Source: an optimization exercise on an open RTL-to-GDS flow (aim: a short achievable clock period and few clock cycles). Production flows keep margins and buffers that such runs may drop.
At most, simulation tests tie the RTL to the original design; equivalence was not proved.
The series may have gaps, and a smaller design here may also do less where the tests do not look.
Function not checked in run 4: the RTL went through the layout flow alone.
No activity file was given, so power comes from the tool's default toggle rates.

run_1/chip.png
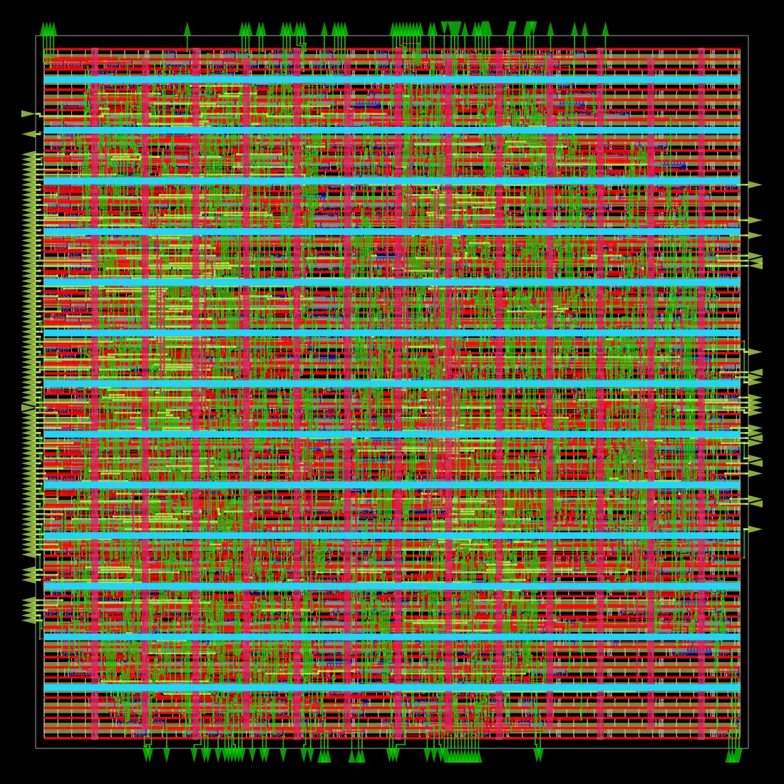
run_1/flops_by_reg.png
Scale: 4 px per um.
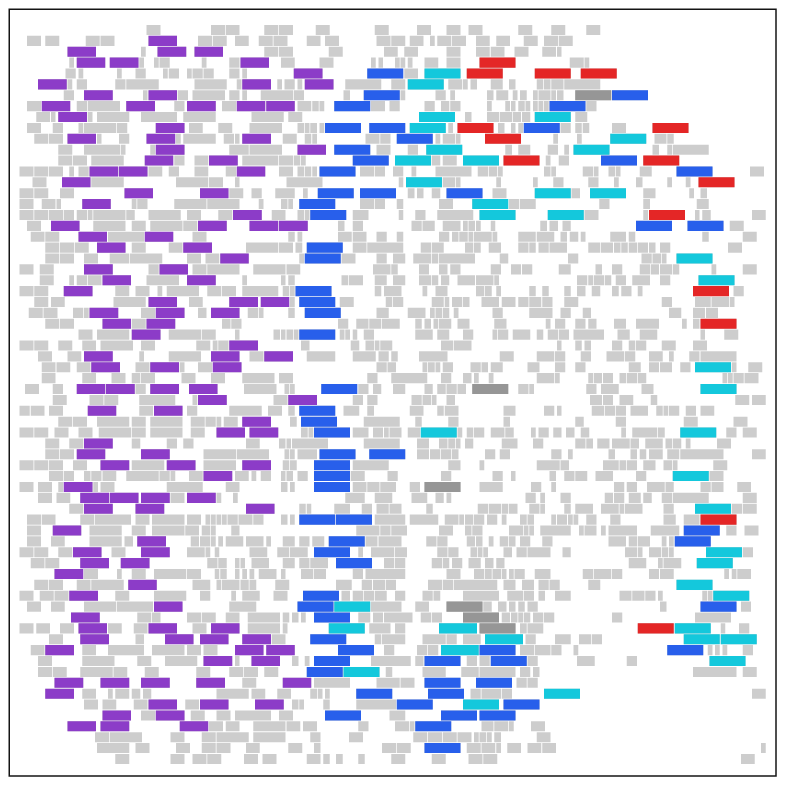
run_1/sizes.png
Scale: 2 px per um.
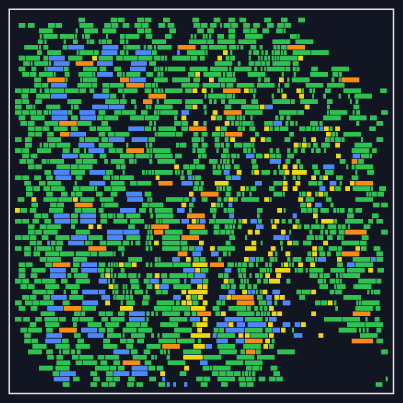
run_1/layer_met3.png
Scale: 3 px per um.
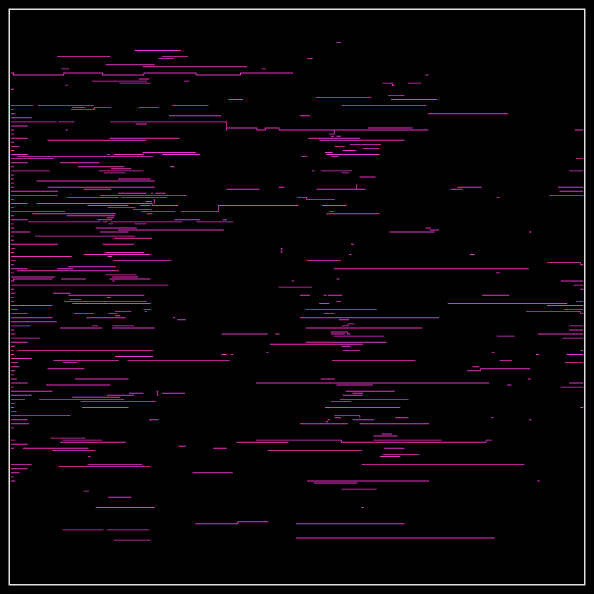
==> flow/design.v <==
package definesPkg;
   parameter IF_ID_WIDTH = 32;
   parameter ID_EX_WIDTH = (16 * 6) + (2 * 3) + (2 * 1);
   parameter EX_WB_WIDTH = (16 * 5);
endpackage
module ALU(
	clk,
	reset,
   ALUop,
   ALUop1,
   ALUop2,
   o_N,
   o_Z,
	N,
	Z,
	update_flags,
   ALUout
);
	input clk, reset;
   input [2:0] ALUop;
   input [15:0] ALUop1;
   input [15:0] ALUop2;
   output logic o_N;
   output logic o_Z;
	output logic N;
	output logic Z;
	input update_flags;
   output logic [15:0] ALUout;
   assign o_Z = ~|{ALUout};
   assign o_N = ALUout[15];
	always_ff @(posedge clk or posedge reset) begin
		if(reset) begin
			N <= '0;
			Z <= '0;
		end else begin
			if(update_flags) begin
				N <= o_N;
				Z <= o_Z;
			end
		end
	end
   always_comb begin
      case(ALUop)
         'b000: ALUout = ALUop1 + ALUop2;
         'b001: ALUout = ALUop1 - ALUop2;
         'b010: ALUout = ALUop1 + (ALUop2 << 1);                
         'b011: ALUout = ALUop1;                                
         'b100: ALUout = (ALUop2 << 8) | {8'b0, ALUop1[7:0]};  
         default: ALUout = '0;
      endcase
   end
endmodule
module RF
(
   clk, 
   reset,
   reg1,
   reg2,
   regw,
   dataw,
   data2,
   data1,
   RFWrite,
	regs
);
   input clk;
   input reset;
   output logic [7:0][15:0] regs;
   input [2:0] reg1;  
   input [2:0] reg2;  
   input [2:0] regw;  
   input RFWrite;
   input [15:0] dataw;
   output [15:0] data1;
   output [15:0] data2;
   assign data1 = regs[reg1];
   assign data2 = regs[reg2];
   always_ff @(posedge clk) begin
      if(reset) begin
         regs <= {16'hBADD, 16'hCAFE, 16'hBADD, 16'hCAFE, 16'hBADD, 16'hCAFE, 16'hBADD, 16'hCAFE};
      end else begin
         if(RFWrite) begin
            regs[regw] <= dataw;
         end
      end
   end
endmodule
import definesPkg::*;
module datapath_fetch
(
   clk,
   reset,
   BT,
   i_pc_rddata,
   IF_ID,
   PC,
	taken,
	f_valid
);
   input clk;
   input reset;
   input [15:0] BT;
	input taken;
   input [15:0] i_pc_rddata;
	output logic f_valid;
	assign f_valid = 1'b1;
   output logic [15:0] PC;
   output logic [IF_ID_WIDTH-1:0] IF_ID;
	wire [15:0] PC_input = (taken == 1'b1) ? (BT) : (PC + 16'd2); 
   always_ff @(posedge clk or posedge reset) begin
      if(reset) begin
         PC <= '0;
         IF_ID <= '0;
      end else begin
         PC <= PC_input;
         IF_ID[31:16] <= PC_input;
         IF_ID[15:0] <= '0;
      end
   end
endmodule
import definesPkg::*;
module datapath_RF_Read
(
   clk,
   reset,
	i_pc_rddata,
   Rx,
   Ry,
   data1,
   data2,
   IF_ID,
   ID_EX,
	dataw,
	regw,
	RFWrite,
	taken,
	f_valid,
	d_valid
);
	input clk;
	input reset;
	input taken;
	input f_valid;
	output d_valid;
	input [15:0] i_pc_rddata;
	input          [IF_ID_WIDTH-1:0] IF_ID;
	output logic   [ID_EX_WIDTH-1:0] ID_EX;   
	wire [15:0] PC = IF_ID[31:16];
	wire [15:0] instr = i_pc_rddata[15:0];
	output logic [2:0] Rx;
	output logic [2:0] Ry;
	logic Rx_valid, Ry_valid;
	input [15:0] data1;  
	input [15:0] data2;  
	logic [15:0] s_ext_imm8;
	logic [15:0] s_ext_imm11;
	logic d_valid;
	always_ff @(posedge clk or posedge reset) begin
		if(reset) begin
			d_valid <= '0;
		end else begin
			d_valid <= (taken) ? '0 : f_valid;
		end
	end
	wire [4:0] opcode = instr[4:0];
	input [15:0] dataw;
	input [2:0] regw;
	input RFWrite;
	logic [15:0] operand1;
	logic [15:0] operand2;
   always_comb begin
      Ry = instr[10:8];		
      Rx = instr[7:5];
		casex(opcode) 
			5'bx00xx, 5'b0010x, 5'b10110, 5'b0100x, 5'b01010, 5'b01100: Rx_valid = '1;
			default: Rx_valid = '0;
		endcase
		casex(opcode) 
			5'b000xx, 5'b0010x: Ry_valid = '1;
			default: Ry_valid = '0;
		endcase
   end
	always_comb begin
		operand1 = data1;
		operand2 = data2;
		if(RFWrite && (regw == Rx)) begin
			operand1 = dataw;
		end
		if(RFWrite && (regw == Ry)) begin
			operand2 = dataw;
		end
	end
   always_comb begin
      s_ext_imm8 = {{8{instr[15]}}, instr[15:8]};
   end
   always_comb begin
      s_ext_imm11 = {{5{instr[15]}}, instr[15:5]};
   end
   always_ff @(posedge clk or posedge reset) begin
      if(reset) begin
         ID_EX <= '0;   
      end else begin
         ID_EX <= {Rx_valid, Ry_valid, Rx, Ry, s_ext_imm8, s_ext_imm11, operand1, operand2, PC, instr};  
      end
   end
endmodule
import definesPkg::*;
module datapath_execute
(
   clk,
   reset,
   ID_EX,
   EX_WB,
	ALUop,
	ALUop1,
	ALUop2,
	ALUout,
	Z,
	N,
	update_flags,
   o_ldst_addr,
   o_ldst_rd,
   o_ldst_wr,
   o_ldst_wrdata,
	dataw,
	regw,
	RFWrite,
	BT,
	taken,
	d_valid,
	ex_valid
);
   input clk;
   input reset;   
   input d_valid;
	output logic [15:0] BT;
	output logic taken;
   input [ID_EX_WIDTH-1:0] ID_EX;
   output logic [EX_WB_WIDTH-1:0] EX_WB;
   wire [15:0] PC;
   wire [15:0] instr;
   wire [15:0] data1;  
   wire [15:0] data2;  
   wire [15:0] s_ext_imm8;
   wire [15:0] s_ext_imm11;
	output logic ex_valid;
	wire [2:0] Rx;
	wire [2:0] Ry;
	wire Rx_valid, Ry_valid;
   assign {Rx_valid, Ry_valid, Rx, Ry, s_ext_imm8, s_ext_imm11, data1, data2, PC, instr} = ID_EX;
	always_ff @(posedge clk or posedge reset) begin
		if(reset) begin
			ex_valid <= '0;
		end else begin
			ex_valid <= (taken) ? '0 : d_valid;
		end
	end
   output logic [2:0] ALUop;	
   output logic [15:0] ALUop1;
   output logic [15:0] ALUop2;
	input [15:0] ALUout;
	input Z, N;
	output logic update_flags;
	output logic [15:0] o_ldst_addr;
   output logic o_ldst_rd;
   output logic o_ldst_wr;
   output logic [15:0] o_ldst_wrdata;
	wire [4:0] opcode = instr[4:0];
	input [15:0] dataw;
	input [2:0] regw;
	input RFWrite;
	logic [15:0] operand1;
	logic [15:0] operand2;
	always_comb begin
		operand1 = data1;
		operand2 = data2;
		if((regw == Rx) & Rx_valid & RFWrite) begin
			operand1 = dataw;
		end
		if((regw == Ry) & Ry_valid & RFWrite) begin
			operand2 = dataw;
		end
	end
	always_comb begin
		taken = '0;
		if(ex_valid) begin
			casex(opcode)
				5'bx1x00: begin 
					taken = '1;
				end
				5'bx1001: begin
					taken = Z;
				end
				5'bx1010: begin
					taken = N;
				end
				default: begin
					taken = '0;
				end
			endcase
		end
	end
	always_comb begin
		BT = ALUout;
	end
	always_comb begin
		update_flags = '0;
		casex(opcode)
			5'b00000: begin
				ALUop1 = '0;
				ALUop2 = operand2;
			end
			5'b00001: begin
				ALUop1 = operand1;
				ALUop2 = operand2;
				update_flags = ex_valid;
			end
			5'b0001x: begin
				ALUop1 = operand1;
				ALUop2 = operand2;
				update_flags = ex_valid;
			end
			5'b10000: begin
				ALUop1 = '0;
				ALUop2 = s_ext_imm8;
			end
			5'b10001: begin
				ALUop1 = operand1;
				ALUop2 = s_ext_imm8;
				update_flags = ex_valid;
			end
			5'b1001x: begin
				ALUop1 = operand1;
				ALUop2 = s_ext_imm8;
				update_flags = ex_valid;
			end
			5'b10110: begin
				ALUop1 = operand1;
				ALUop2 = instr[15:8];  
			end
			5'b11100, 5'b11000, 5'b11001, 5'b11010: begin
				ALUop1 = PC;
				ALUop2 = s_ext_imm11;
			end
			5'b01100, 5'b01000, 5'b01001, 5'b01010: begin
				ALUop1 = operand1;
				ALUop2 = 'x;
			end
			default: begin
				ALUop1 = 'x;
				ALUop2 = 'x;
			end
		endcase
	end
   always_comb begin
      casex(opcode) 
         5'bx000x: ALUop = 3'b000; 
         5'bx001x: ALUop = 3'b001;
			5'b10110: ALUop = 3'b100;
			5'b1100x, 5'b11010, 5'b11100: ALUop = 3'b010;
			5'b0100x, 5'b01010, 5'b01100: ALUop = 3'b011;
         default: ALUop = '0;
      endcase
   end
	always_comb begin
		if(ex_valid) begin
			case(opcode)
				5'b00100: begin
					o_ldst_addr = operand2;
					o_ldst_rd = 1'b1;
					o_ldst_wr = 1'b0;
					o_ldst_wrdata = 'x;
				end
				5'b00101: begin
					o_ldst_addr = operand2;
					o_ldst_rd = 1'b0;
					o_ldst_wr = 1'b1;
					o_ldst_wrdata = operand1;
				end
				default: begin
					o_ldst_addr = 'x;
					o_ldst_wrdata = 'x;
					o_ldst_wr = '0;
					o_ldst_rd = '0;
				end
			endcase
		end else begin
			o_ldst_addr = 'x;
			o_ldst_wrdata = 'x;
			o_ldst_wr = '0;
			o_ldst_rd = '0;
		end
	end
	always_ff @(posedge clk or posedge reset) begin
		if(reset) begin
			EX_WB <= '0;
		end else begin
			EX_WB <= {PC, data1, data2, ALUout, instr};
		end
	end
endmodule
import definesPkg::*;
module datapath_writeback
(
   clk,
   reset,
   EX_WB,
	i_ldst_rddata,
	RFWrite,
	dataw,
	regw,
	ex_valid,
	wb_valid
);
   input clk;
   input reset;
	input ex_valid;
   input [EX_WB_WIDTH-1:0] EX_WB;
   input [15:0] i_ldst_rddata;
	wire [15:0] instr;
	wire [15:0] ALUout;
   wire [15:0] data1;  
   wire [15:0] data2;  
	output logic wb_valid;
	output logic RFWrite;
	output logic [15:0] dataw;
	output logic [2:0] regw;
	logic[15:0] PC;
	assign {PC, data1, data2, ALUout, instr} = EX_WB;
	wire [4:0] opcode = instr[4:0];
	always_ff @(posedge clk or posedge reset) begin
		if(reset) begin
			wb_valid <= '0;
		end else begin
			wb_valid <= ex_valid;
		end
	end
	always_comb begin
		RFWrite = 1'b0;
		if(wb_valid) begin
			casex(opcode)
				5'b0000x, 5'b00010, 5'b1000x, 5'b10010, 5'b10110: begin
					RFWrite = 1'b1;
					dataw = ALUout;
					regw = instr[7:5];
				end
				5'b11100, 5'b01100: begin
					RFWrite = 1'b1;
					dataw = PC;
					regw = 3'd7;
				end
				5'b00100: begin
					RFWrite = 1'b1;
					dataw = i_ldst_rddata;  
					regw = instr[7:5];  
				end
				default: begin
					RFWrite = 1'b0;
					dataw = 'x;
					regw = 'x;
				end
			endcase
		end else begin
			RFWrite = 1'b0;
			dataw = 'x;
			regw = 'x;
		end
	end
endmodule
import definesPkg::*;
module cpu
(
   input clk,
   input reset,
   output [15:0] o_pc_addr,
   output o_pc_rd,
   input [15:0] i_pc_rddata,
   output [15:0] o_ldst_addr,
   output o_ldst_rd,
   output o_ldst_wr,
   input [15:0] i_ldst_rddata,
   output [15:0] o_ldst_wrdata,
   output [127:0] o_tb_regs
);
   wire [15:0] PC;
   wire [15:0] BT;
   wire [IF_ID_WIDTH-1:0] IF_ID;
	wire taken;
   datapath_fetch f0(.*);
   assign o_pc_rd = '1;
   assign o_pc_addr = PC;
	wire f_valid;
   wire [15:0] data1;
   wire [15:0] data2;
   wire [15:0] dataw;
   wire [2:0] reg1; 
   wire [2:0] reg2; 
   wire [2:0] regw; 
	wire [7:0][15:0] regs;
   wire RFWrite;
   RF rf0(.*);
   assign o_tb_regs = regs;
	wire d_valid;
   wire [ID_EX_WIDTH-1:0] ID_EX;
   wire [2:0] Rx;
   wire [2:0] Ry;
   assign reg1 = Rx;
   assign reg2 = Ry;
   datapath_RF_Read r0(.*);
	wire ex_valid;
   wire [EX_WB_WIDTH-1:0] EX_WB;
   datapath_execute ex0(.*);
   wire [2:0] ALUop;
   wire [15:0] ALUop1;
   wire [15:0] ALUop2;
   wire logic o_N;
   wire logic o_Z;
	wire N, Z, update_flags;
   wire [15:0] ALUout;  
   ALU a0(.*);
   wire wb_valid;
   datapath_writeback wb0(.*);
endmodule
==> flow/run.sh <==
#!/bin/bash
# synth_recipe.tcl (not shown) runs the flow's synth.tcl, then flattens the netlist and writes it again
# the make line also repeats each setting of config.mk as NAME=value (left out here)
make -C /OpenROAD-flow-scripts/flow DESIGN_CONFIG=/design/flow/config.mk WORK_HOME=/design/flow/orfs CLKGATE_MAP_FILE= SYNTH_SCRIPT=/design/flow/synth_recipe.tcl finish
==> flow/config.mk <==
export PLATFORM = sky130hd
export DESIGN_NAME = cpu
export DESIGN_NICKNAME = cpu
export VERILOG_FILES = /design/flow/design.v
export SDC_FILE = /design/flow/constraint.sdc
export NUM_CORES = 4
export LEC_CHECK = 0
export CAP_MARGIN = 20
export CORE_MARGIN = 2
export CORE_UTILIZATION = 40
export PLACE_DENSITY = 0.6
export SLEW_MARGIN = 20
==> flow/constraint.sdc <==
create_clock -name core_clock -period 5.6 [get_ports {clk}]
set_input_delay 1.1200 -clock core_clock [delete_from_list [all_inputs] [get_ports {clk}]]
set_output_delay 1.1200 -clock core_clock [all_outputs]
set_load 0.01 [all_outputs]
==> summary.txt, run 1 <==
* Vias per inst at between 6 and 7
* Async S/R FF share, synth at 0.498
* HP Class: reg2reg
* DR iter-0 viols at around 1200
* CTS root buffer: clkbuf_16
* Max-cap violations at 0
* Die Wd at about 190 um
* Drt pass-1 iters at 7
* Synthesis-stage register bit count at roughly 260
* Post-synthesis sequential area ratio at 0.409
* All-Layer GR Usage at 0.286
* Slowest CP cell: fa_1
* Reg clk slew, reported paths at 60 ps
* # DRC at 0
* R2R Setup Slk at roughly 160 ps
* Worst Hold Depth at 0
* RSZ-0062 raised after global routing: true
* Clock sinks at between 200 and 300
* Crit Path Max Fanout at 5
* Critical path type: reg2reg
* Synth top area cells: dfrtp_1 (23%), dfxtp_1 (18%), mux4_2 (10%)
* Leakage at approximately 7.3 nW
* Status: timing/DRC/antenna clean
* CTS tree: yes
* Clk buf depth at 3
* Final setup violation count at 0
* Total power per unit cell area at 353 nW/um^2
* Yosys warnings at 6
* Core Box Area at 34500 um^2
* Vias in the first global route at about 12000
* Largest area contributor in the netlist: dfrtp_1
* Initial antenna violation count at 0
* Critical Path Sink Type: register
* Setup crit start kind: register
* PortBufs at around 210
* Clk Latency, worst-skew pair at ~570 ps
* Synth top area share at 0.226
* Nets at about 1700
* Syn Area/Cell at between 10 and 15 um^2
* Wire per inst at 25.5 um
* EDFF count, synth at 0
* Final worst path period share at 0.971
* Crit path cell chain: buf_4, a2111oi_2, a21o_1, buf_4, inv_2, xnor2_2, a41oi_1, a211oi_1, nor2_1, ha_1, a21oi_1, buf_4, fa_1, a211oi_2, o21a_1, o21bai_1, xor2_1, a222oi_1, o21ai_0, nor4_1, nand4_1, nor4_2, nand4_1, nand2_1
* Slew Viols, Final at 0
* H-tree Lvls at 1
* Crit path DAT at a little under 6000 ps
* Max Clock Freq at roughly 0.18 GHz
* Worst vdd ir at 0.000244 V
* Final hold vios at 0
* Placement Setup Slack at between 20 and 25 ps
* Synth cell types at 91
Testbench counts for the RTL of run 1, summed over its fixed seeds: cycles 64,986.
About chip.png:
Die Footprint: 36600 um^2
post-layout util: 0.536
Ports: 213
Cell Rows: 68
Die Y: 191 um

About flops_by_reg.png:
blue -> r0.ID_EX  # placed flops 66
cyan -> ex0.EX_WB  # placed flops 40
red -> f0.PC  # placed flops 15
purple -> rf0.regs  # placed flops 128, where a vertical strip on the left
not colored = 6
reported sequential group power: 0.00236 W
register area: 5740 um^2

About sizes.png:
green -> _0 and _1 cells  # cells 1290, share 79%, most used clkdlybuf4s50_1
yellow -> _3 and _4 cells  # cells 154, share 9.5%, most used buf_4
blue -> _2 cells  # cells 140, share 8.6%, most used mux4_2
orange -> _6 and larger  # cells 43, share 2.6%, most used clkbuf_16
nonclk buf count: 352
fin area: 18500 um^2
area grow syn2layout: 31.9%
worst setup margin: 160 ps

About layer_met3.png:
longest straight run = 77.5 um
nets with wire on the layer = 264
wire length on this layer = 4040 um
Vias: 12500
final WL: 53100 um

## run 1: metrics by stage
stage / TNS (ps) / hold slack [ps] / instance area (um^2) / power, W / instances
floorplan: 0 / 352 / 14000 / 0.00348 / 1317
global placement: 0 / 364 / 17400 / 0.00453 / 2022
detailed placement: 0 / 373 / 17400 / 0.00453 / 2022
CTS: 0 / 387 / 18300 / 0.00650 / 2074
global route: -114 / 389 / 18500 / 0.00684 / 2082
finish: 0 / 385 / 18500 / 0.00654 / 2082
## run 1: cells in the final DEF, fill, tap and decap left out, types with 30 or more instances in the layout
cell	n
ha_1	38
clkbuf_16	30
a21oi_1	43
dfxtp_1	128
xnor2_1	31
nor2_1	94
clkdlybuf4s50_1	206
dfrtp_1	124
mux2i_1	45
a221o_1	98
inv_1	36
a22oi_1	56
o21ai_0	65
nand2_1	100
mux4_2	64
xor2_1	30
buf_4	138
## run 1: logic make-up (layout without fill, tap and decap cells)
group | count (synthesis) | count (layout) | synth area share
AO/OA/AOI/OAI | 375 | 375 | 0.210
XOR/XNOR | 66 | 66 | 0.0447
adder cells (fa/ha/maj) | 41 | 41 | 0.0374
buffers and inverters | 132 | 442 | 0.0390
flip-flops | 255 | 255 | 0.409
multiplexers | 125 | 125 | 0.148
other | 1 | 1 | 0.000267
AND/OR/NAND/NOR | 322 | 322 | 0.112
## run 1: worst max-delay path: cells and delay by family (launching register included)
family / cells / cell delay (ps)
adders and majority gates: 2 / 720
buffers and inverters: 4 / 540
DFF: 1 / 410
AOI/OAI and AO/OA: 10 / 2360
and+or+nand+nor: 6 / 980
xor gates and xnor gates: 2 / 370
## run 1: final timing paths
path | to | from
worst max register to register | a0.Z$_DFFE_PP0P_ | ex0.EX_WB[0]$_DFF_PP0_
worst min register to register | ex0.EX_WB[69]$_DFF_PP0_ | r0.ID_EX[21]$_DFF_PP0_
worst min-delay path | ex0.EX_WB[69]$_DFF_PP0_ | r0.ID_EX[21]$_DFF_PP0_
max in group asynchronous | ex0.EX_WB[3]$_DFF_PP0_ | reset
worst max-delay path | a0.Z$_DFFE_PP0P_ | ex0.EX_WB[0]$_DFF_PP0_
min in group asynchronous | r0.ID_EX[43]$_DFF_PP0_ | reset
## run 1: power by group
| group | total, W | internal (W) | switching [W] |
|---|---|---|---|
| Sequential | 0.00236 | 0.00212 | 0.000248 |
| Combinational | 0.00222 | 0.000988 | 0.00123 |
| Clock | 0.00196 | 0.00119 | 0.000767 |
## run 1: layer usage
metal,wire length (um),up-vias,global-route usage,part of all wire
li1,-,5593,-,-
met1,22900,6222,0.402,0.43
met2,24600,594,0.456,0.46
met3,4040,101,0.0442,0.076
met4,1540,0,0.0834,0.029
met5,0,-,0,0
## run 1: cells in the mapped netlist (5+ instances only)
cell	number
mux2_2	16
ha_1	38
inv_1	37
or2_2	5
nor2_1	96
a22oi_1	56
or3_1	11
nor3_1	19
nand4_1	10
a21oi_1	43
a221o_1	98
mux4_2	64
a22o_1	7
buf_1	11
nand2b_1	6
nand3_1	14
dfxtp_1	128
o21a_1	8
nor4_1	8
o21ai_0	67
nor2b_1	16
xor2_1	30
mux2i_1	45
a31oi_1	6
nand2_1	100
o22ai_1	5
and2_1	14
xnor2_1	31
o31ai_1	5
o211ai_1	6
dfrtp_1	127
clkbuf_1	74
a21o_1	13
a211oi_1	6
## run 1: registers in the layout, summed over array words and instances, names as in the netlist
register and flops:
r0.d_valid 1, a0.Z 1, r0.ID_EX 66, ex0.ex_valid 1
ex0.EX_WB 40, f0.IF_ID 1, f0.PC 15, a0.N 1
rf0.regs 128, wb0.wb_valid 1
## run 1: final cells by class
type / instances / area share
Inverter: 38 / 0.00784
Timing Repair Buffer: 352 / 0.172
Clock inverter: 9 / 0.00669
Clock buffer: 43 / 0.0464
Sequential cell: 255 / 0.310
Tap cell: 455 / 0.0307
Multi-Input combinational cell: 930 / 0.426
## run 1: timing repair
action,CTS,global route
hold buffers,0,0
endpoints found under the setup margin,0,8
buffers inserted,0,8
resized for setup,0,25
run_1/layer_met4.png
Scale: 2 px per um. Cells faint in the background.
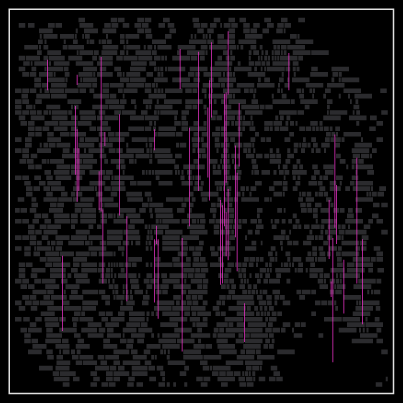

--- run 2 (changed files replaced; the others as in run 1) ---
==> flow/design.v <==
package definesPkg;
endpackage
module cpu
(
   input clk,
   input reset,
   output [15:0] o_pc_addr,
   output o_pc_rd,
   input [15:0] i_pc_rddata,
   output [15:0] o_ldst_addr,
   output o_ldst_rd,
   output o_ldst_wr,
   input [15:0] i_ldst_rddata,
   output [15:0] o_ldst_wrdata,
   output [127:0] o_tb_regs
);
   logic [15:0] pc;             
   logic        d_valid;
   logic [15:0] d_fa;           
   logic [15:0] d_pc;           
   logic        e_valid;
   logic [15:0] e_A, e_B;
   logic        e_sadd, e_ssub, e_sb, e_smrg;
   logic        e_wr;           
   logic [2:0]  e_rd;
   logic        e_flags;
   logic        e_ld, e_st;
   logic        e_br;
   logic        e_calw, e_calz, e_caln;
   logic        e_pred;
   logic [15:0] e_fix;
   logic        e_useA;
   logic        w_ld;
   logic [2:0]  w_rd;
   logic        fN, fZ;
   logic [15:0] regs [0:7];
   wire [15:0] sum  = e_A + e_B;
   wire [15:0] diff = e_A - e_B;
   wire [15:0] res = ({16{e_sadd}} & sum) | ({16{e_ssub}} & diff) |
                     ({16{e_sb}} & e_B) | ({16{e_smrg}} & {e_B[15:8], e_A[7:0]});
   wire        res_N = e_ssub ? diff[15] : sum[15];
   wire        res_Z = e_ssub ? (e_A == e_B) : (sum == 16'd0);
   wire taken = e_calw | (e_calz & fZ) | (e_caln & fN);
   wire mispE = e_valid & e_br & (taken ^ e_pred);
   wire [15:0] fixpc = e_useA ? e_A : e_fix;
   wire [15:0] instr = i_pc_rddata;
   wire [4:0]  op = instr[4:0];
   wire [2:0]  rx = instr[7:5];
   wire [2:0]  ry = instr[10:8];
   wire dv = d_valid & ~mispE;
   wire isMV    = op == 5'b00000;
   wire isADD   = op == 5'b00001;
   wire isSUB   = op == 5'b00010;
   wire isCMP   = op == 5'b00011;
   wire isLD    = op == 5'b00100;
   wire isST    = op == 5'b00101;
   wire isMVI   = op == 5'b10000;
   wire isADDI  = op == 5'b10001;
   wire isSUBI  = op == 5'b10010;
   wire isCMPI  = op == 5'b10011;
   wire isMVHI  = op == 5'b10110;
   wire isJR    = op == 5'b01000;
   wire isJZR   = op == 5'b01001;
   wire isJNR   = op == 5'b01010;
   wire isCALLR = op == 5'b01100;
   wire isJ     = op == 5'b11000;
   wire isJZ    = op == 5'b11001;
   wire isJN    = op == 5'b11010;
   wire isCALL  = op == 5'b11100;
   wire readA = isADD | isSUB | isCMP | isST | isADDI | isSUBI | isCMPI | isMVHI |
                isJR | isJZR | isJNR | isCALLR;
   wire readB = isMV | isADD | isSUB | isCMP | isLD | isST;
   wire regjump = isJR | isJZR | isJNR | isCALLR;
   wire dirjump = isJ | isJZ | isJN | isCALL;
   wire eA = e_valid & e_wr & (e_rd == rx);
   wire eB = e_valid & e_wr & (e_rd == ry);
   wire wA = w_ld & (w_rd == rx);
   wire wB = w_ld & (w_rd == ry);
   wire [15:0] rfA = regs[rx];
   wire [15:0] rfB = regs[ry];
   wire [15:0] A_early = wA ? i_ldst_rddata : rfA;
   wire [15:0] B_early = wB ? i_ldst_rddata : rfB;
   wire [15:0] A_val = eA ? res : A_early;
   wire [15:0] B_val = eB ? res : B_early;
   wire [15:0] imm8s = {{8{instr[15]}}, instr[15:8]};
   wire [15:0] B_next = readB ? B_val :
                        (isMVHI ? {instr[15:8], 8'd0} :
                        ((isCALL | isCALLR) ? d_pc : imm8s));
   wire [15:0] tgtD = d_pc + {{4{instr[15]}}, instr[15:5], 1'b0};
   wire stall = dv & e_valid & e_ld &
                ((readA & (e_rd == rx)) | (readB & (e_rd == ry)));
   wire eAany = e_valid & (e_wr | e_ld) & (e_rd == rx);
   wire predT_dir = isJ | isCALL | ((isJZ | isJN) & instr[15]);
   wire predT_reg = (isJR | isCALLR) & ~eAany;
   wire redirD = dv & ~stall & (predT_dir | predT_reg);
   wire [15:0] tgt_redir = predT_dir ? tgtD : A_early;
   wire [15:0] pc_inc = pc + 16'd2;
   wire [15:0] pc_next = mispE ? fixpc : (stall ? d_fa : (redirD ? tgt_redir : pc_inc));
   always_ff @(posedge clk or posedge reset) begin
      if (reset) begin
         pc <= '0;
         d_valid <= 1'b0;
         e_valid <= 1'b0;
         w_ld <= 1'b0;
         fN <= 1'b0;
         fZ <= 1'b0;
      end else begin
         pc <= pc_next;
         d_valid <= ~(mispE | stall | redirD);
         e_valid <= dv & ~stall;
         w_ld <= e_valid & e_ld;
         if (e_valid & e_flags) begin
            fN <= res_N;
            fZ <= res_Z;
         end
      end
   end
   always_ff @(posedge clk) begin
      d_fa <= pc;
      d_pc <= pc_inc;
      e_A <= A_val;
      e_B <= B_next;
      e_sadd <= isADD | isADDI;
      e_ssub <= isSUB | isCMP | isSUBI | isCMPI;
      e_sb <= isMV | isMVI | isCALL | isCALLR;
      e_smrg <= isMVHI;
      e_wr <= isMV | isADD | isSUB | isMVI | isADDI | isSUBI | isMVHI | isCALL | isCALLR;
      e_rd <= (isCALL | isCALLR) ? 3'd7 : rx;
      e_flags <= isADD | isSUB | isCMP | isADDI | isSUBI | isCMPI;
      e_ld <= isLD;
      e_st <= isST;
      e_br <= regjump | dirjump;
      e_calw <= isJR | isCALLR | isJ | isCALL;
      e_calz <= isJZR | isJZ;
      e_caln <= isJNR | isJN;
      e_pred <= predT_dir | predT_reg;
      e_fix <= (predT_dir | predT_reg) ? d_pc : tgtD;
      e_useA <= regjump & ~predT_reg;
      w_rd <= e_rd;
      if (reset) begin
         regs[0] <= 16'hCAFE; regs[1] <= 16'hBADD; regs[2] <= 16'hCAFE; regs[3] <= 16'hBADD;
         regs[4] <= 16'hCAFE; regs[5] <= 16'hBADD; regs[6] <= 16'hCAFE; regs[7] <= 16'hBADD;
      end else begin
         if (w_ld) regs[w_rd] <= i_ldst_rddata;
         if (e_valid & e_wr) regs[e_rd] <= res;
      end
   end
   assign o_pc_addr = pc;
   assign o_pc_rd = 1'b1;
   assign o_ldst_addr = e_B;
   assign o_ldst_wrdata = e_A;
   assign o_ldst_rd = 1'b1;
   assign o_ldst_wr = e_valid & e_st;
   assign o_tb_regs = {regs[7], regs[6], regs[5], regs[4], regs[3], regs[2], regs[1], regs[0]};
endmodule
run_2/layer_met4.png
Scale: 2 px per um. Cells faint in the background.
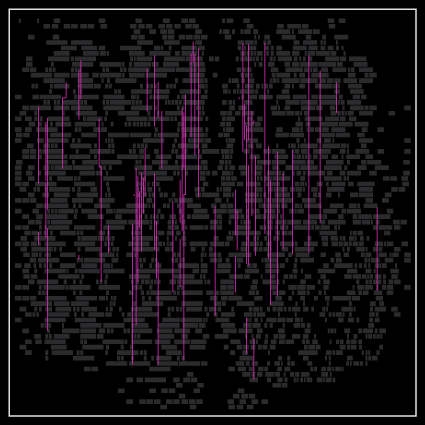
longest straight run = 98.6 um
nets with wire on the layer = 51
main direction = vertical
final WL: 62200 um
Vias: 14200

run_2/layer_met3.png
Scale: 3 px per um.
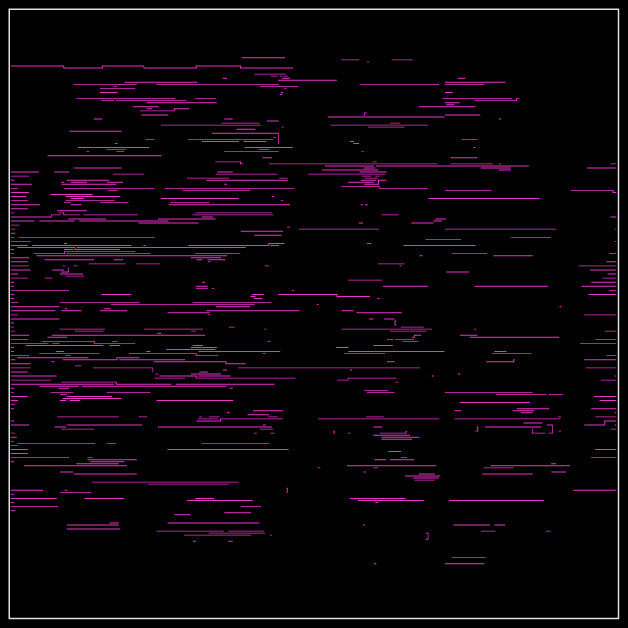
GRT met3 Usage: 0.0372

==> summary.txt, run 2 <==
* Status: timing/DRC/antenna clean (unchanged)
* Synth top area share at 0.244 (was 0.226)
* H-tree Lvls at 1 (unchanged)
* Crit Path Max Fanout at 12 (was 5)
* R2R Setup Slk at 1240 ps (was 160 ps)
* Area grow syn2layout at 21.3% (was 31.9%)
* Setup crit start kind: register (unchanged)
* Worst setup path end: regs[0][13]$_DFFE_PP_ (was a0.Z$_DFFE_PP0P_)
* Clk Latency, worst-skew pair at 550 ps (was 570 ps)
* Placement Setup Slack at 1150 ps (was 20.9 ps)
* # DRC at 0 (unchanged)
* Crit path DAT at 4670 ps (was 5930 ps)
* EDFF count, synth at 128 (was 0)
* Worst R2R Start: e_B[3]$_DFF_P_ (was ex0.EX_WB[0]$_DFF_PP0_)
* Die Footprint at 41000 um^2 (was 36600 um^2)
* RR Endpoint: regs[0][13]$_DFFE_PP_ (was a0.Z$_DFFE_PP0P_)
* Slew Viols, Final at 0 (unchanged)
* All-Layer GR Usage at 0.295 (was 0.286)
* Die Wd at 203 um (was 191 um)
* HP Class: reg2reg (unchanged)
* Final worst path period share at 0.778 (was 0.971)
* Post-synthesis sequential area ratio at 0.403 (was 0.409)
* PortBufs at 210 (was 211)
* Ports at 213 (unchanged)
* Comb pwr share at 0.329 (was 0.339)
* Nets at 1798 (was 1679)
Testbench counts for the RTL of run 2, summed over its fixed seeds: cycles 62,127.
run 2: changes by cell type after synthesis, sizes merged, moves of 15 or more:
cell / delta
a21oi: +82
a221o: -91
a221oi: +20
a22oi: -52
buf: +25
clkbuf: +15
dfrtp: -106
dfxtp: -29
edfxtp: +128
mux2i: +17
nand3: +59
nor2: -38
nor3: +100
o21ai: +53
run 2: how the worst min path moves through the flow:
stage / from / to / slack, ps / depth (start not counted)
after floorplan: d_pc[0]$_DFF_P_ / e_fix[0]$_DFF_P_ / 350 / 0
after global placement: pc[14]$_DFF_PP0_ / d_fa[14]$_DFF_P_ / 420 / 0
after detailed placement: pc[14]$_DFF_PP0_ / d_fa[14]$_DFF_P_ / 420 / 0
after CTS: d_pc[0]$_DFF_P_ / e_fix[0]$_DFF_P_ / 430 / 0
after global routing: d_pc[0]$_DFF_P_ / e_fix[0]$_DFF_P_ / 440 / 0
final: pc[14]$_DFF_PP0_ / d_fa[14]$_DFF_P_ / 430 / 0
run 2: per-stage QoR:
stage,total power [W],instance area (um^2)
3_3_place_gp,0.00462,18200
6_report,0.00651,19100
4_1_cts,0.00648,19100
2_1_floorplan,0.00381,15800
5_1_grt,0.00678,19100
3_5_place_dp,0.00463,18200
run 2: cell families (layout without fill, tap and decap cells):
logic type,Yosys count,in the layout,share of synthesized area
other cells,1,2,0.000238
mux,156,156,0.152
xor+xnor,47,47,0.0261
buf+inv,185,358,0.0531
simple gates,439,439,0.137
compound gates,439,439,0.188
flops,248,248,0.403
fa+ha+maj,49,49,0.0401
run 2: critical path, delay by kind of cell (launching register included):
kind            cells  cell delay [ps]
compound gates      5             2670
fa+ha+maj           1              550
buf+inv             1               90
flops               1              450
simple gates        2              370
run 2: per-layer routing:
layer	share of wire	GRT usage	vias up
li1	-	-	6277
met1	0.40	0.399	6944
met2	0.47	0.487	867
met3	0.089	0.0372	150
met4	0.040	0.105	2
met5	0.00021	0	-
run 2: final cells by class:
class,instances,area share
clock inverters,14,0.00667
clock buffers,39,0.0415
well taps,518,0.0339
inverters,51,0.0101
repair buffers,254,0.126
multi-input cells,1132,0.450
flip-flops and latches,248,0.332
run 2: power by group through the flow:
stage | sequential, W | clock, W | combinational (W)
6_report | 0.00251 | 0.00186 | 0.00214
4_1_cts | 0.00251 | 0.00186 | 0.00211
5_1_grt | 0.00255 | 0.00194 | 0.00230
2_1_floorplan | 0.00244 | 0 | 0.00137
3_5_place_dp | 0.00254 | 0 | 0.00209
3_3_place_gp | 0.00254 | 0 | 0.00208
run_2/sizes.png
Scale: 2 px per um.
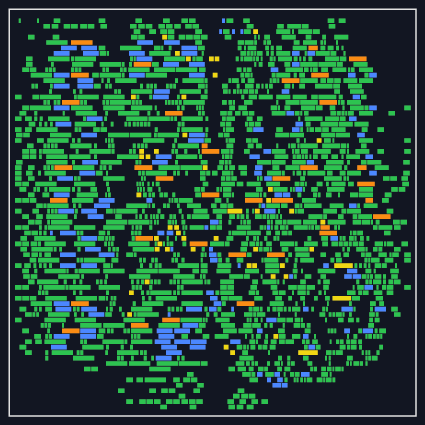

==> run 3: changes to the inputs <==
--- a/flow/config.mk
+++ b/flow/config.mk
@@ -10,3 +10,5 @@
 export CORE_UTILIZATION = 40
 export PLACE_DENSITY = 0.6
+export SETUP_SLACK_MARGIN = 3.0
 export SLEW_MARGIN = 20
+export TNS_END_PERCENT = 100
run_3/sizes.png
Scale: 2 px per um.
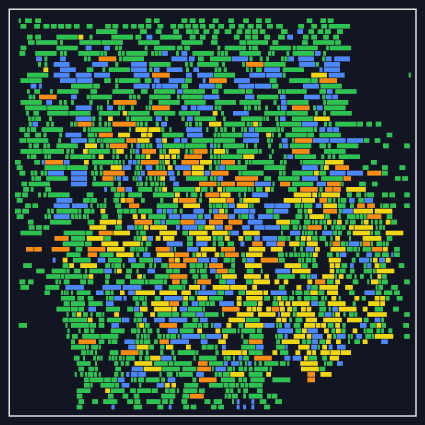
orange -> _6 and larger  # cells 99, share 5.3%, most used clkbuf_16
green -> _0 and _1 cells  # cells 1241, share 66%, most used dlygate4sd2_1
blue -> _2 cells  # cells 286, share 15%, most used mux4_2
yellow -> _3 and _4 cells  # cells 258, share 14%, most used buf_4
area grow syn2layout: 41.6%
worst setup margin: 2660 ps
fin area: 22300 um^2
nonclk buf count: 401

==> summary.txt, run 3 <==
* Core Box Area at 38800 um^2 (unchanged)
* Async S/R FF share, synth at 0.0847 (unchanged)
* Crit Path Max Fanout at 5 (was 12)
* Syn Area/Cell at 10.1 um^2 (unchanged)
* Worst setup path end: regs[4][10]$_DFFE_PP_ (was regs[0][13]$_DFFE_PP_)
* Top-count cell post-synth: edfxtp_1 (unchanged)
* # DRC at 0 (unchanged)
* Most common cell after layout, fill and taps aside: dlygate4sd2_1 (was clkdlybuf4s50_1)
* Final worst path period share at 0.524 (was 0.778)
* Die Y at 203 um (unchanged)
* Die Wd at 203 um (unchanged)
* PortBufs at 210 (unchanged)
* Slowest CP cell: fa_2 (was a21oi_1)
* Total power per unit cell area at 327 nW/um^2 (was 340 nW/um^2)
* Worst vdd ir at 0.000220 V (was 0.000248 V)
* Synth top area cells: edfxtp_1 (24%), dfxtp_1 (13%), mux4_2 (9.1%) (unchanged)
* Final setup violation count at 0 (unchanged)
* DR iter-0 viols at 1974 (was 1583)
* CTS tree: yes (unchanged)
* H-tree Lvls at 1 (unchanged)
* Status: timing/DRC/antenna clean (unchanged)
* Reg clk slew, reported paths at 60 ps (about the same)
* Post-layout util at 0.575 (was 0.493)
* R2R Setup Slk at 2660 ps (was 1240 ps)
* Vias in the first global route at 14900 (was 13700)
run_3/layer_met4.png
Scale: 2 px per um. Cells faint in the background.
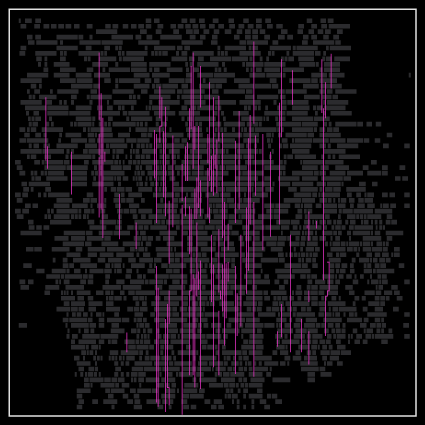
nets with wire on the layer = 80
share of all routed wire = 4.6%
main direction = vertical
final WL: 69100 um
Vias: 15400

[run 3: cell counts after synthesis]
No cell type changed its count.
[run 3: power breakdown]
group | switching (W) | internal [W]
logic | 0.00160 | 0.00144
clock network | 0.000769 | 0.000984
registers | 0.000312 | 0.00222
total | 0.00268 | 0.00464
[run 3: how the worst min path moves through the flow]
stage / startpoint / endpoint / cells after the start
after floorplan: d_pc[0]$_DFF_P_ / e_fix[0]$_DFF_P_ / 0
after global placement: pc[14]$_DFF_PP0_ / d_fa[14]$_DFF_P_ / 0
final: pc[0]$_DFFE_PP0N_ / d_pc[0]$_DFF_P_ / 0
after CTS: d_pc[0]$_DFF_P_ / e_fix[0]$_DFF_P_ / 0
after detailed placement: pc[0]$_DFFE_PP0N_ / d_pc[0]$_DFF_P_ / 0
after global routing: d_pc[0]$_DFF_P_ / e_fix[0]$_DFF_P_ / 0
[run 3: cell families (layout without fill, tap and decap cells)]
kind of cell	count (synthesis)	in the layout	synth area share
other	1	3	0.000238
multiplexers	156	156	0.152
adder cells (fa/ha/maj)	49	49	0.0401
AO/OA/AOI/OAI	439	441	0.188
flip-flops	248	248	0.403
XOR/XNOR	47	47	0.0261
buffers and inverters	185	502	0.0531
AND/OR/NAND/NOR	439	439	0.137
[run 3: layout make-up]
cell class | instances | area (um^2) | share of cell area
Multi-Input combinational cell | 1134 | 10200 | 0.457
Clock inverter | 14 | 98.8 | 0.00442
Sequential cell | 248 | 6460 | 0.289
Tap cell | 518 | 648 | 0.0290
Inverter | 51 | 233 | 0.0104
Clock buffer | 36 | 749 | 0.0335
Antenna cell | 1 | 2.50 | 0.000112
Timing Repair Buffer | 401 | 3950 | 0.177
[run 3: repair_timing]
action	CTS	global route
setup buffers	99	45
gates resized for setup	472	210
hold endpoints to repair	0	0
endpoints found under the setup margin	481	284
pin swaps	58	90
gates cloned	8	9
[run 3: stage by stage]
stage	instances	cell area (um^2)	power [W]
after global placement	2191	18400	0.00465
after detailed placement	2191	18400	0.00467
final	2403	22300	0.00732
after global routing	2402	22300	0.00758
after floorplan	1565	16100	0.00387
after CTS	2348	21100	0.00691
[run 3: worst max-delay path: cells and delay by family (launching register included)]
kind | cells | cell delay [ps]
flip-flops | 1 | 360
buffers and inverters | 5 | 560
adder cells (fa/ha/maj) | 2 | 540
AO/OA/AOI/OAI | 7 | 1220
[run 3: metal layers]
layer | up-vias | routed length (um) | share of wire
met5 | - | 0 | 0
met3 | 209 | 7890 | 0.11
met2 | 1079 | 31500 | 0.46
met1 | 7554 | 26600 | 0.38
li1 | 6601 | - | -
met4 | 0 | 3180 | 0.046
run_3/layer_met3.png
Scale: 3 px per um.
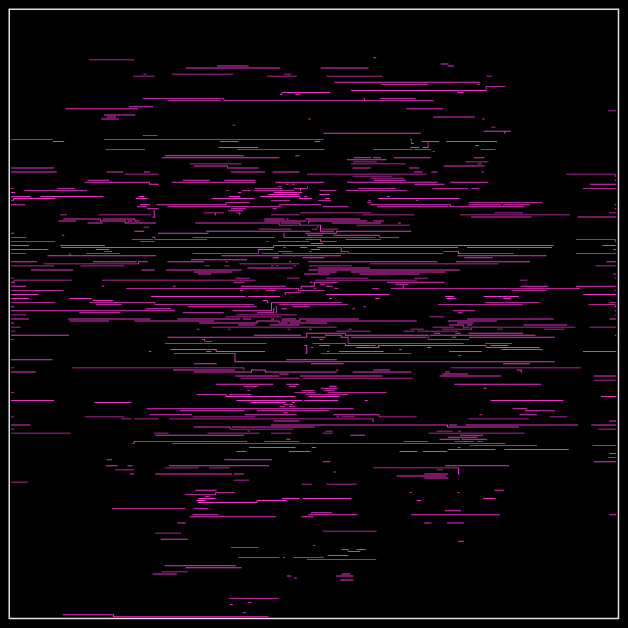

--- run 4 (changed files replaced; the others as in run 3) ---
==> flow/design.v <==
package definesPkg;
endpackage
module cpu #(parameter BTB_N = 8)
(
   input clk,
   input reset,
   output [15:0] o_pc_addr,
   output o_pc_rd,
   input [15:0] i_pc_rddata,
   output [15:0] o_ldst_addr,
   output o_ldst_rd,
   output o_ldst_wr,
   input [15:0] i_ldst_rddata,
   output [15:0] o_ldst_wrdata,
   output [127:0] o_tb_regs
);
   logic [15:0] pc;             
   logic        d_valid;
   logic        d_btb;          
   logic [15:0] d_fa;           
   logic [15:0] d_pc;           
   logic        e_valid;
   logic [15:0] e_A, e_B;
   logic        e_sadd, e_ssub, e_sb, e_smrg;
   logic        e_wr;           
   logic [2:0]  e_rd;
   logic        e_flags;
   logic        e_ld, e_st;
   logic        e_br;
   logic        e_calw, e_calz, e_caln;
   logic        e_pred;
   logic [15:0] e_fix;
   logic        e_useA;
   logic        w_wr;           
   logic        w_isld;         
   logic [2:0]  w_rd;
   logic [15:0] w_res;          
   logic        fN, fZ;
   logic [15:0] regs [0:7];
   wire [15:0] sum  = e_A + e_B;
   wire [15:0] diff = e_A - e_B;
   wire e_simple = e_sb | e_smrg;
   wire [15:0] res_simple = e_smrg ? {e_B[15:8], e_A[7:0]} : e_B;
   wire [15:0] res = ({16{e_sadd}} & sum) | ({16{e_ssub}} & diff) | ({16{e_simple}} & res_simple);
   wire        res_N = e_ssub ? diff[15] : sum[15];
   wire        res_Z = e_ssub ? (e_A == e_B) : (sum == 16'd0);
   wire taken = e_calw | (e_calz & fZ) | (e_caln & fN);
   wire mispE = e_valid & e_br & (taken ^ e_pred);
   wire [15:0] fixpc = e_useA ? e_A : e_fix;
   wire [15:0] instr = i_pc_rddata;
   wire [4:0]  op = instr[4:0];
   wire [2:0]  rx = instr[7:5];
   wire [2:0]  ry = instr[10:8];
   wire dv = d_valid & ~mispE;
   wire isMV    = op == 5'b00000;
   wire isADD   = op == 5'b00001;
   wire isSUB   = op == 5'b00010;
   wire isCMP   = op == 5'b00011;
   wire isLD    = op == 5'b00100;
   wire isST    = op == 5'b00101;
   wire isMVI   = op == 5'b10000;
   wire isADDI  = op == 5'b10001;
   wire isSUBI  = op == 5'b10010;
   wire isCMPI  = op == 5'b10011;
   wire isMVHI  = op == 5'b10110;
   wire isJR    = op == 5'b01000;
   wire isJZR   = op == 5'b01001;
   wire isJNR   = op == 5'b01010;
   wire isCALLR = op == 5'b01100;
   wire isJ     = op == 5'b11000;
   wire isJZ    = op == 5'b11001;
   wire isJN    = op == 5'b11010;
   wire isCALL  = op == 5'b11100;
   wire readA = isADD | isSUB | isCMP | isST | isADDI | isSUBI | isCMPI | isMVHI |
                isJR | isJZR | isJNR | isCALLR;
   wire readB = isMV | isADD | isSUB | isCMP | isLD | isST;
   wire regjump = isJR | isJZR | isJNR | isCALLR;
   wire dirjump = isJ | isJZ | isJN | isCALL;
   wire eA = e_valid & e_wr & (e_rd == rx);
   wire eB = e_valid & e_wr & (e_rd == ry);
   wire wA = w_wr & (w_rd == rx);
   wire wB = w_wr & (w_rd == ry);
   wire [15:0] w_val = w_isld ? i_ldst_rddata : w_res;
   wire [15:0] rfA = regs[rx];
   wire [15:0] rfB = regs[ry];
   wire [15:0] A_early = wA ? w_val : rfA;
   wire [15:0] B_early = wB ? w_val : rfB;
   wire [15:0] imm8s = {{8{instr[15]}}, instr[15:8]};
   wire [15:0] B_other = readB ? B_early :
                         (isMVHI ? {instr[15:8], 8'd0} :
                         ((isCALL | isCALLR) ? d_pc : imm8s));
   wire fB = readB & eB;
   wire [15:0] A_next = ({16{eA & e_sadd}} & sum) | ({16{eA & e_ssub}} & diff) |
                        ({16{eA & e_simple}} & res_simple) | ({16{~eA}} & A_early);
   wire [15:0] B_next = ({16{fB & e_sadd}} & sum) | ({16{fB & e_ssub}} & diff) |
                        ({16{fB & e_simple}} & res_simple) | ({16{~fB}} & B_other);
   wire [15:0] tgtD = d_pc + {{4{instr[15]}}, instr[15:5], 1'b0};
   wire stall = dv & e_valid & e_ld &
                ((readA & (e_rd == rx)) | (readB & (e_rd == ry)));
   wire eAslow = e_valid & ((e_wr & ~e_simple) | e_ld) & (e_rd == rx);
   wire predT_dir = isJ | isCALL | ((isJZ | isJN) & instr[15]);
   wire predT_reg = (isJR | isCALLR) & ~eAslow;
   wire predT = d_btb | predT_dir | predT_reg;
   wire redirD = dv & ~stall & ~d_btb & (predT_dir | predT_reg);
   wire [15:0] tgt_redir = predT_dir ? tgtD : (eA ? res_simple : A_early);
   localparam NB = BTB_N;
   logic [NB-1:0]  btb_v;
   logic [14:0]    btb_tag [0:NB-1];
   logic [14:0]    btb_tgt [0:NB-1];
   logic [$clog2(NB)-1:0] btb_ptr;
   logic [NB-1:0]  btb_hitv;
   logic [14:0]    btb_t;
   always_comb begin
      btb_t = '0;
      for (int i = 0; i < NB; i++) begin
         btb_hitv[i] = btb_v[i] & (btb_tag[i] == pc[15:1]);
         btb_t = btb_t | ({15{btb_hitv[i]}} & btb_tgt[i]);
      end
   end
   wire btb_hit = |btb_hitv;
   wire btb_alloc = redirD & predT_dir;
   wire [15:0] pc_inc = pc + 16'd2;
   wire [15:0] pc_next = mispE ? fixpc : (stall ? d_fa : (redirD ? tgt_redir : (btb_hit ? {btb_t, 1'b0} : pc_inc)));
   always_ff @(posedge clk or posedge reset) begin
      if (reset) begin
         pc <= '0;
         d_valid <= 1'b0;
         e_valid <= 1'b0;
         w_wr <= 1'b0;
         btb_v <= '0;
         btb_ptr <= '0;
         fN <= 1'b0;
         fZ <= 1'b0;
      end else begin
         pc <= pc_next;
         d_valid <= ~(mispE | stall | redirD);
         e_valid <= dv & ~stall;
         w_wr <= e_valid & (e_wr | e_ld);
         if (btb_alloc) begin
            btb_v[btb_ptr] <= 1'b1;
            btb_ptr <= btb_ptr + 1'b1;
         end
         if (e_valid & e_flags) begin
            fN <= res_N;
            fZ <= res_Z;
         end
      end
   end
   always_ff @(posedge clk) begin
      d_fa <= pc;
      d_btb <= btb_hit;
      if (btb_alloc) begin
         btb_tag[btb_ptr] <= d_fa[15:1];
         btb_tgt[btb_ptr] <= tgtD[15:1];
      end
      d_pc <= pc_inc;
      e_A <= A_next;
      e_B <= B_next;
      e_sadd <= isADD | isADDI;
      e_ssub <= isSUB | isCMP | isSUBI | isCMPI;
      e_sb <= isMV | isMVI | isCALL | isCALLR;
      e_smrg <= isMVHI;
      e_wr <= isMV | isADD | isSUB | isMVI | isADDI | isSUBI | isMVHI | isCALL | isCALLR;
      e_rd <= (isCALL | isCALLR) ? 3'd7 : rx;
      e_flags <= isADD | isSUB | isCMP | isADDI | isSUBI | isCMPI;
      e_ld <= isLD;
      e_st <= isST;
      e_br <= regjump | dirjump;
      e_calw <= isJR | isCALLR | isJ | isCALL;
      e_calz <= isJZR | isJZ;
      e_caln <= isJNR | isJN;
      e_pred <= predT;
      e_fix <= predT ? d_pc : tgtD;
      e_useA <= regjump & ~predT_reg;
      w_rd <= e_rd;
      w_isld <= e_ld;
      w_res <= res;
      if (reset) begin
         regs[0] <= 16'hCAFE; regs[1] <= 16'hBADD; regs[2] <= 16'hCAFE; regs[3] <= 16'hBADD;
         regs[4] <= 16'hCAFE; regs[5] <= 16'hBADD; regs[6] <= 16'hCAFE; regs[7] <= 16'hBADD;
      end else begin
         if (w_wr) regs[w_rd] <= w_val;
      end
   end
   assign o_pc_addr = pc;
   assign o_pc_rd = 1'b1;
   assign o_ldst_addr = e_B;
   assign o_ldst_wrdata = e_A;
   assign o_ldst_rd = 1'b1;
   assign o_ldst_wr = e_valid & e_st;
   assign o_tb_regs = {regs[7], regs[6], regs[5], regs[4], regs[3], regs[2], regs[1], regs[0]};
endmodule
==> flow/config.mk <==
export PLATFORM = sky130hd
export DESIGN_NAME = cpu
export DESIGN_NICKNAME = cpu
export VERILOG_FILES = /design/flow/design.v
export SDC_FILE = /design/flow/constraint.sdc
export NUM_CORES = 4
export LEC_CHECK = 0
export CAP_MARGIN = 20
export CORE_MARGIN = 2
export CORE_UTILIZATION = 40
export PLACE_DENSITY = 0.6
export SETUP_SLACK_MARGIN = 2.8
export SLEW_MARGIN = 20
export TNS_END_PERCENT = 100
run_4/layer_met3.png
Scale: 3 px per um.
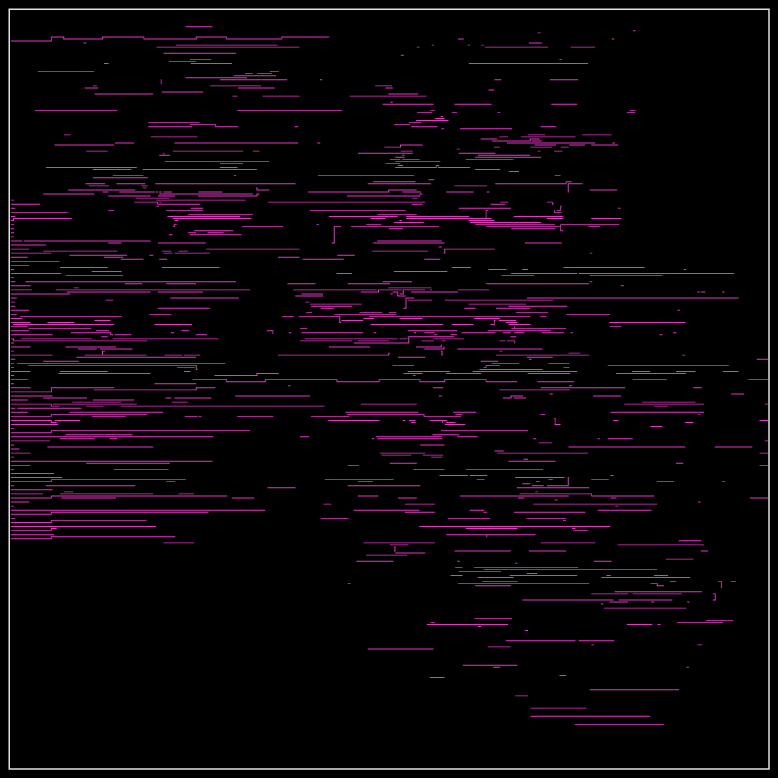
wire length on this layer = 8810 um
main direction = horizontal
nets with wire on the layer = 455
final WL: 95300 um
GRT met3 Usage: 0.0549
Vias: 19500

==> summary.txt, run 4 <==
* Max-cap violations at 0 (unchanged)
* All-Layer GR Usage at 0.287 (was 0.319)
* Post-synthesis sequential area ratio at 0.573 (was 0.403)
* Reg clk slew, reported paths at 60 ps (about the same)
* Ports at 213 (unchanged)
* Clock sinks at 517 (was 248)
* Async S/R FF share, synth at 0.0619 (was 0.0847)
* HP Class: reg2reg (unchanged)
* Total power per unit cell area at 419 nW/um^2 (was 327 nW/um^2)
* CTS root buffer: clkbuf_16 (unchanged)
* Register area at 14300 um^2 (was 6460 um^2)
* Synth top area cells: edfxtp_1 (45%), dfxtp_1 (9.5%), mux4_2 (5.8%) (was edfxtp_1 (24%), dfxtp_1 (13%), mux4_2 (9.1%))
* H-tree Lvls at 2 (was 1)
* Die Wd at 253 um (was 203 um)
* Top-count cell post-synth: edfxtp_1 (unchanged)
* Status: timing/DRC/antenna clean (unchanged)
* Final worst path period share at 0.561 (was 0.524)
* Initial antenna violation count at 11 (was 2)
* Setup crit start kind: register (unchanged)
* Synth cell types at 76 (was 94)
* RSZ-0062 raised after global routing: true (unchanged)
* Setup TNS at 0 ps (unchanged)
* Placed Cells at 2912 (was 2191)
* Wire per inst at 29.8 um (was 28.8 um)
* Nets at 2445 (was 1945)
* Syn Area/Cell at 12.5 um^2 (was 10.1 um^2)
run_4/layer_met4.png
Scale: 1.5 px per um. Cells faint in the background.
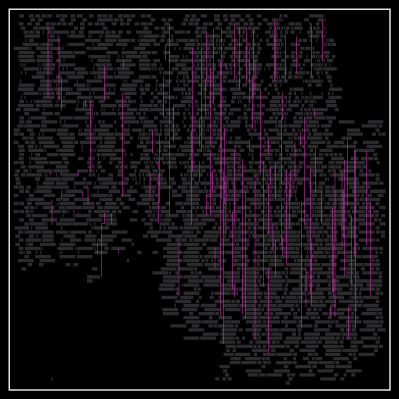
share of all routed wire = 4.5%
nets with wire on the layer = 89

[run 4: repair_timing]
| action | 4_1_cts | 5_1_grt |
|---|---|---|
| setup endpoints to repair | 590 | 382 |
| pin swaps | 43 | 90 |
| cloned | 5 | 9 |
| setup buffers | 96 | 70 |
| gates resized for setup | 289 | 161 |
[run 4: per-layer routing]
metal | part of all wire | wire [um] | GRT usage
met1 | 0.40 | 37700 | 0.390
met2 | 0.47 | 44400 | 0.455
met3 | 0.092 | 8810 | 0.0549
met4 | 0.044 | 4240 | 0.113
met5 | 0.0013 | 123 | 0
[run 4: critical path, stage by stage (launching register included)]
cell	delay [ps]
dfxtp_4	370
ha_4	160
fa_2	370
xnor2_2	160
or4b_4	520
or4_4	430
or4_4	440
or4_4	510
o21ai_2	140
[run 4: logic make-up after synthesis]
family / Yosys count / share of synthesized area
AO/OA/AOI/OAI: 362 / 0.102
XOR/XNOR: 184 / 0.0651
adder cells (fa/ha/maj): 52 / 0.0272
buffers and inverters: 178 / 0.0295
flip-flops: 517 / 0.573
multiplexers: 171 / 0.104
other: 1 / 0.000152
AND/OR/NAND/NOR: 521 / 0.0990
[run 4: final timing paths]
path                                          from           endpoint  slack [ps]  cells past startpoint
worst min-delay path            e_rd[1]$_SDFF_PN1_    w_rd[1]$_DFF_P_         440                      0
worst min register to register  e_rd[1]$_SDFF_PN1_    w_rd[1]$_DFF_P_         440                      0
min in group asynchronous                    reset  d_valid$_DFF_PP0_        1200                      3
max in group asynchronous                    reset    pc[1]$_DFF_PP0_        3830                      3
worst max-delay path                e_A[0]$_DFF_P_     fZ$_DFFE_PP0P_        2460                      8
worst max register to register      e_A[0]$_DFF_P_     fZ$_DFFE_PP0P_        2460                      8
[run 4: cell type report]
type / instances / share of cell area
Antenna cell: 1 / 0.0000758
Clock buffer: 72 / 0.0467
Clock inverter: 31 / 0.00815
Inverter: 59 / 0.00693
Multi-Input combinational cell: 1294 / 0.342
Sequential cell: 517 / 0.434
Tap cell: 790 / 0.0299
Timing Repair Buffer: 432 / 0.132
[run 4: per-stage QoR]
stage                      util  hold slack, ps  area, um^2  setup slack [ps]  power [W]
after floorplan               -             345       25200              1840    0.00751
after global placement    0.455             407       28000              1050    0.00899
after detailed placement  0.456             405       28000               980    0.00905
final                     0.537             441       33000              2460     0.0139
after global routing      0.537             453       33000              2390     0.0142
after CTS                 0.515             436       31600              2440     0.0134
[run 4: power by group]
| part | switching, W | internal (W) |
|---|---|---|
| Clock | 0.00160 | 0.00205 |
| Combinational | 0.00251 | 0.00201 |
| Sequential | 0.000768 | 0.00491 |
| Total | 0.00488 | 0.00897 |
run_4/chip.png
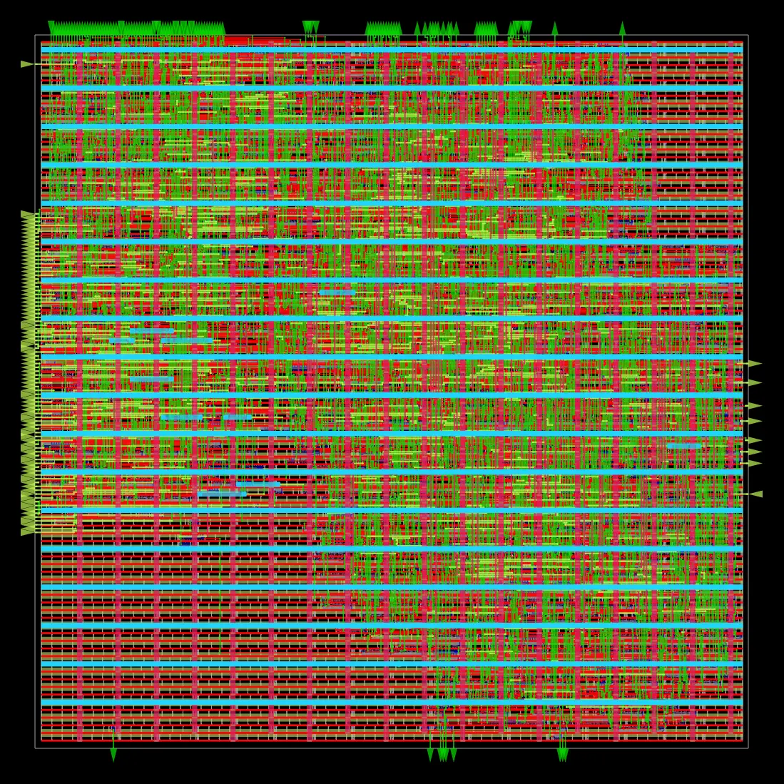

==> run 5: changes to the inputs <==
--- a/flow/design.v
+++ b/flow/design.v
@@ -1,5 +1,5 @@
 package definesPkg;
 endpackage
-module cpu #(parameter BTB_N = 8)
+module cpu
 (
    input clk,
@@ -104,9 +104,9 @@
    wire redirD = dv & ~stall & ~d_btb & (predT_dir | predT_reg);
    wire [15:0] tgt_redir = predT_dir ? tgtD : (eA ? res_simple : A_early);
-   localparam NB = BTB_N;
+   localparam NB = 8;
    logic [NB-1:0]  btb_v;
    logic [14:0]    btb_tag [0:NB-1];
    logic [14:0]    btb_tgt [0:NB-1];
-   logic [$clog2(NB)-1:0] btb_ptr;
+   logic [2:0]     btb_ptr;        
    logic [NB-1:0]  btb_hitv;
    logic [14:0]    btb_t;
--- a/flow/config.mk
+++ b/flow/config.mk
@@ -10,5 +10,5 @@
 export CORE_UTILIZATION = 40
 export PLACE_DENSITY = 0.6
-export SETUP_SLACK_MARGIN = 2.8
+export SETUP_SLACK_MARGIN = 3.3
 export SLEW_MARGIN = 20
 export TNS_END_PERCENT = 100
run_5/chip.png
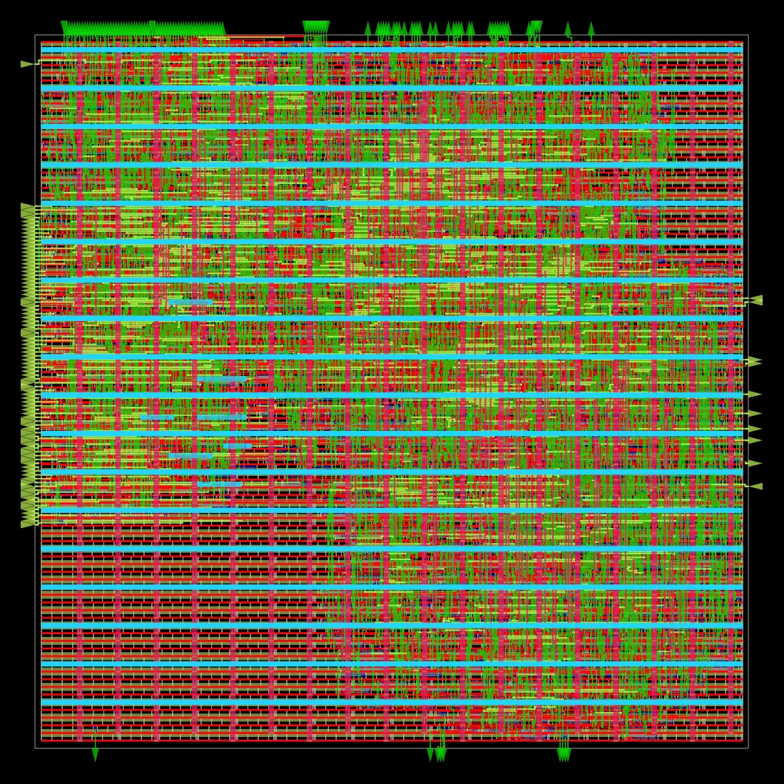
fin area: 36500 um^2
Die Wd: 253 um
Die Y: 253 um
post-layout util: 0.594
Cell Rows: 91

==> summary.txt, run 5 <==
* Status: timing/DRC/antenna clean (unchanged)
* Largest reg by FF count: regs (unchanged)
* HP Class: reg2reg (unchanged)
* Synth cell types at 76 (unchanged)
* R2R Setup Slk at 2380 ps (was 2460 ps)
* Clk pwr share at 0.243 (was 0.263)
* Synthesis-stage register bit count at 517 (unchanged)
* Max reg flops at 128 (unchanged)
* Largest family of logic cells by synthesized area: multiplexers (unchanged)
* Worst vdd ir at 0.000290 V (was 0.000308 V)
* Worst hold endpoint: w_isld$_DFF_P_ (was w_rd[1]$_DFF_P_)
* Worst Hold Depth at 0 (unchanged)
* Most common cell after layout, fill and taps aside: edfxtp_1 (unchanged)
* Slew Viols, Final at 0 (unchanged)
* Final worst path period share at 0.575 (was 0.561)
* Power consumption at 0.0149 W (was 0.0139 W)
* Max Clock Freq at 0.310 GHz (was 0.318 GHz)
* Largest area contributor in the netlist: edfxtp_1 (unchanged)
* Origin of the worst min-delay path: e_ld$_DFF_P_ (was e_rd[1]$_SDFF_PN1_)
* All-Layer GR Usage at 0.311 (was 0.287)
* Antenna cells at 0 (was 1)
* XOR/XNOR Fraction of Synth Area at 0.0651 (unchanged)
* Leakage at 13.5 nW (was 11.7 nW)
* Top-count cell post-synth: edfxtp_1 (unchanged)
* Vias per inst at 6.08 (was 6.11)
* P_int at 0.00958 W (was 0.00897 W)
* Clock sinks at 517 (unchanged)
* R2R depth at 8 (unchanged)
* Async S/R FF share, synth at 0.0619 (unchanged)
* Ports at 213 (unchanged)
* Flop pwr share at 0.378 (was 0.410)
* Setup crit start kind: register (unchanged)
* RR Endpoint: fZ$_DFFE_PP0P_ (unchanged)
* Core Box Area at 61500 um^2 (unchanged)
* Yosys warnings at 1 (unchanged)
* CTS root buffer: clkbuf_16 (unchanged)
* Area grow syn2layout at 47.5% (was 33.4%)
* H-tree Lvls at 2 (unchanged)
* Crit path cell chain: ha_4, fa_2, xnor2_2, or4b_4, or4_4, or4_4, or4_4, o21ai_1 (was ha_4, fa_2, xnor2_2, or4b_4, or4_4, or4_4, or4_4, o21ai_2)
* CP Buf/Inv Count at 0 (unchanged)
* Wire per inst at 29.9 um (was 29.8 um)
* Worst R2R Start: e_B[0]$_DFF_P_ (was e_A[0]$_DFF_P_)
* Switch share at 0.355 (was 0.353)
* PortBufs at 210 (unchanged)
* Final setup violation count at 0 (unchanged)
* Drt pass-1 iters at 8 (was 6)
* Initial antenna violation count at 8 (was 11)
* Clk Latency, worst-skew pair at 660 ps (was 650 ps)
* CP most frequent cell: or4_4 (unchanged)
* Clk buf depth at 3 (unchanged)
* Crit path DAT at 3750 ps (was 3720 ps)
Testbench counts for the RTL of run 5, summed over its fixed seeds: cycles 59,437.
run_5/layer_met3.png
Scale: 3 px per um.
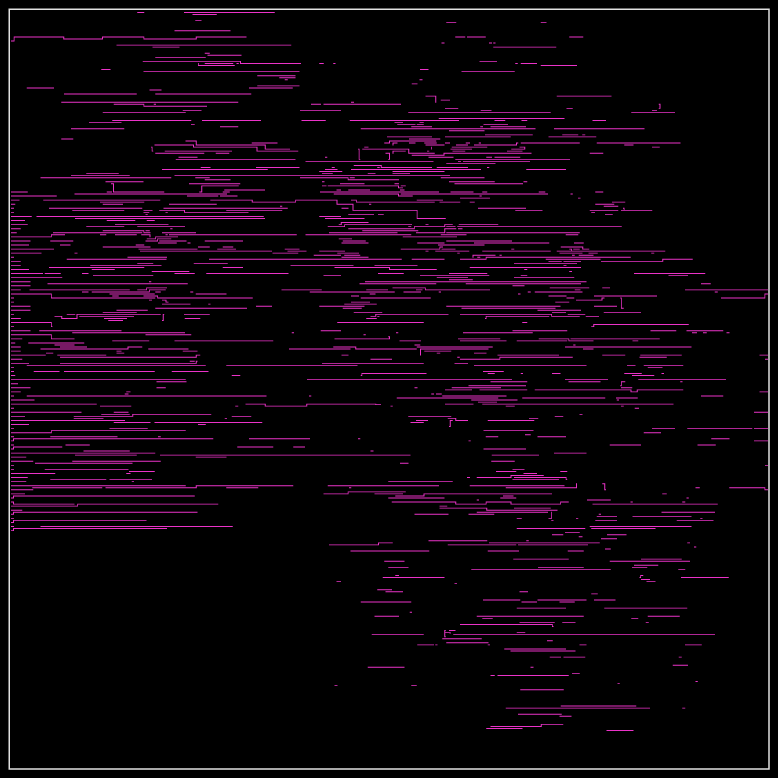
Vias: 21100
final WL: 103000 um
GRT met3 Usage: 0.0729

-- run 5: cell families after synthesis --
kind of cell / count (synthesis)
AOI/OAI and AO/OA: 362
DFF: 517
and+or+nand+nor: 521
muxes: 171
xor gates and xnor gates: 184
adders and majority gates: 52
other: 1
buffers and inverters: 178
-- run 5: per-stage QoR --
stage | cells | setup WS (ps) | hold slack [ps]
2_1_floorplan | 1987 | 1840 | 345
3_3_place_gp | 2913 | 1070 | 411
3_5_place_dp | 2913 | 973 | 414
4_1_cts | 3380 | 2400 | 439
5_1_grt | 3464 | 2300 | 456
6_report | 3464 | 2380 | 454
-- run 5: power by group through the flow --
| stage | Sequential, W | Clock (W) | Combinational [W] |
|---|---|---|---|
| 6_report | 0.00561 | 0.00361 | 0.00563 |
| 5_1_grt | 0.00561 | 0.00377 | 0.00584 |
| 4_1_cts | 0.00557 | 0.00362 | 0.00506 |
| 3_5_place_dp | 0.00589 | 0 | 0.00329 |
| 3_3_place_gp | 0.00587 | 0 | 0.00324 |
| 2_1_floorplan | 0.00523 | 0 | 0.00237 |
-- run 5: routing by layer --
metal / up-vias / wire [um] / GRT usage
li1: 8758 / - / -
met1: 10600 / 39200 / 0.406
met2: 1401 / 47600 / 0.494
met3: 320 / 11000 / 0.0729
met4: 14 / 5590 / 0.140
met5: - / 91 / 0
-- run 5: worst register-to-register path: cells and delay by family (launching register included) --
kind / cells / cell delay [ps]
AOI/OAI and AO/OA: 1 / 130
xor gates and xnor gates: 1 / 160
adders and majority gates: 2 / 550
DFF: 1 / 360
and+or+nand+nor: 4 / 1900
-- run 5: worst max-delay path by stage --
stage,to,slack (ps),cells after the start
2_1_floorplan,btb_tag[1][0]$_DFFE_PP_,1840,10
3_3_place_gp,pc[13]$_DFF_PP0_,1070,10
3_5_place_dp,pc[13]$_DFF_PP0_,970,10
4_1_cts,fZ$_DFFE_PP0P_,2400,8
5_1_grt,btb_tgt[3][14]$_DFFE_PP_,2300,16
6_report,fZ$_DFFE_PP0P_,2380,8
-- run 5: repair_timing --
item | in CTS | in global routing
cloned | 32 | 8
buffers inserted | 333 | 76
pin swaps | 125 | 86
gates resized for setup | 1304 | 190
endpoints found under the setup margin | 850 | 633
hold buffers | 0 | 0
-- run 5: layout make-up --
cell class                      instances  area [um^2]
Clock inverter                         33          317
Tap cell                              790          988
Timing Repair Buffer                  703         7130
Fill cell                            4764        25000
Inverter                               59          231
Sequential cell                       517        14400
Clock buffer                           69         1430
Multi-Input combinational cell       1293        12100
run_5/flops_by_reg.png
Scale: 3 px per um.
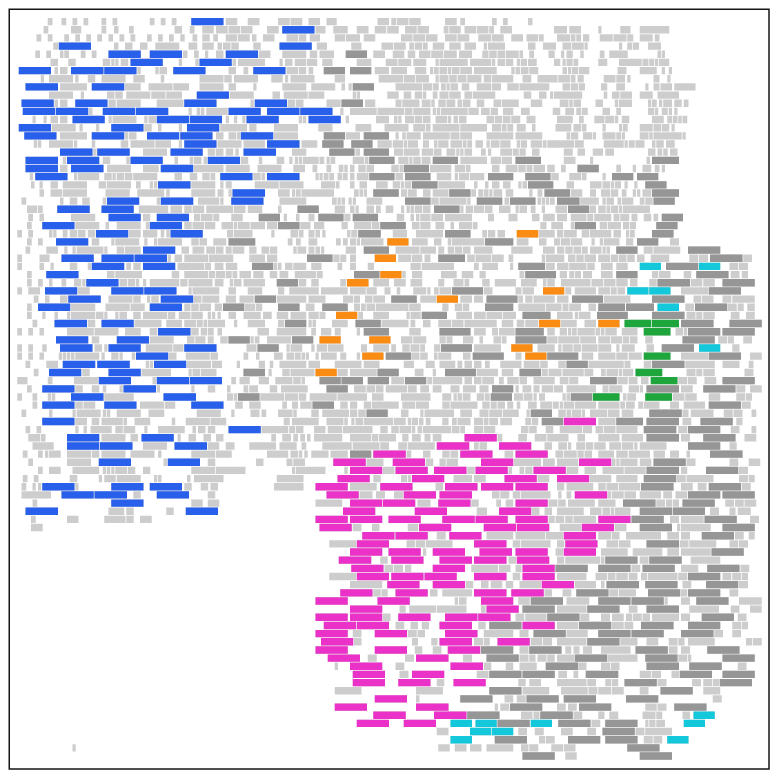

==> run 6: changes to the inputs <==
--- a/flow/design.v
+++ b/flow/design.v
@@ -18,4 +18,6 @@
    logic        d_valid;
    logic        d_btb;          
+   logic        d_replay;       
+   logic [15:0] d_hold;
    logic [15:0] d_fa;           
    logic [15:0] d_pc;           
@@ -38,15 +40,36 @@
    logic        fN, fZ;
    logic [15:0] regs [0:7];
-   wire [15:0] sum  = e_A + e_B;
-   wire [15:0] diff = e_A - e_B;
+   function automatic [15:0] ks_add(input [15:0] a, input [15:0] b, input cin);
+      logic [15:0] g, p, x;
+      logic [15:0] gn, pn;
+      g = a & b;
+      p = a | b;
+      x = a ^ b;
+      g[0] = g[0] | (p[0] & cin);
+      for (int d = 1; d < 16; d = d * 2) begin
+         gn = g;
+         pn = p;
+         for (int i = d; i < 16; i++) begin
+            gn[i] = g[i] | (p[i] & g[i-d]);
+            pn[i] = p[i] & p[i-d];
+         end
+         g = gn;
+         p = pn;
+      end
+      ks_add = x ^ {g[14:0], cin};
+   endfunction
+   wire [15:0] sum  = ks_add(e_A, e_B, 1'b0);
+   wire [15:0] diff = ks_add(e_A, ~e_B, 1'b1);
+   wire [15:0] e_or = e_A | e_B;
+   wire        sum_zero = &(~((e_A ^ e_B) ^ {e_or[14:0], 1'b0}));
    wire e_simple = e_sb | e_smrg;
    wire [15:0] res_simple = e_smrg ? {e_B[15:8], e_A[7:0]} : e_B;
    wire [15:0] res = ({16{e_sadd}} & sum) | ({16{e_ssub}} & diff) | ({16{e_simple}} & res_simple);
    wire        res_N = e_ssub ? diff[15] : sum[15];
-   wire        res_Z = e_ssub ? (e_A == e_B) : (sum == 16'd0);
+   wire        res_Z = e_ssub ? (e_A == e_B) : sum_zero;
    wire taken = e_calw | (e_calz & fZ) | (e_caln & fN);
    wire mispE = e_valid & e_br & (taken ^ e_pred);
    wire [15:0] fixpc = e_useA ? e_A : e_fix;
-   wire [15:0] instr = i_pc_rddata;
+   wire [15:0] instr = d_replay ? d_hold : i_pc_rddata;
    wire [4:0]  op = instr[4:0];
    wire [2:0]  rx = instr[7:5];
@@ -95,5 +118,5 @@
    wire [15:0] B_next = ({16{fB & e_sadd}} & sum) | ({16{fB & e_ssub}} & diff) |
                         ({16{fB & e_simple}} & res_simple) | ({16{~fB}} & B_other);
-   wire [15:0] tgtD = d_pc + {{4{instr[15]}}, instr[15:5], 1'b0};
+   wire [15:0] tgtD = ks_add(d_pc, {{4{instr[15]}}, instr[15:5], 1'b0}, 1'b0);
    wire stall = dv & e_valid & e_ld &
                 ((readA & (e_rd == rx)) | (readB & (e_rd == ry)));
@@ -108,4 +131,5 @@
    logic [14:0]    btb_tag [0:NB-1];
    logic [14:0]    btb_tgt [0:NB-1];
+   logic [NB-1:0]  btb_r7;         
    logic [2:0]     btb_ptr;        
    logic [NB-1:0]  btb_hitv;
@@ -118,15 +142,27 @@
       end
    end
-   wire btb_hit = |btb_hitv;
-   wire btb_alloc = redirD & predT_dir;
+   wire hit_dir = |(btb_hitv & ~btb_r7);
+   wire hit_r7 = |(btb_hitv & btb_r7);
+   wire dWr7 = dv & ((((isMV | isADD | isSUB | isLD | isMVI | isADDI | isSUBI | isMVHI)) & (rx == 3'd7)) |
+                     isCALL | isCALLR);
+   wire r7_busy = dWr7 | (e_valid & (e_wr | e_ld) & (e_rd == 3'd7)) | (w_wr & (w_rd == 3'd7));
+   wire btb_pred = hit_dir | (hit_r7 & ~r7_busy);
+   wire [15:0] btb_target = hit_r7 ? regs[7] : {btb_t, 1'b0};
+   wire alloc_r7 = predT_reg & (rx == 3'd7);
+   wire btb_alloc = redirD & (predT_dir | alloc_r7);
+   logic        al_q, al_r7;
+   logic [14:0] al_tag, al_tgt;
    wire [15:0] pc_inc = pc + 16'd2;
-   wire [15:0] pc_next = mispE ? fixpc : (stall ? d_fa : (redirD ? tgt_redir : (btb_hit ? {btb_t, 1'b0} : pc_inc)));
+   wire [15:0] pc_next = mispE ? fixpc : (stall ? pc : (redirD ? tgt_redir : (btb_pred ? btb_target : pc_inc)));
    always_ff @(posedge clk or posedge reset) begin
       if (reset) begin
          pc <= '0;
          d_valid <= 1'b0;
+         d_replay <= 1'b0;
          e_valid <= 1'b0;
          w_wr <= 1'b0;
          btb_v <= '0;
+         al_q <= 1'b0;
+         btb_r7 <= '0;
          btb_ptr <= '0;
          fN <= 1'b0;
@@ -134,9 +170,12 @@
       end else begin
          pc <= pc_next;
-         d_valid <= ~(mispE | stall | redirD);
+         d_valid <= ~(mispE | redirD);
+         d_replay <= stall;
          e_valid <= dv & ~stall;
          w_wr <= e_valid & (e_wr | e_ld);
-         if (btb_alloc) begin
+         al_q <= btb_alloc;
+         if (al_q) begin
             btb_v[btb_ptr] <= 1'b1;
+            btb_r7[btb_ptr] <= al_r7;
             btb_ptr <= btb_ptr + 1'b1;
          end
@@ -148,11 +187,17 @@
    end
    always_ff @(posedge clk) begin
-      d_fa <= pc;
-      d_btb <= btb_hit;
-      if (btb_alloc) begin
-         btb_tag[btb_ptr] <= d_fa[15:1];
-         btb_tgt[btb_ptr] <= tgtD[15:1];
-      end
-      d_pc <= pc_inc;
+      d_hold <= instr;
+      if (!stall) begin
+         d_fa <= pc;
+         d_pc <= pc_inc;
+            d_btb <= btb_pred;
+      end
+      al_r7 <= alloc_r7;
+      al_tag <= d_fa[15:1];
+      al_tgt <= tgtD[15:1];
+      if (al_q) begin
+         btb_tag[btb_ptr] <= al_tag;
+         btb_tgt[btb_ptr] <= al_tgt;
+      end
       e_A <= A_next;
       e_B <= B_next;
run_6/flops_by_reg.png
Scale: 3 px per um.
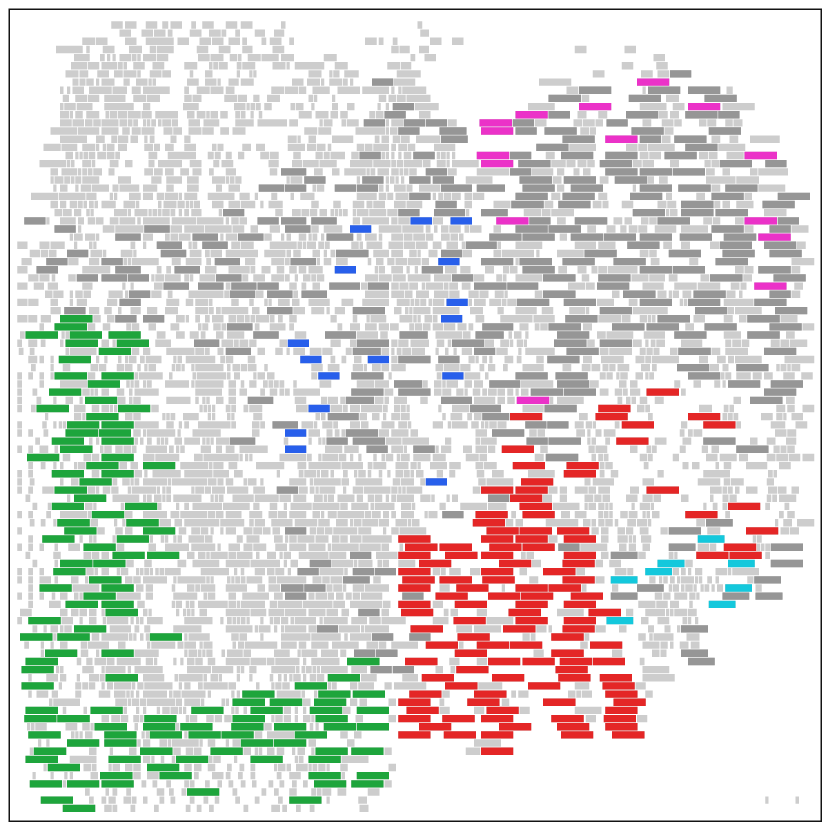
reported sequential group power: 0.00609 W
register share of the cell area: 0.384

run_6/chip.png
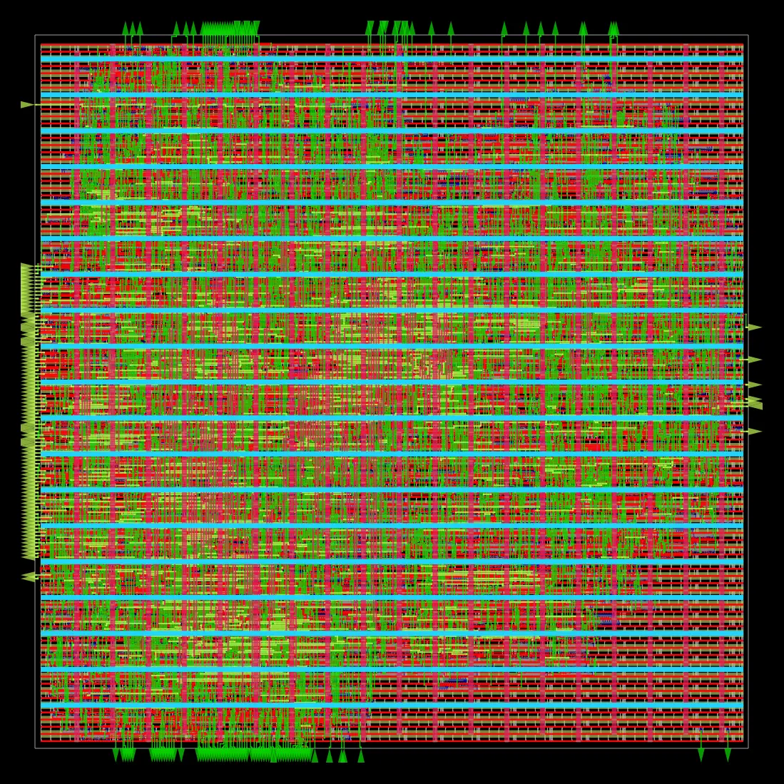
Cell Rows: 97
final WL: 120000 um
fin area: 41400 um^2

==> summary.txt, run 6 <==
* Status: timing/DRC/antenna clean (unchanged)
* Switch share at 0.346 (was 0.355)
* Setup crit start kind: input pin (was register)
* RSZ-0062 raised after global routing: true (unchanged)
* Reg clk slew, reported paths at 60 ps (was 70 ps)
* Largest area contributor in the netlist: edfxtp_1 (unchanged)
* Critical path type: in2reg (was reg2reg)
* Synth cell count leaders: edfxtp_1 (400), nand2_1 (370), nor2_1 (140) (was edfxtp_1 (368), nand2_1 (207), xnor2_1 (160))
* Vias in the first global route at 24000 (was 20500)
* PortBufs at 210 (unchanged)
* H-tree Lvls at 2 (unchanged)
* Syn Area/Cell at 11.3 um^2 (was 12.5 um^2)
* Crit path DAT at 3760 ps (was 3750 ps)
* Yosys warnings at 1 (unchanged)
* Setup TNS at 0 ps (unchanged)
* Post-synthesis sequential area ratio at 0.554 (was 0.573)
* Hold WS at 338 ps (was 454 ps)
* Vias at 25000 (was 21100)
* EDFF count, synth at 400 (was 368)
* Flop pwr share at 0.392 (was 0.378)
* Non-filler cells, final at 4236 (was 3464)
* Initial antenna violation count at 0 (was 8)
* Top-count cell post-synth: edfxtp_1 (unchanged)
* Wire per inst at 28.3 um (was 29.9 um)
* Ports at 213 (unchanged)
* Clock sinks at 574 (was 517)
* HP Class: reg2reg (unchanged)
* Max reg flops at 128 (unchanged)
* Final setup violation count at 0 (unchanged)
* P_sw at 0.00539 W (was 0.00527 W)
* Clk buf depth at 3 (unchanged)
* All-Layer GR Usage at 0.309 (was 0.311)
* Final hold vios at 0 (unchanged)
* Synthesis-stage register bit count at 574 (was 517)
* CTS root buffer: clkbuf_16 (unchanged)
* Worst setup margin at 2410 ps (was 2380 ps)
* Max-cap violations at 0 (unchanged)
* Slew Viols, Final at 0 (unchanged)
* Placed Cells at 3588 (was 2913)
* Synth top area cells: edfxtp_1 (42%), dfxtp_1 (9.3%), nand2_1 (4.9%) (was edfxtp_1 (45%), dfxtp_1 (9.5%), mux4_2 (5.8%))
* Antenna cells at 0 (unchanged)
* # DRC at 0 (unchanged)
* Synth cell types at 85 (was 76)
* Total power per unit cell area at 376 nW/um^2 (was 407 nW/um^2)
* Core Box Area at 70100 um^2 (was 61500 um^2)
* Placement Setup Slack at 1020 ps (was 973 ps)
Testbench counts for the RTL of run 6, summed over its fixed seeds: cycles 58,138.
run 6: cell types whose count changed after synthesis, sizes merged, moves of 35 or more:
cell and delta:
xor2 +50, nand3 +63, ha +42, xnor2 -35, nand2 +163, inv +65
nor3 +36, a21oi +49
run 6: cells by family after synthesis:
family	synth area share
and+or+nand+nor	0.139
DFF	0.554
AOI/OAI and AO/OA	0.104
buffers and inverters	0.0392
xor gates and xnor gates	0.0618
muxes	0.0600
adders and majority gates	0.0423
other	0.000132
run 6: path summary, 6_finish.rpt:
| path | startpoint | endpoint | cells after the start |
|---|---|---|---|
| min | d_fa[1]$_DFFE_PN_ | al_tag[0]$_DFF_P_ | 0 |
| min in group asynchronous | reset | pc[1]$_DFFE_PP0P_ | 4 |
| max in group asynchronous | reset | pc[4]$_DFFE_PP0P_ | 4 |
| min reg2reg | d_fa[1]$_DFFE_PN_ | al_tag[0]$_DFF_P_ | 0 |
| max | i_pc_rddata[6] | pc[12]$_DFFE_PP0P_ | 12 |
| max reg2reg | d_replay$_DFF_PP0_ | pc[12]$_DFFE_PP0P_ | 12 |
run 6: what timing repair did:
action,CTS,global route
gates resized for setup,1236,262
endpoints found under the setup margin,599,346
buffers inserted,385,124
gates cloned,17,11
hold buffers,0,0
pin swaps,116,109
run 6: area by class of cell:
cell class              count  area (um^2)  share of cell area
inverters                 126          534              0.0129
well taps                 940         1180              0.0284
multi-input cells        1682        14400               0.348
flip-flops and latches    574        15900               0.384
clock buffers              78         1590              0.0384
repair buffers            798         7250               0.175
clock inverters            33          459              0.0111
repair inverters            5         80.1             0.00194
run 6: metrics by stage:
| step | util | total power (W) | instance area (um^2) |
|---|---|---|---|
| after floorplan | - | 0.00793 | 29000 |
| after global placement | 0.457 | 0.00944 | 32100 |
| after detailed placement | 0.457 | 0.00946 | 32100 |
| after CTS | 0.555 | 0.0149 | 38900 |
| after global routing | 0.590 | 0.0160 | 41400 |
| final | 0.590 | 0.0156 | 41400 |
run 6: power groups by stage:
stage          sequential (W)  combinational, W  clock, W
6_report              0.00609           0.00529   0.00418
5_1_grt               0.00614           0.00552   0.00436
4_1_cts               0.00607           0.00461   0.00418
3_3_place_gp          0.00632           0.00312         0
2_1_floorplan         0.00575           0.00218         0
3_5_place_dp          0.00632           0.00314         0
run 6: critical path, cell delays in order:
cell and delay, ps:
clkdlybuf4s15_2 230, mux2i_4 330, buf_12 190, buf_4 140, mux4_2 490, nand2_1 200, nand2_1 120, o21ai_1 240
o211ai_1 210, o21ai_1 150, a221oi_1 120, a22o_1 210
run 6: metal layers:
metal / global-route usage / routed length, um
met1: 0.393 / 45400
met2: 0.508 / 56500
met3: 0.0454 / 10100
met4: 0.172 / 7920
met5: 0 / 0
run_6/layer_met4.png
Scale: 1.5 px per um. Cells faint in the background.
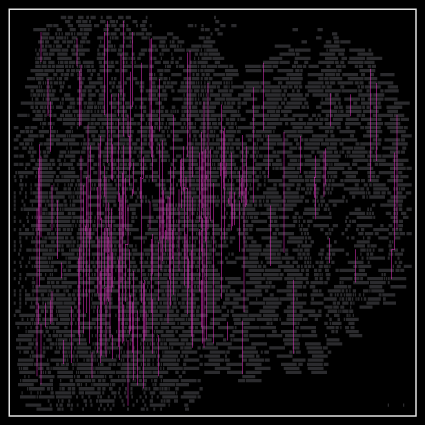

==> run 7: changes to the inputs <==
--- a/flow/design.v
+++ b/flow/design.v
@@ -118,13 +118,15 @@
    wire [15:0] B_next = ({16{fB & e_sadd}} & sum) | ({16{fB & e_ssub}} & diff) |
                         ({16{fB & e_simple}} & res_simple) | ({16{~fB}} & B_other);
-   wire [15:0] tgtD = ks_add(d_pc, {{4{instr[15]}}, instr[15:5], 1'b0}, 1'b0);
+   wire [15:0] tgtD = ks_add(d_pc, {{4{i_pc_rddata[15]}}, i_pc_rddata[15:5], 1'b0}, 1'b0);
    wire stall = dv & e_valid & e_ld &
                 ((readA & (e_rd == rx)) | (readB & (e_rd == ry)));
    wire eAslow = e_valid & ((e_wr & ~e_simple) | e_ld) & (e_rd == rx);
-   wire predT_dir = isJ | isCALL | ((isJZ | isJN) & instr[15]);
+      wire [4:0] op_raw = i_pc_rddata[4:0];
+   wire predT_dir = ~d_replay & ((op_raw == 5'b11000) | (op_raw == 5'b11100) |
+                                 (((op_raw == 5'b11001) | (op_raw == 5'b11010)) & i_pc_rddata[15]));
    wire predT_reg = (isJR | isCALLR) & ~eAslow;
    wire predT = d_btb | predT_dir | predT_reg;
    wire redirD = dv & ~stall & ~d_btb & (predT_dir | predT_reg);
-   wire [15:0] tgt_redir = predT_dir ? tgtD : (eA ? res_simple : A_early);
+   wire [15:0] tgt_reg = eA ? res_simple : A_early;
    localparam NB = 8;
    logic [NB-1:0]  btb_v;
@@ -154,5 +156,7 @@
    logic [14:0] al_tag, al_tgt;
    wire [15:0] pc_inc = pc + 16'd2;
-   wire [15:0] pc_next = mispE ? fixpc : (stall ? pc : (redirD ? tgt_redir : (btb_pred ? btb_target : pc_inc)));
+   wire sel_tgtD = redirD & predT_dir;
+   wire [15:0] pc_other = mispE ? fixpc : (stall ? pc : (redirD ? tgt_reg : (btb_pred ? btb_target : pc_inc)));
+   wire [15:0] pc_next = sel_tgtD ? tgtD : pc_other;
    always_ff @(posedge clk or posedge reset) begin
       if (reset) begin
run_7/layer_met4.png
Scale: 1.5 px per um. Cells faint in the background.
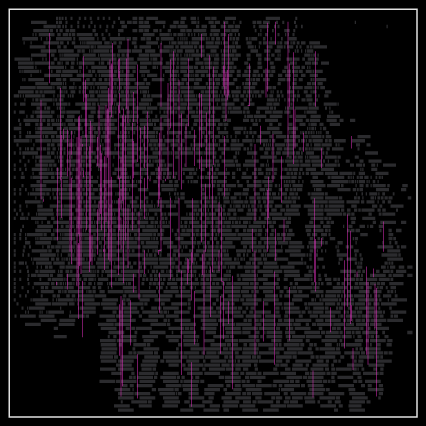
share of all routed wire = 5.6%
main direction = vertical
wire length on this layer = 6750 um
nets with wire on the layer = 135
longest straight run = 116 um
final WL: 120000 um
Vias: 25900

run_7/chip.png
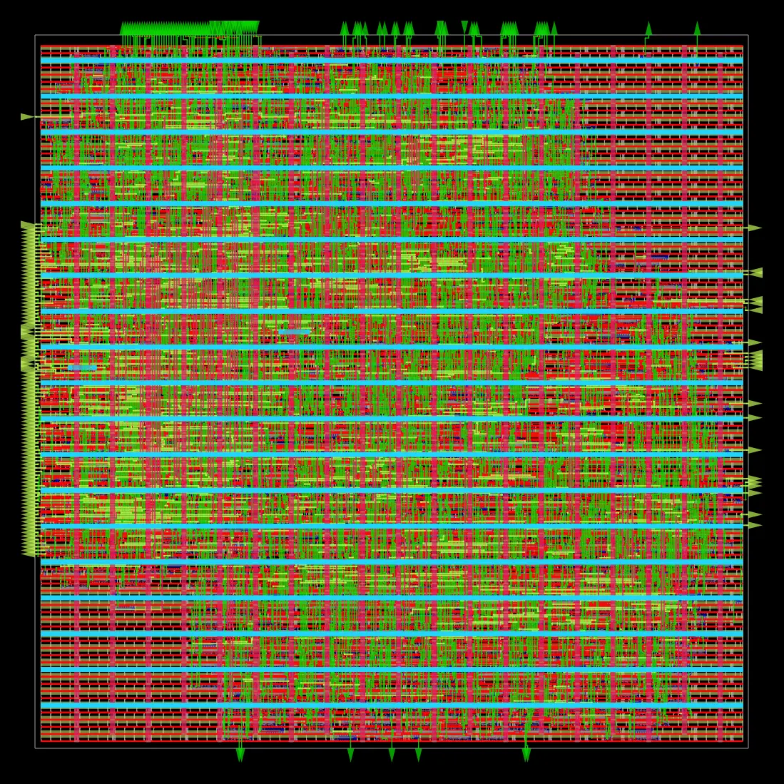
Die Footprint: 73300 um^2
non-filler cells, final: 4330
fin area: 42000 um^2
Die Y: 271 um
post-layout util: 0.597

==> summary.txt, run 7 <==
* Hold WS at 337 ps (was 338 ps)
* Total power per unit cell area at 382 nW/um^2 (was 376 nW/um^2)
* Worst R2R Start: pc[4]$_DFFE_PP0P_ (was d_replay$_DFF_PP0_)
* Placed cell area at 32400 um^2 (was 32100 um^2)
* Status: timing/DRC/antenna clean (unchanged)
* Synth top area share at 0.422 (was 0.424)
* CTS tree: yes (unchanged)
* Post-synthesis sequential area ratio at 0.552 (was 0.554)
* PortBufs at 210 (unchanged)
* Worst vdd ir at 0.000196 V (was 0.000280 V)
* Biggest regs: regs (128), btb_tag (120), btb_tgt (120) (unchanged)
* Final setup violation count at 0 (unchanged)
* All-Layer GR Usage at 0.316 (was 0.309)
* Ports at 213 (unchanged)
* Wire per inst at 27.8 um (was 28.3 um)
* CTS root buffer: clkbuf_16 (unchanged)
* Most frequent cells in the layout: edfxtp_1 (400), buf_4 (399), nand2_1 (325) (was buf_4 (426), edfxtp_1 (400), nand2_1 (353))
* Critical Path Sink Type: register (unchanged)
* CP Buf/Inv Count at 4 (was 3)
* Crit Path Max Fanout at 6 (was 8)
* RSZ-0062 raised after global routing: true (unchanged)
* EDFF count, synth at 400 (unchanged)
* DR iter-0 viols at 3203 (was 2680)
* R2R depth at 13 (was 12)
* Slowest CP cell: or4_4 (was mux4_2)
* Top-count cell post-synth: nand2_1 (was edfxtp_1)
* Largest reg by FF count: regs (unchanged)
* Filler Cells Inserted at 5573 (was 5660)
* Synth top area cells: edfxtp_1 (42%), dfxtp_1 (9.3%), nand2_1 (5.4%) (was edfxtp_1 (42%), dfxtp_1 (9.3%), nand2_1 (4.9%))
* Worst setup margin at 2510 ps (was 2410 ps)
* Crit path DAT at 3570 ps (was 3760 ps)
* Synth cell count leaders: nand2_1 (411), edfxtp_1 (400), nor2_1 (135) (was edfxtp_1 (400), nand2_1 (370), nor2_1 (140))
* Crit path cell chain: xor2_1, or4_4, or3_4, o22ai_4, nor4_4, o211ai_1, buf_4, buf_8, buf_12, buf_12, o211ai_1, a31oi_1, a21oi_1 (was clkdlybuf4s15_2, mux2i_4, buf_12, buf_4, mux4_2, nand2_1, nand2_1, o21ai_1, o211ai_1, o21ai_1, a221oi_1, a22o_1)
* Final worst path period share at 0.551 (was 0.570)
* Placement Setup Slack at 951 ps (was 1020 ps)
* Setup TNS at 0 ps (unchanged)
* # DRC at 0 (unchanged)
* Vias in the first global route at 25100 (was 24000)
* Power consumption at 0.0160 W (was 0.0156 W)
* GRT met3 Usage at 0.0552 (was 0.0454)
* Setup crit start kind: register (was input pin)
* Most common cell after layout, fill and taps aside: edfxtp_1 (was buf_4)
* Met1 Usage GRT at 0.415 (was 0.393)
* HP Class: reg2reg (unchanged)
* Async S/R FF share, synth at 0.0732 (unchanged)
* Slew Viols, Final at 0 (unchanged)
* Core Box Area at 70300 um^2 (was 70100 um^2)
* Hold-fix buffers, CTS at 0 (unchanged)
Testbench counts for the RTL of run 7, summed over its fixed seeds: cycles 58,138.
-- run 7: timing repair --
action,4_1_cts,5_1_grt
cloned,23,2
pin swaps,131,114
setup endpoints to repair,538,401
resized for setup,1387,223
buffers inserted,386,118
-- run 7: cell families after synthesis --
logic type,Yosys count,synth area share
other,1,0.000132
AOI/OAI and AO/OA,434,0.105
xor gates and xnor gates,200,0.0615
muxes,81,0.0441
adders and majority gates,94,0.0421
DFF,574,0.552
buffers and inverters,268,0.0375
and+or+nand+nor,950,0.158
-- run 7: worst max path at each step --
stage | from | to | depth (start not counted)
final | pc[4]$_DFFE_PP0P_ | pc[1]$_DFFE_PP0P_ | 13
after global placement | i_pc_rddata[6] | pc[14]$_DFFE_PP0P_ | 10
after global routing | d_replay$_DFF_PP0_ | pc[2]$_DFFE_PP0P_ | 15
after CTS | pc[7]$_DFFE_PP0P_ | pc[14]$_DFFE_PP0P_ | 12
after detailed placement | i_pc_rddata[6] | pc[14]$_DFFE_PP0P_ | 10
after floorplan | i_pc_rddata[5] | pc[14]$_DFFE_PP0P_ | 9
-- run 7: report_power, final --
group	internal [W]	switching, W	leakage (nW)
clock network	0.00241	0.00181	1.02
registers	0.00536	0.000762	5.15
logic	0.00254	0.00314	9.68
-- run 7: through the flow --
| stage | utilization | instances |
|---|---|---|
| final | 0.597 | 4330 |
| after global routing | 0.597 | 4328 |
| after CTS | 0.568 | 4206 |
| after detailed placement | 0.460 | 3677 |
| after global placement | 0.460 | 3674 |
| after floorplan | - | 2603 |
-- run 7: layout make-up --
class	instances	area [um^2]	area share
clock inverter	28	233	0.00554
inverter	138	591	0.0141
timing repair buffer	786	7210	0.172
tap	940	1180	0.0280
antenna	4	10.0	0.000238
multi-input combinational	1768	15000	0.358
sequential	574	15900	0.378
clock buffer	92	1840	0.0438
-- run 7: layer usage --
layer,vias to the layer above,wire (um),part of all wire
met5,-,19,0.00016
met4,4,6750,0.056
met3,365,10400,0.086
met2,1486,55300,0.46
met1,13000,47700,0.40
li1,11000,-,-
run_7/sizes.png
Scale: 1.5 px per um.
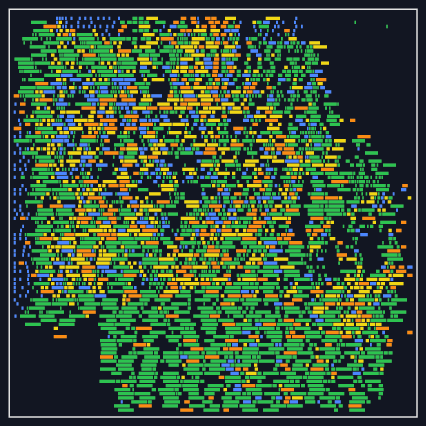

==> run 8: changes to the inputs <==
--- a/flow/design.v
+++ b/flow/design.v
@@ -105,6 +105,6 @@
    wire wB = w_wr & (w_rd == ry);
    wire [15:0] w_val = w_isld ? i_ldst_rddata : w_res;
-   wire [15:0] rfA = regs[rx];
-   wire [15:0] rfB = regs[ry];
+   wire [15:0] rfA = d_replay ? regs[d_hold[7:5]] : regs[i_pc_rddata[7:5]];
+   wire [15:0] rfB = d_replay ? regs[d_hold[10:8]] : regs[i_pc_rddata[10:8]];
    wire [15:0] A_early = wA ? w_val : rfA;
    wire [15:0] B_early = wB ? w_val : rfB;
@@ -121,12 +121,15 @@
    wire stall = dv & e_valid & e_ld &
                 ((readA & (e_rd == rx)) | (readB & (e_rd == ry)));
-   wire eAslow = e_valid & ((e_wr & ~e_simple) | e_ld) & (e_rd == rx);
+   wire e7 = e_valid & (e_wr | e_ld) & (e_rd == 3'd7);
+   wire e7slow = e7 & ~e_simple;
+   wire w7 = w_wr & (w_rd == 3'd7);
+   wire [15:0] r7_fwd = e7 ? res_simple : (w7 ? w_val : regs[7]);
       wire [4:0] op_raw = i_pc_rddata[4:0];
    wire predT_dir = ~d_replay & ((op_raw == 5'b11000) | (op_raw == 5'b11100) |
                                  (((op_raw == 5'b11001) | (op_raw == 5'b11010)) & i_pc_rddata[15]));
-   wire predT_reg = (isJR | isCALLR) & ~eAslow;
+   wire predT_reg = (isJR | isCALLR) & (rx == 3'd7) & ~e7slow;
    wire predT = d_btb | predT_dir | predT_reg;
    wire redirD = dv & ~stall & ~d_btb & (predT_dir | predT_reg);
-   wire [15:0] tgt_reg = eA ? res_simple : A_early;
+   wire [15:0] tgt_reg = r7_fwd;
    localparam NB = 8;
    logic [NB-1:0]  btb_v;
@@ -148,8 +151,8 @@
    wire dWr7 = dv & ((((isMV | isADD | isSUB | isLD | isMVI | isADDI | isSUBI | isMVHI)) & (rx == 3'd7)) |
                      isCALL | isCALLR);
-   wire r7_busy = dWr7 | (e_valid & (e_wr | e_ld) & (e_rd == 3'd7)) | (w_wr & (w_rd == 3'd7));
+   wire r7_busy = dWr7 | e7 | w7;
    wire btb_pred = hit_dir | (hit_r7 & ~r7_busy);
    wire [15:0] btb_target = hit_r7 ? regs[7] : {btb_t, 1'b0};
-   wire alloc_r7 = predT_reg & (rx == 3'd7);
+   wire alloc_r7 = predT_reg;
    wire btb_alloc = redirD & (predT_dir | alloc_r7);
    logic        al_q, al_r7;
--- a/flow/config.mk
+++ b/flow/config.mk
@@ -10,5 +10,5 @@
 export CORE_UTILIZATION = 40
 export PLACE_DENSITY = 0.6
-export SETUP_SLACK_MARGIN = 3.3
+export SETUP_SLACK_MARGIN = 3.0
 export SLEW_MARGIN = 20
 export TNS_END_PERCENT = 100
run_8/sizes.png
Scale: 1.5 px per um.
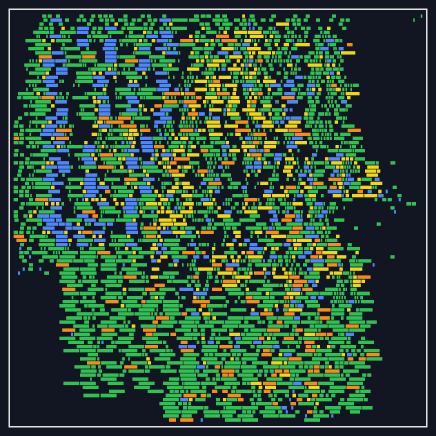
area grow syn2layout: 31.9%
fin area: 39400 um^2
worst setup margin: 2370 ps
nonclk buf count: 571

==> summary.txt, run 8 <==
* Drt pass-1 iters at 6 (unchanged)
* Total power per unit cell area at 378 nW/um^2 (was 382 nW/um^2)
* Async S/R FF share, synth at 0.0732 (unchanged)
* Setup crit start kind: input pin (was register)
* Max Clock Freq at 0.310 GHz (was 0.324 GHz)
* Vias in the first global route at 23400 (was 25100)
* H-tree Lvls at 2 (was 3)
* Critical path type: in2reg (was reg2reg)
* Final worst path period share at 0.576 (was 0.551)
* Placed Cells at 3549 (was 3677)
* Critical Path Start: i_pc_rddata[6] (was pc[4]$_DFFE_PP0P_)
* Crit path DAT at 3730 ps (was 3570 ps)
* Post-synthesis sequential area ratio at 0.525 (was 0.552)
* Max-cap violations at 0 (unchanged)
* Nets at 3070 (was 3462)
* Clk buf depth at 3 (unchanged)
* Most frequent cells in the layout: edfxtp_1 (400), buf_4 (280), nand2_1 (205) (was edfxtp_1 (400), buf_4 (399), nand2_1 (325))
* All-Layer GR Usage at 0.292 (was 0.316)
* Status: timing/DRC/antenna clean (unchanged)
* Largest reg by FF count: regs (unchanged)
* PortBufs at 210 (unchanged)
* Ports at 213 (unchanged)
* Vias per inst at 6.12 (was 5.98)
* Origin of the worst min-delay path: d_fa[12]$_DFFE_PN_ (was d_fa[9]$_DFFE_PN_)
* Cell Rows at 100 (was 97)
* Placement Setup Slack at 1030 ps (was 951 ps)
* Yosys warnings at 1 (unchanged)
* Antenna cells at 0 (was 4)
* Syn Area/Cell at 12.1 um^2 (was 10.9 um^2)
* Die Footprint at 77000 um^2 (was 73300 um^2)
* CTS root buffer: clkbuf_16 (unchanged)
* Hold WS at 337 ps (about the same)
* Die Wd at 277 um (was 271 um)
* Non-filler cells, final at 3961 (was 4330)
* Core Box Area at 74200 um^2 (was 70300 um^2)
* Final hold vios at 0 (unchanged)
* Reg clk slew, reported paths at 60 ps (was 70 ps)
* Synth cell types at 84 (unchanged)
* Synthesis-stage register bit count at 574 (unchanged)
* Worst vdd ir at 0.000284 V (was 0.000196 V)
* Biggest regs: regs (128), btb_tag (120), btb_tgt (120) (unchanged)
* Most common cell after layout, fill and taps aside: edfxtp_1 (unchanged)
Testbench counts for the RTL of run 8, summed over its fixed seeds: cycles 58,138.
run_8/layer_met3.png
Scale: 2 px per um.
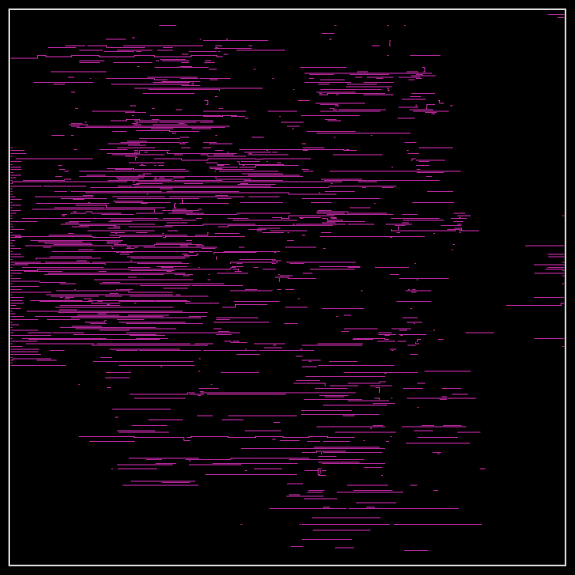
share of all routed wire = 11%
wire length on this layer = 12900 um
final WL: 115000 um
Vias: 24300

run 8: cell types whose count changed in the layout (fill, tap and decap cells not counted), moves of 45 or more:
cell           before  now
buf_2             138   12
buf_4             399  280
buf_6             142   43
dlygate4sd2_1       7  143
mux4_2             32  128
nand2_1           325  205
nand2_2            58    6
nand3_1            76   31
nor2_1            113  162
o22ai_1             7   62
xnor2_1            83  150
xor2_1             84   33
run 8: repair_timing:
action                     in CTS  in global routing
cloned                          7                  4
buffers inserted              249                 41
pin swaps                      92                 59
resized for setup             612                115
setup endpoints to repair     497                219
run 8: through the flow:
step | total power, W | instance area (um^2)
finish | 0.0149 | 39400
global route | 0.0154 | 39400
CTS | 0.0146 | 38600
detailed placement | 0.00968 | 33300
global placement | 0.00964 | 33300
floorplan | 0.00823 | 30400
run 8: area by class of cell:
type,instances,area [um^2]
clock inverters,24,319
flip-flops and latches,574,15900
inverters,125,503
repair buffers,571,5250
repair inverters,1,7.51
multi-input cells,1610,14600
well taps,969,1210
clock buffers,87,1680
fillers,6212,34800
run 8: report_power, final:
part / total, W / leakage, nW / internal [W] / switching (W)
Sequential: 0.00622 / 5.14 / 0.00541 / 0.000809
Clock: 0.00409 / 0.973 / 0.00236 / 0.00173
Combinational: 0.00460 / 7.94 / 0.00210 / 0.00251
Total: 0.0149 / 14.1 / 0.00987 / 0.00505
run 8: kinds of logic after synthesis:
group	count (synthesis)	synth area share
AND/OR/NAND/NOR	641	0.105
flip-flops	574	0.525
multiplexers	211	0.126
other	1	0.000125
buffers and inverters	282	0.0411
adder cells (fa/ha/maj)	95	0.0404
AO/OA/AOI/OAI	457	0.103
XOR/XNOR	200	0.0593
run 8: worst max-delay path: stages:
cell and delay [ps]:
buf_12 140, inv_4 60, fa_2 410, o21ba_4 240
o311a_4 320, a211oi_4 240, a221oi_2 120, a221oi_2 330
a21oi_1 110, o21bai_1 230, xnor2_2 140, mux2_4 270
run 8: worst paths after layout:
kind | cells past startpoint | slack (ps) | to
max | 12 | 2370 | e_fix[15]$_DFF_P_
min | 0 | 340 | al_tag[11]$_DFF_P_
max reg2reg | 14 | 2420 | pc[12]$_DFFE_PP0P_
min reg2reg | 0 | 340 | al_tag[11]$_DFF_P_
max in group asynchronous | 3 | 3860 | d_replay$_DFF_PP0_
min in group asynchronous | 2 | 960 | w_wr$_DFF_PP0_
run 8: metal layers:
layer,routed length (um),track usage
met5,67,0
met2,51700,0.451
met1,45600,0.403
met3,12900,0.0622
met4,4900,0.109
run_8/chip.png
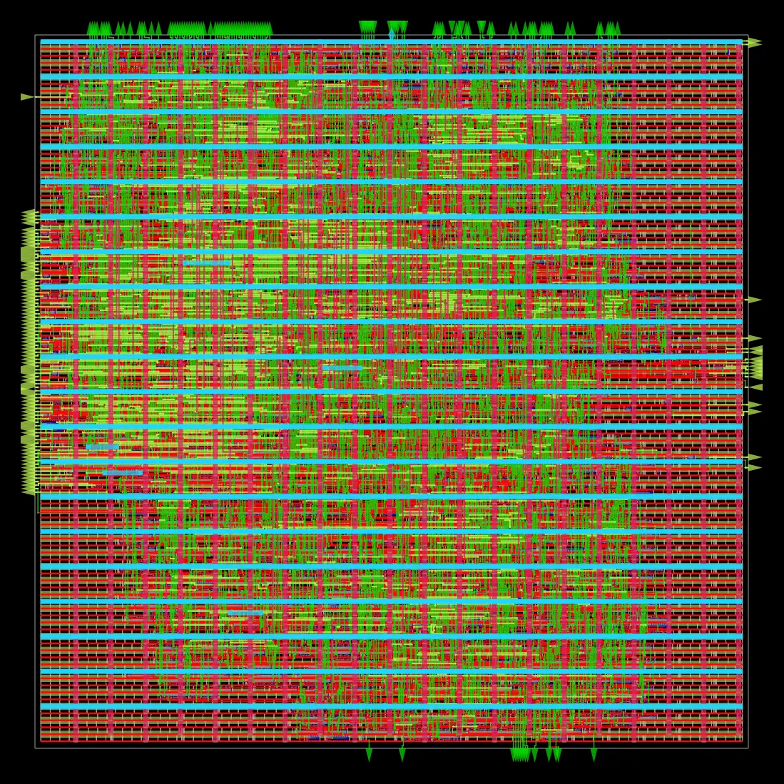

==> run 9: changes to the inputs <==
--- a/flow/design.v
+++ b/flow/design.v
@@ -20,6 +20,9 @@
    logic        d_replay;       
    logic [15:0] d_hold;
+   logic        d_hwr7;         
+   logic [15:0] pc_out;         
    logic [15:0] d_fa;           
    logic [15:0] d_pc;           
+   logic [3:0]  d_hip, d_him;   
    logic        e_valid;
    logic [15:0] e_A, e_B;
@@ -32,5 +35,6 @@
    logic        e_calw, e_calz, e_caln;
    logic        e_pred;
-   logic [15:0] e_fix;
+   logic [15:0] e_pcf;          
+   logic [15:0] e_tgt;          
    logic        e_useA;
    logic        w_wr;           
@@ -70,5 +74,5 @@
    wire taken = e_calw | (e_calz & fZ) | (e_caln & fN);
    wire mispE = e_valid & e_br & (taken ^ e_pred);
-   wire [15:0] fixpc = e_useA ? e_A : e_fix;
+   wire [15:0] fixpc = e_useA ? e_A : (e_pred ? e_pcf : e_tgt);
    wire [15:0] instr = d_replay ? d_hold : i_pc_rddata;
    wire [4:0]  op = instr[4:0];
@@ -118,7 +122,19 @@
    wire [15:0] B_next = ({16{fB & e_sadd}} & sum) | ({16{fB & e_ssub}} & diff) |
                         ({16{fB & e_simple}} & res_simple) | ({16{~fB}} & B_other);
-   wire [15:0] tgtD = ks_add(d_pc, {{4{i_pc_rddata[15]}}, i_pc_rddata[15:5], 1'b0}, 1'b0);
+   wire [11:0] tlo = {1'b0, d_pc[11:1]} + {1'b0, i_pc_rddata[15:5]};
+   wire [3:0]  thi = i_pc_rddata[15] ? (tlo[11] ? d_pc[15:12] : d_him) : (tlo[11] ? d_hip : d_pc[15:12]);
+   wire [15:0] tgtD = {thi, tlo[10:0], 1'b0};
+   wire [2:0] rx_r = i_pc_rddata[7:5];
+   wire [2:0] ry_r = i_pc_rddata[10:8];
+   wire readA_r = (op_raw == 5'b00001) | (op_raw == 5'b00010) | (op_raw == 5'b00011) | (op_raw == 5'b00101) |
+                  (op_raw == 5'b10001) | (op_raw == 5'b10010) | (op_raw == 5'b10011) | (op_raw == 5'b10110) |
+                  (op_raw == 5'b01000) | (op_raw == 5'b01001) | (op_raw == 5'b01010) | (op_raw == 5'b01100);
+   wire readB_r = (op_raw == 5'b00000) | (op_raw == 5'b00001) | (op_raw == 5'b00010) | (op_raw == 5'b00011) |
+                  (op_raw == 5'b00100) | (op_raw == 5'b00101);
+   wire wr7_r = ((((op_raw == 5'b00000) | (op_raw == 5'b00001) | (op_raw == 5'b00010) | (op_raw == 5'b00100) |
+                   (op_raw == 5'b10000) | (op_raw == 5'b10001) | (op_raw == 5'b10010) | (op_raw == 5'b10110)) &
+                  (rx_r == 3'd7)) | (op_raw == 5'b11100) | (op_raw == 5'b01100));
    wire stall = dv & e_valid & e_ld &
-                ((readA & (e_rd == rx)) | (readB & (e_rd == ry)));
+                ((readA_r & (e_rd == rx_r)) | (readB_r & (e_rd == ry_r)));
    wire e7 = e_valid & (e_wr | e_ld) & (e_rd == 3'd7);
    wire e7slow = e7 & ~e_simple;
@@ -128,5 +144,5 @@
    wire predT_dir = ~d_replay & ((op_raw == 5'b11000) | (op_raw == 5'b11100) |
                                  (((op_raw == 5'b11001) | (op_raw == 5'b11010)) & i_pc_rddata[15]));
-   wire predT_reg = (isJR | isCALLR) & (rx == 3'd7) & ~e7slow;
+   wire predT_reg = ~d_replay & ((op_raw == 5'b01000) | (op_raw == 5'b01100)) & (rx_r == 3'd7) & ~e7slow;
    wire predT = d_btb | predT_dir | predT_reg;
    wire redirD = dv & ~stall & ~d_btb & (predT_dir | predT_reg);
@@ -149,6 +165,5 @@
    wire hit_dir = |(btb_hitv & ~btb_r7);
    wire hit_r7 = |(btb_hitv & btb_r7);
-   wire dWr7 = dv & ((((isMV | isADD | isSUB | isLD | isMVI | isADDI | isSUBI | isMVHI)) & (rx == 3'd7)) |
-                     isCALL | isCALLR);
+   wire dWr7 = dv & (d_replay ? d_hwr7 : wr7_r);
    wire r7_busy = dWr7 | e7 | w7;
    wire btb_pred = hit_dir | (hit_r7 & ~r7_busy);
@@ -157,5 +172,5 @@
    wire btb_alloc = redirD & (predT_dir | alloc_r7);
    logic        al_q, al_r7;
-   logic [14:0] al_tag, al_tgt;
+   logic [14:0] al_tag;
    wire [15:0] pc_inc = pc + 16'd2;
    wire sel_tgtD = redirD & predT_dir;
@@ -195,15 +210,18 @@
    always_ff @(posedge clk) begin
       d_hold <= instr;
+      d_hwr7 <= wr7_r;
+      pc_out <= reset ? 16'd0 : pc_next;
       if (!stall) begin
          d_fa <= pc;
          d_pc <= pc_inc;
+         d_hip <= pc_inc[15:12] + 4'd1;
+         d_him <= pc_inc[15:12] - 4'd1;
             d_btb <= btb_pred;
       end
       al_r7 <= alloc_r7;
       al_tag <= d_fa[15:1];
-      al_tgt <= tgtD[15:1];
       if (al_q) begin
          btb_tag[btb_ptr] <= al_tag;
-         btb_tgt[btb_ptr] <= al_tgt;
+         btb_tgt[btb_ptr] <= e_tgt[15:1];
       end
       e_A <= A_next;
@@ -223,5 +241,6 @@
       e_caln <= isJNR | isJN;
       e_pred <= predT;
-      e_fix <= predT ? d_pc : tgtD;
+      e_pcf <= d_pc;
+      e_tgt <= tgtD;
       e_useA <= regjump & ~predT_reg;
       w_rd <= e_rd;
@@ -235,5 +254,5 @@
       end
    end
-   assign o_pc_addr = pc;
+   assign o_pc_addr = pc_out;
    assign o_pc_rd = 1'b1;
    assign o_ldst_addr = e_B;
--- a/flow/config.mk
+++ b/flow/config.mk
@@ -8,7 +8,7 @@
 export CAP_MARGIN = 20
 export CORE_MARGIN = 2
-export CORE_UTILIZATION = 40
-export PLACE_DENSITY = 0.6
-export SETUP_SLACK_MARGIN = 3.0
+export CORE_UTILIZATION = 55
+export PLACE_DENSITY = 0.7
+export SETUP_SLACK_MARGIN = 3.3
 export SLEW_MARGIN = 20
 export TNS_END_PERCENT = 100
run_9/chip.png
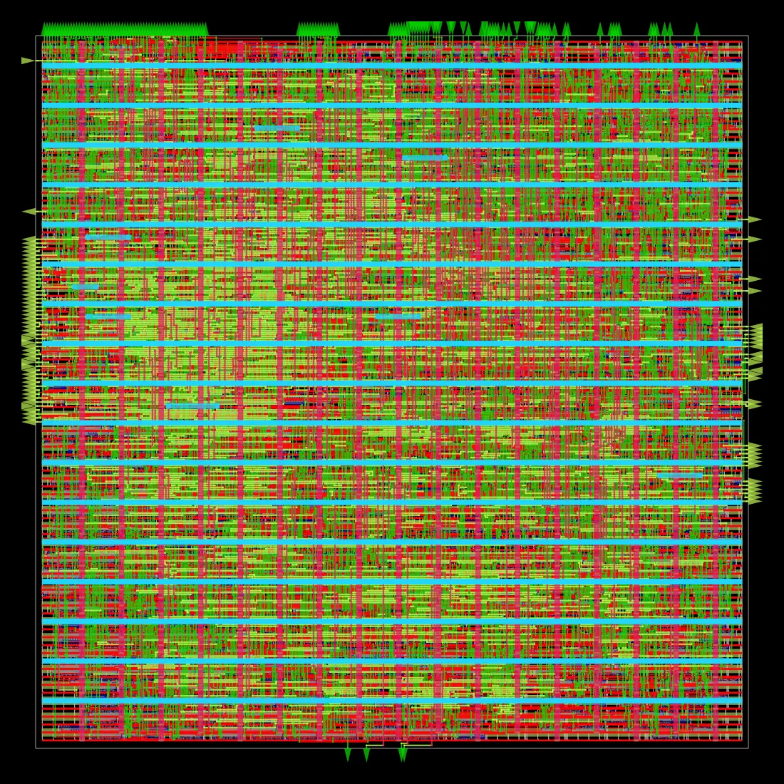
Die Y: 244 um
non-filler cells, final: 4244
final WL: 137000 um
Die Wd: 244 um

==> summary.txt, run 9 <==
* Max Clock Freq at 0.317 GHz (was 0.310 GHz)
* Nets at 3540 (was 3070)
* Final worst path period share at 0.563 (was 0.576)
* All-Layer GR Usage at 0.432 (was 0.292)
* XOR/XNOR Fraction of Synth Area at 0.0572 (was 0.0593)
* Reg clk slew, reported paths at 70 ps (was 60 ps)
* Status: timing/DRC/antenna clean (unchanged)
* H-tree Lvls at 2 (unchanged)
* Area grow syn2layout at 43.0% (was 31.9%)
* Setup TNS at 0 ps (unchanged)
* Critical Path Sink Type: register (unchanged)
* Filler Cells Inserted at 3345 (was 6212)
* CTS root buffer: clkbuf_16 (unchanged)
* Hold-fix buffers, CTS at 0 (unchanged)
* Initial antenna violation count at 10 (was 8)
* Yosys warnings at 1 (unchanged)
* Comb pwr share at 0.350 (was 0.309)
* Synth top area share at 0.385 (was 0.402)
* Max-cap violations at 0 (unchanged)
* Final setup violation count at 0 (unchanged)
* Crit path DAT at 3710 ps (was 3730 ps)
* Synthesis-stage register bit count at 598 (was 574)
* Power consumption at 0.0174 W (was 0.0149 W)
* Clock sinks at 598 (was 574)
* Core Box Area at 57400 um^2 (was 74200 um^2)
* Max reg flops at 128 (unchanged)
* P_sw at 0.00640 W (was 0.00505 W)
* RSZ-0062 raised after global routing: true (unchanged)
* Largest reg by FF count: regs (unchanged)
* Synth cell count leaders: edfxtp_1 (407), nand2_1 (242), nor2_1 (192) (was edfxtp_1 (400), nand2_1 (222), nor2_1 (178))
* Async S/R FF share, synth at 0.0702 (was 0.0732)
* Clk pwr share at 0.256 (was 0.274)
* DR iter-0 viols at 4627 (was 3067)
* Final hold vios at 0 (unchanged)
* Most common cell after layout, fill and taps aside: buf_4 (was edfxtp_1)
* Clk buf depth at 3 (unchanged)
* Most frequent cells in the layout: buf_4 (462), edfxtp_1 (407), nand2_1 (223) (was edfxtp_1 (400), buf_4 (280), nand2_1 (205))
* Cell Rows at 88 (was 100)
* Vias in the first global route at 26800 (was 23400)
* Compound-Gate Fraction of Synth Area at 0.111 (was 0.103)
* Synth top area cells: edfxtp_1 (39%), dfxtp_1 (9.4%), mux4_2 (9.1%) (was edfxtp_1 (40%), mux4_2 (9.6%), dfxtp_1 (8.8%))
* Post-synthesis sequential area ratio at 0.512 (was 0.525)
* Synth Area in Adders at 0.0326 (was 0.0404)
* Largest family of logic cells by synthesized area: simple AND/OR/NAND/NOR gates (was multiplexers)
* Syn Area/Cell at 11.8 um^2 (was 12.1 um^2)
* Vias per inst at 6.82 (was 6.12)
* Slew Viols, Final at 0 (unchanged)
* Ports at 213 (unchanged)
* CTS tree: yes (unchanged)
* EDFF count, synth at 407 (was 400)
Testbench counts for the RTL of run 9, summed over its fixed seeds: cycles 58,138.
run_9/flops_by_reg.png
Scale: 3 px per um.
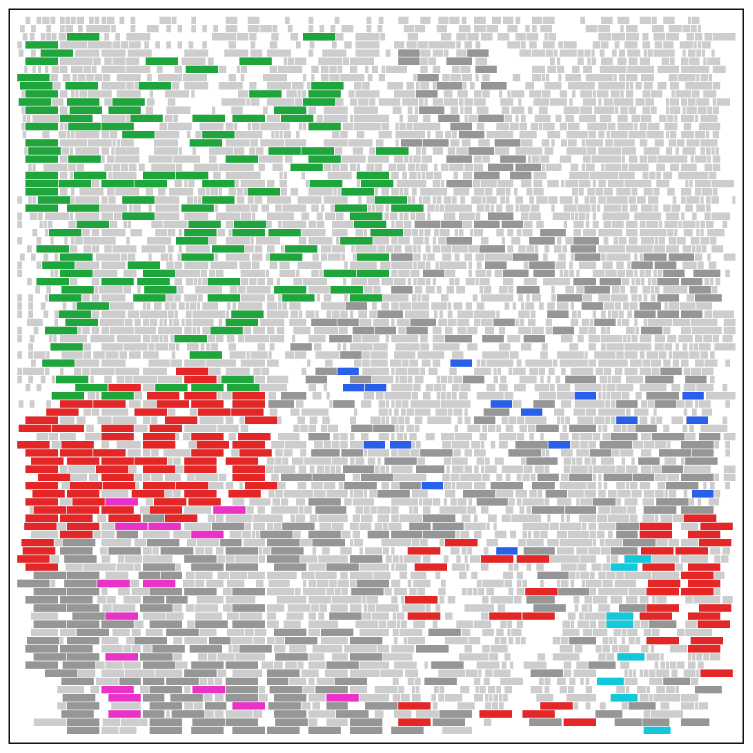
cyan -> btb_r7  # placed flops 8, where lower right
green -> regs  # placed flops 128
blue -> e_pcf  # placed flops 16
magenta -> d_fa  # placed flops 15, where lower left
red -> btb_tgt  # placed flops 120
post-layout util: 0.791
register area: 16500 um^2
reported sequential group power: 0.00687 W

[run 9: changes by cell type in the layout (fill, tap and decap cells not counted), moves of 22 or more]
| cell | change |
|---|---|
| buf_6 | +109 |
| xnor2_2 | +40 |
| ha_1 | -24 |
| o21ai_0 | -29 |
| xnor2_1 | -67 |
| o21ai_2 | +22 |
| xnor2_4 | +23 |
| dlygate4sd2_1 | -142 |
| buf_2 | +125 |
| buf_4 | +182 |
[run 9: worst paths after layout]
path	from	to	slack, ps	depth (start not counted)
max	pc[7]$_DFF_PP0_	pc_out[13]$_SDFF_PP0_	2440	14
min	d_fa[13]$_DFFE_PN_	al_tag[12]$_DFF_P_	340	0
max reg2reg	pc[7]$_DFF_PP0_	pc_out[13]$_SDFF_PP0_	2440	14
min reg2reg	d_fa[13]$_DFFE_PN_	al_tag[12]$_DFF_P_	340	0
max in group asynchronous	reset	d_replay$_DFF_PP0_	4100	3
min in group asynchronous	reset	pc[3]$_DFF_PP0_	960	3
[run 9: layer usage]
| layer | wire (um) | vias up | GRT usage |
|---|---|---|---|
| met5 | 106 | - | 0 |
| met4 | 7900 | 16 | 0.181 |
| met3 | 21500 | 551 | 0.148 |
| met2 | 57600 | 2637 | 0.613 |
| met1 | 49600 | 14100 | 0.606 |
| li1 | - | 11600 | - |
[run 9: power by group through the flow]
stage / Sequential [W] / Clock (W) / Combinational, W
3_5_place_dp: 0.00691 / 0 / 0.00354
5_1_grt: 0.00688 / 0.00458 / 0.00629
4_1_cts: 0.00679 / 0.00439 / 0.00511
2_1_floorplan: 0.00615 / 0 / 0.00277
3_3_place_gp: 0.00688 / 0 / 0.00347
6_report: 0.00687 / 0.00447 / 0.00610
[run 9: area by class of cell]
cell class	count	area, um^2	area share
diodes	1	2.50	0.0000551
clock buffers	80	1710	0.0377
clock inverters	36	470	0.0104
inverters	103	422	0.00929
multi-input cells	1821	17900	0.394
flip-flops and latches	598	16500	0.363
well taps	765	957	0.0211
repair buffers	838	7450	0.164
repair inverters	2	15.0	0.000331
[run 9: metrics by stage]
| step | std cells | worst slack (ps) | hold slack (ps) | instance area, um^2 | util |
|---|---|---|---|---|---|
| after CTS | 4098 | 2660 | 338 | 42800 | 0.746 |
| after floorplan | 2681 | 2120 | 323 | 32400 | - |
| after global placement | 3562 | 1190 | 326 | 35000 | 0.610 |
| after global routing | 4243 | 2400 | 354 | 45400 | 0.791 |
| after detailed placement | 3564 | 1110 | 328 | 35000 | 0.610 |
| final | 4244 | 2440 | 343 | 45400 | 0.791 |
[run 9: timing repair]
| item | 4_1_cts | 5_1_grt |
|---|---|---|
| pin swaps | 167 | 123 |
| setup endpoints to repair | 626 | 325 |
| setup buffers | 404 | 141 |
| resized for setup | 1401 | 276 |
| gates cloned | 14 | 4 |
| endpoints found under the hold margin | 0 | 0 |
[run 9: logic make-up (layout without fill, tap and decap cells)]
group / after synthesis / count (layout)
fa+ha+maj: 81 / 81
xor+xnor: 200 / 200
flops: 598 / 598
mux: 221 / 221
other cells: 1 / 3
buf+inv: 266 / 1059
simple gates: 796 / 799
compound gates: 517 / 518
[run 9: worst max-delay path: stages, from the launching register on]
cell and delay (ps):
dfrtp_4 600, buf_12 190, buf_12 130, xnor2_4 140
nand4_1 130, buf_6 180, nor2_4 200, a2111oi_4 110
buf_6 160, buf_6 130, a21oi_4 260, o21ai_4 130
o21ai_2 230, a22oi_2 140, a211oi_2 280

-- separate check: timing with driven ports --
In the flow no input, the clock included, has a driving cell. The finished layouts below were timed again as built, in two steps. Step 1 sets driving cells, clkbuf_16 on the clock port and buf_2 on the other inputs (assumed; they add their load-dependent delay and slew). Step 2 adds t to the input delays and takes it off the output delays; t is the mean of the earliest and latest rising clock arrival at the registers after step 1. Input paths then give back, and output paths get back, about the clock's delay inside the block. Slacks: ideal / step 1 / step 2; pairs: ideal / step 1.
run	t, ns	slack for setup (ns)	worst data-port slew with drivers (ns)
run 1	0.605	0.160 / 0.160 / 0.095	0.04
run 2	0.592	1.243 / 1.243 / 1.095	0.08
run 3	0.596	2.664 / 2.664 / 2.321	0.12
run 4	0.684	2.459 / 2.459 / 2.000	0.14
run 5	0.694	2.379 / 2.379 / 1.708	0.12
run 6	0.715	2.406 / 2.423 / 1.728	0.04
run 7	0.675	2.514 / 2.514 / 1.860	0.12
run 8	0.704	2.372 / 2.379 / 1.675	0.15
run 9	0.730	2.445 / 2.445 / 1.816	0.10
After both steps every run listed still meets setup and hold. The setup slack of run 8, which loses most, moves by +0.007 ns with the drivers and by -0.697 ns with both steps.
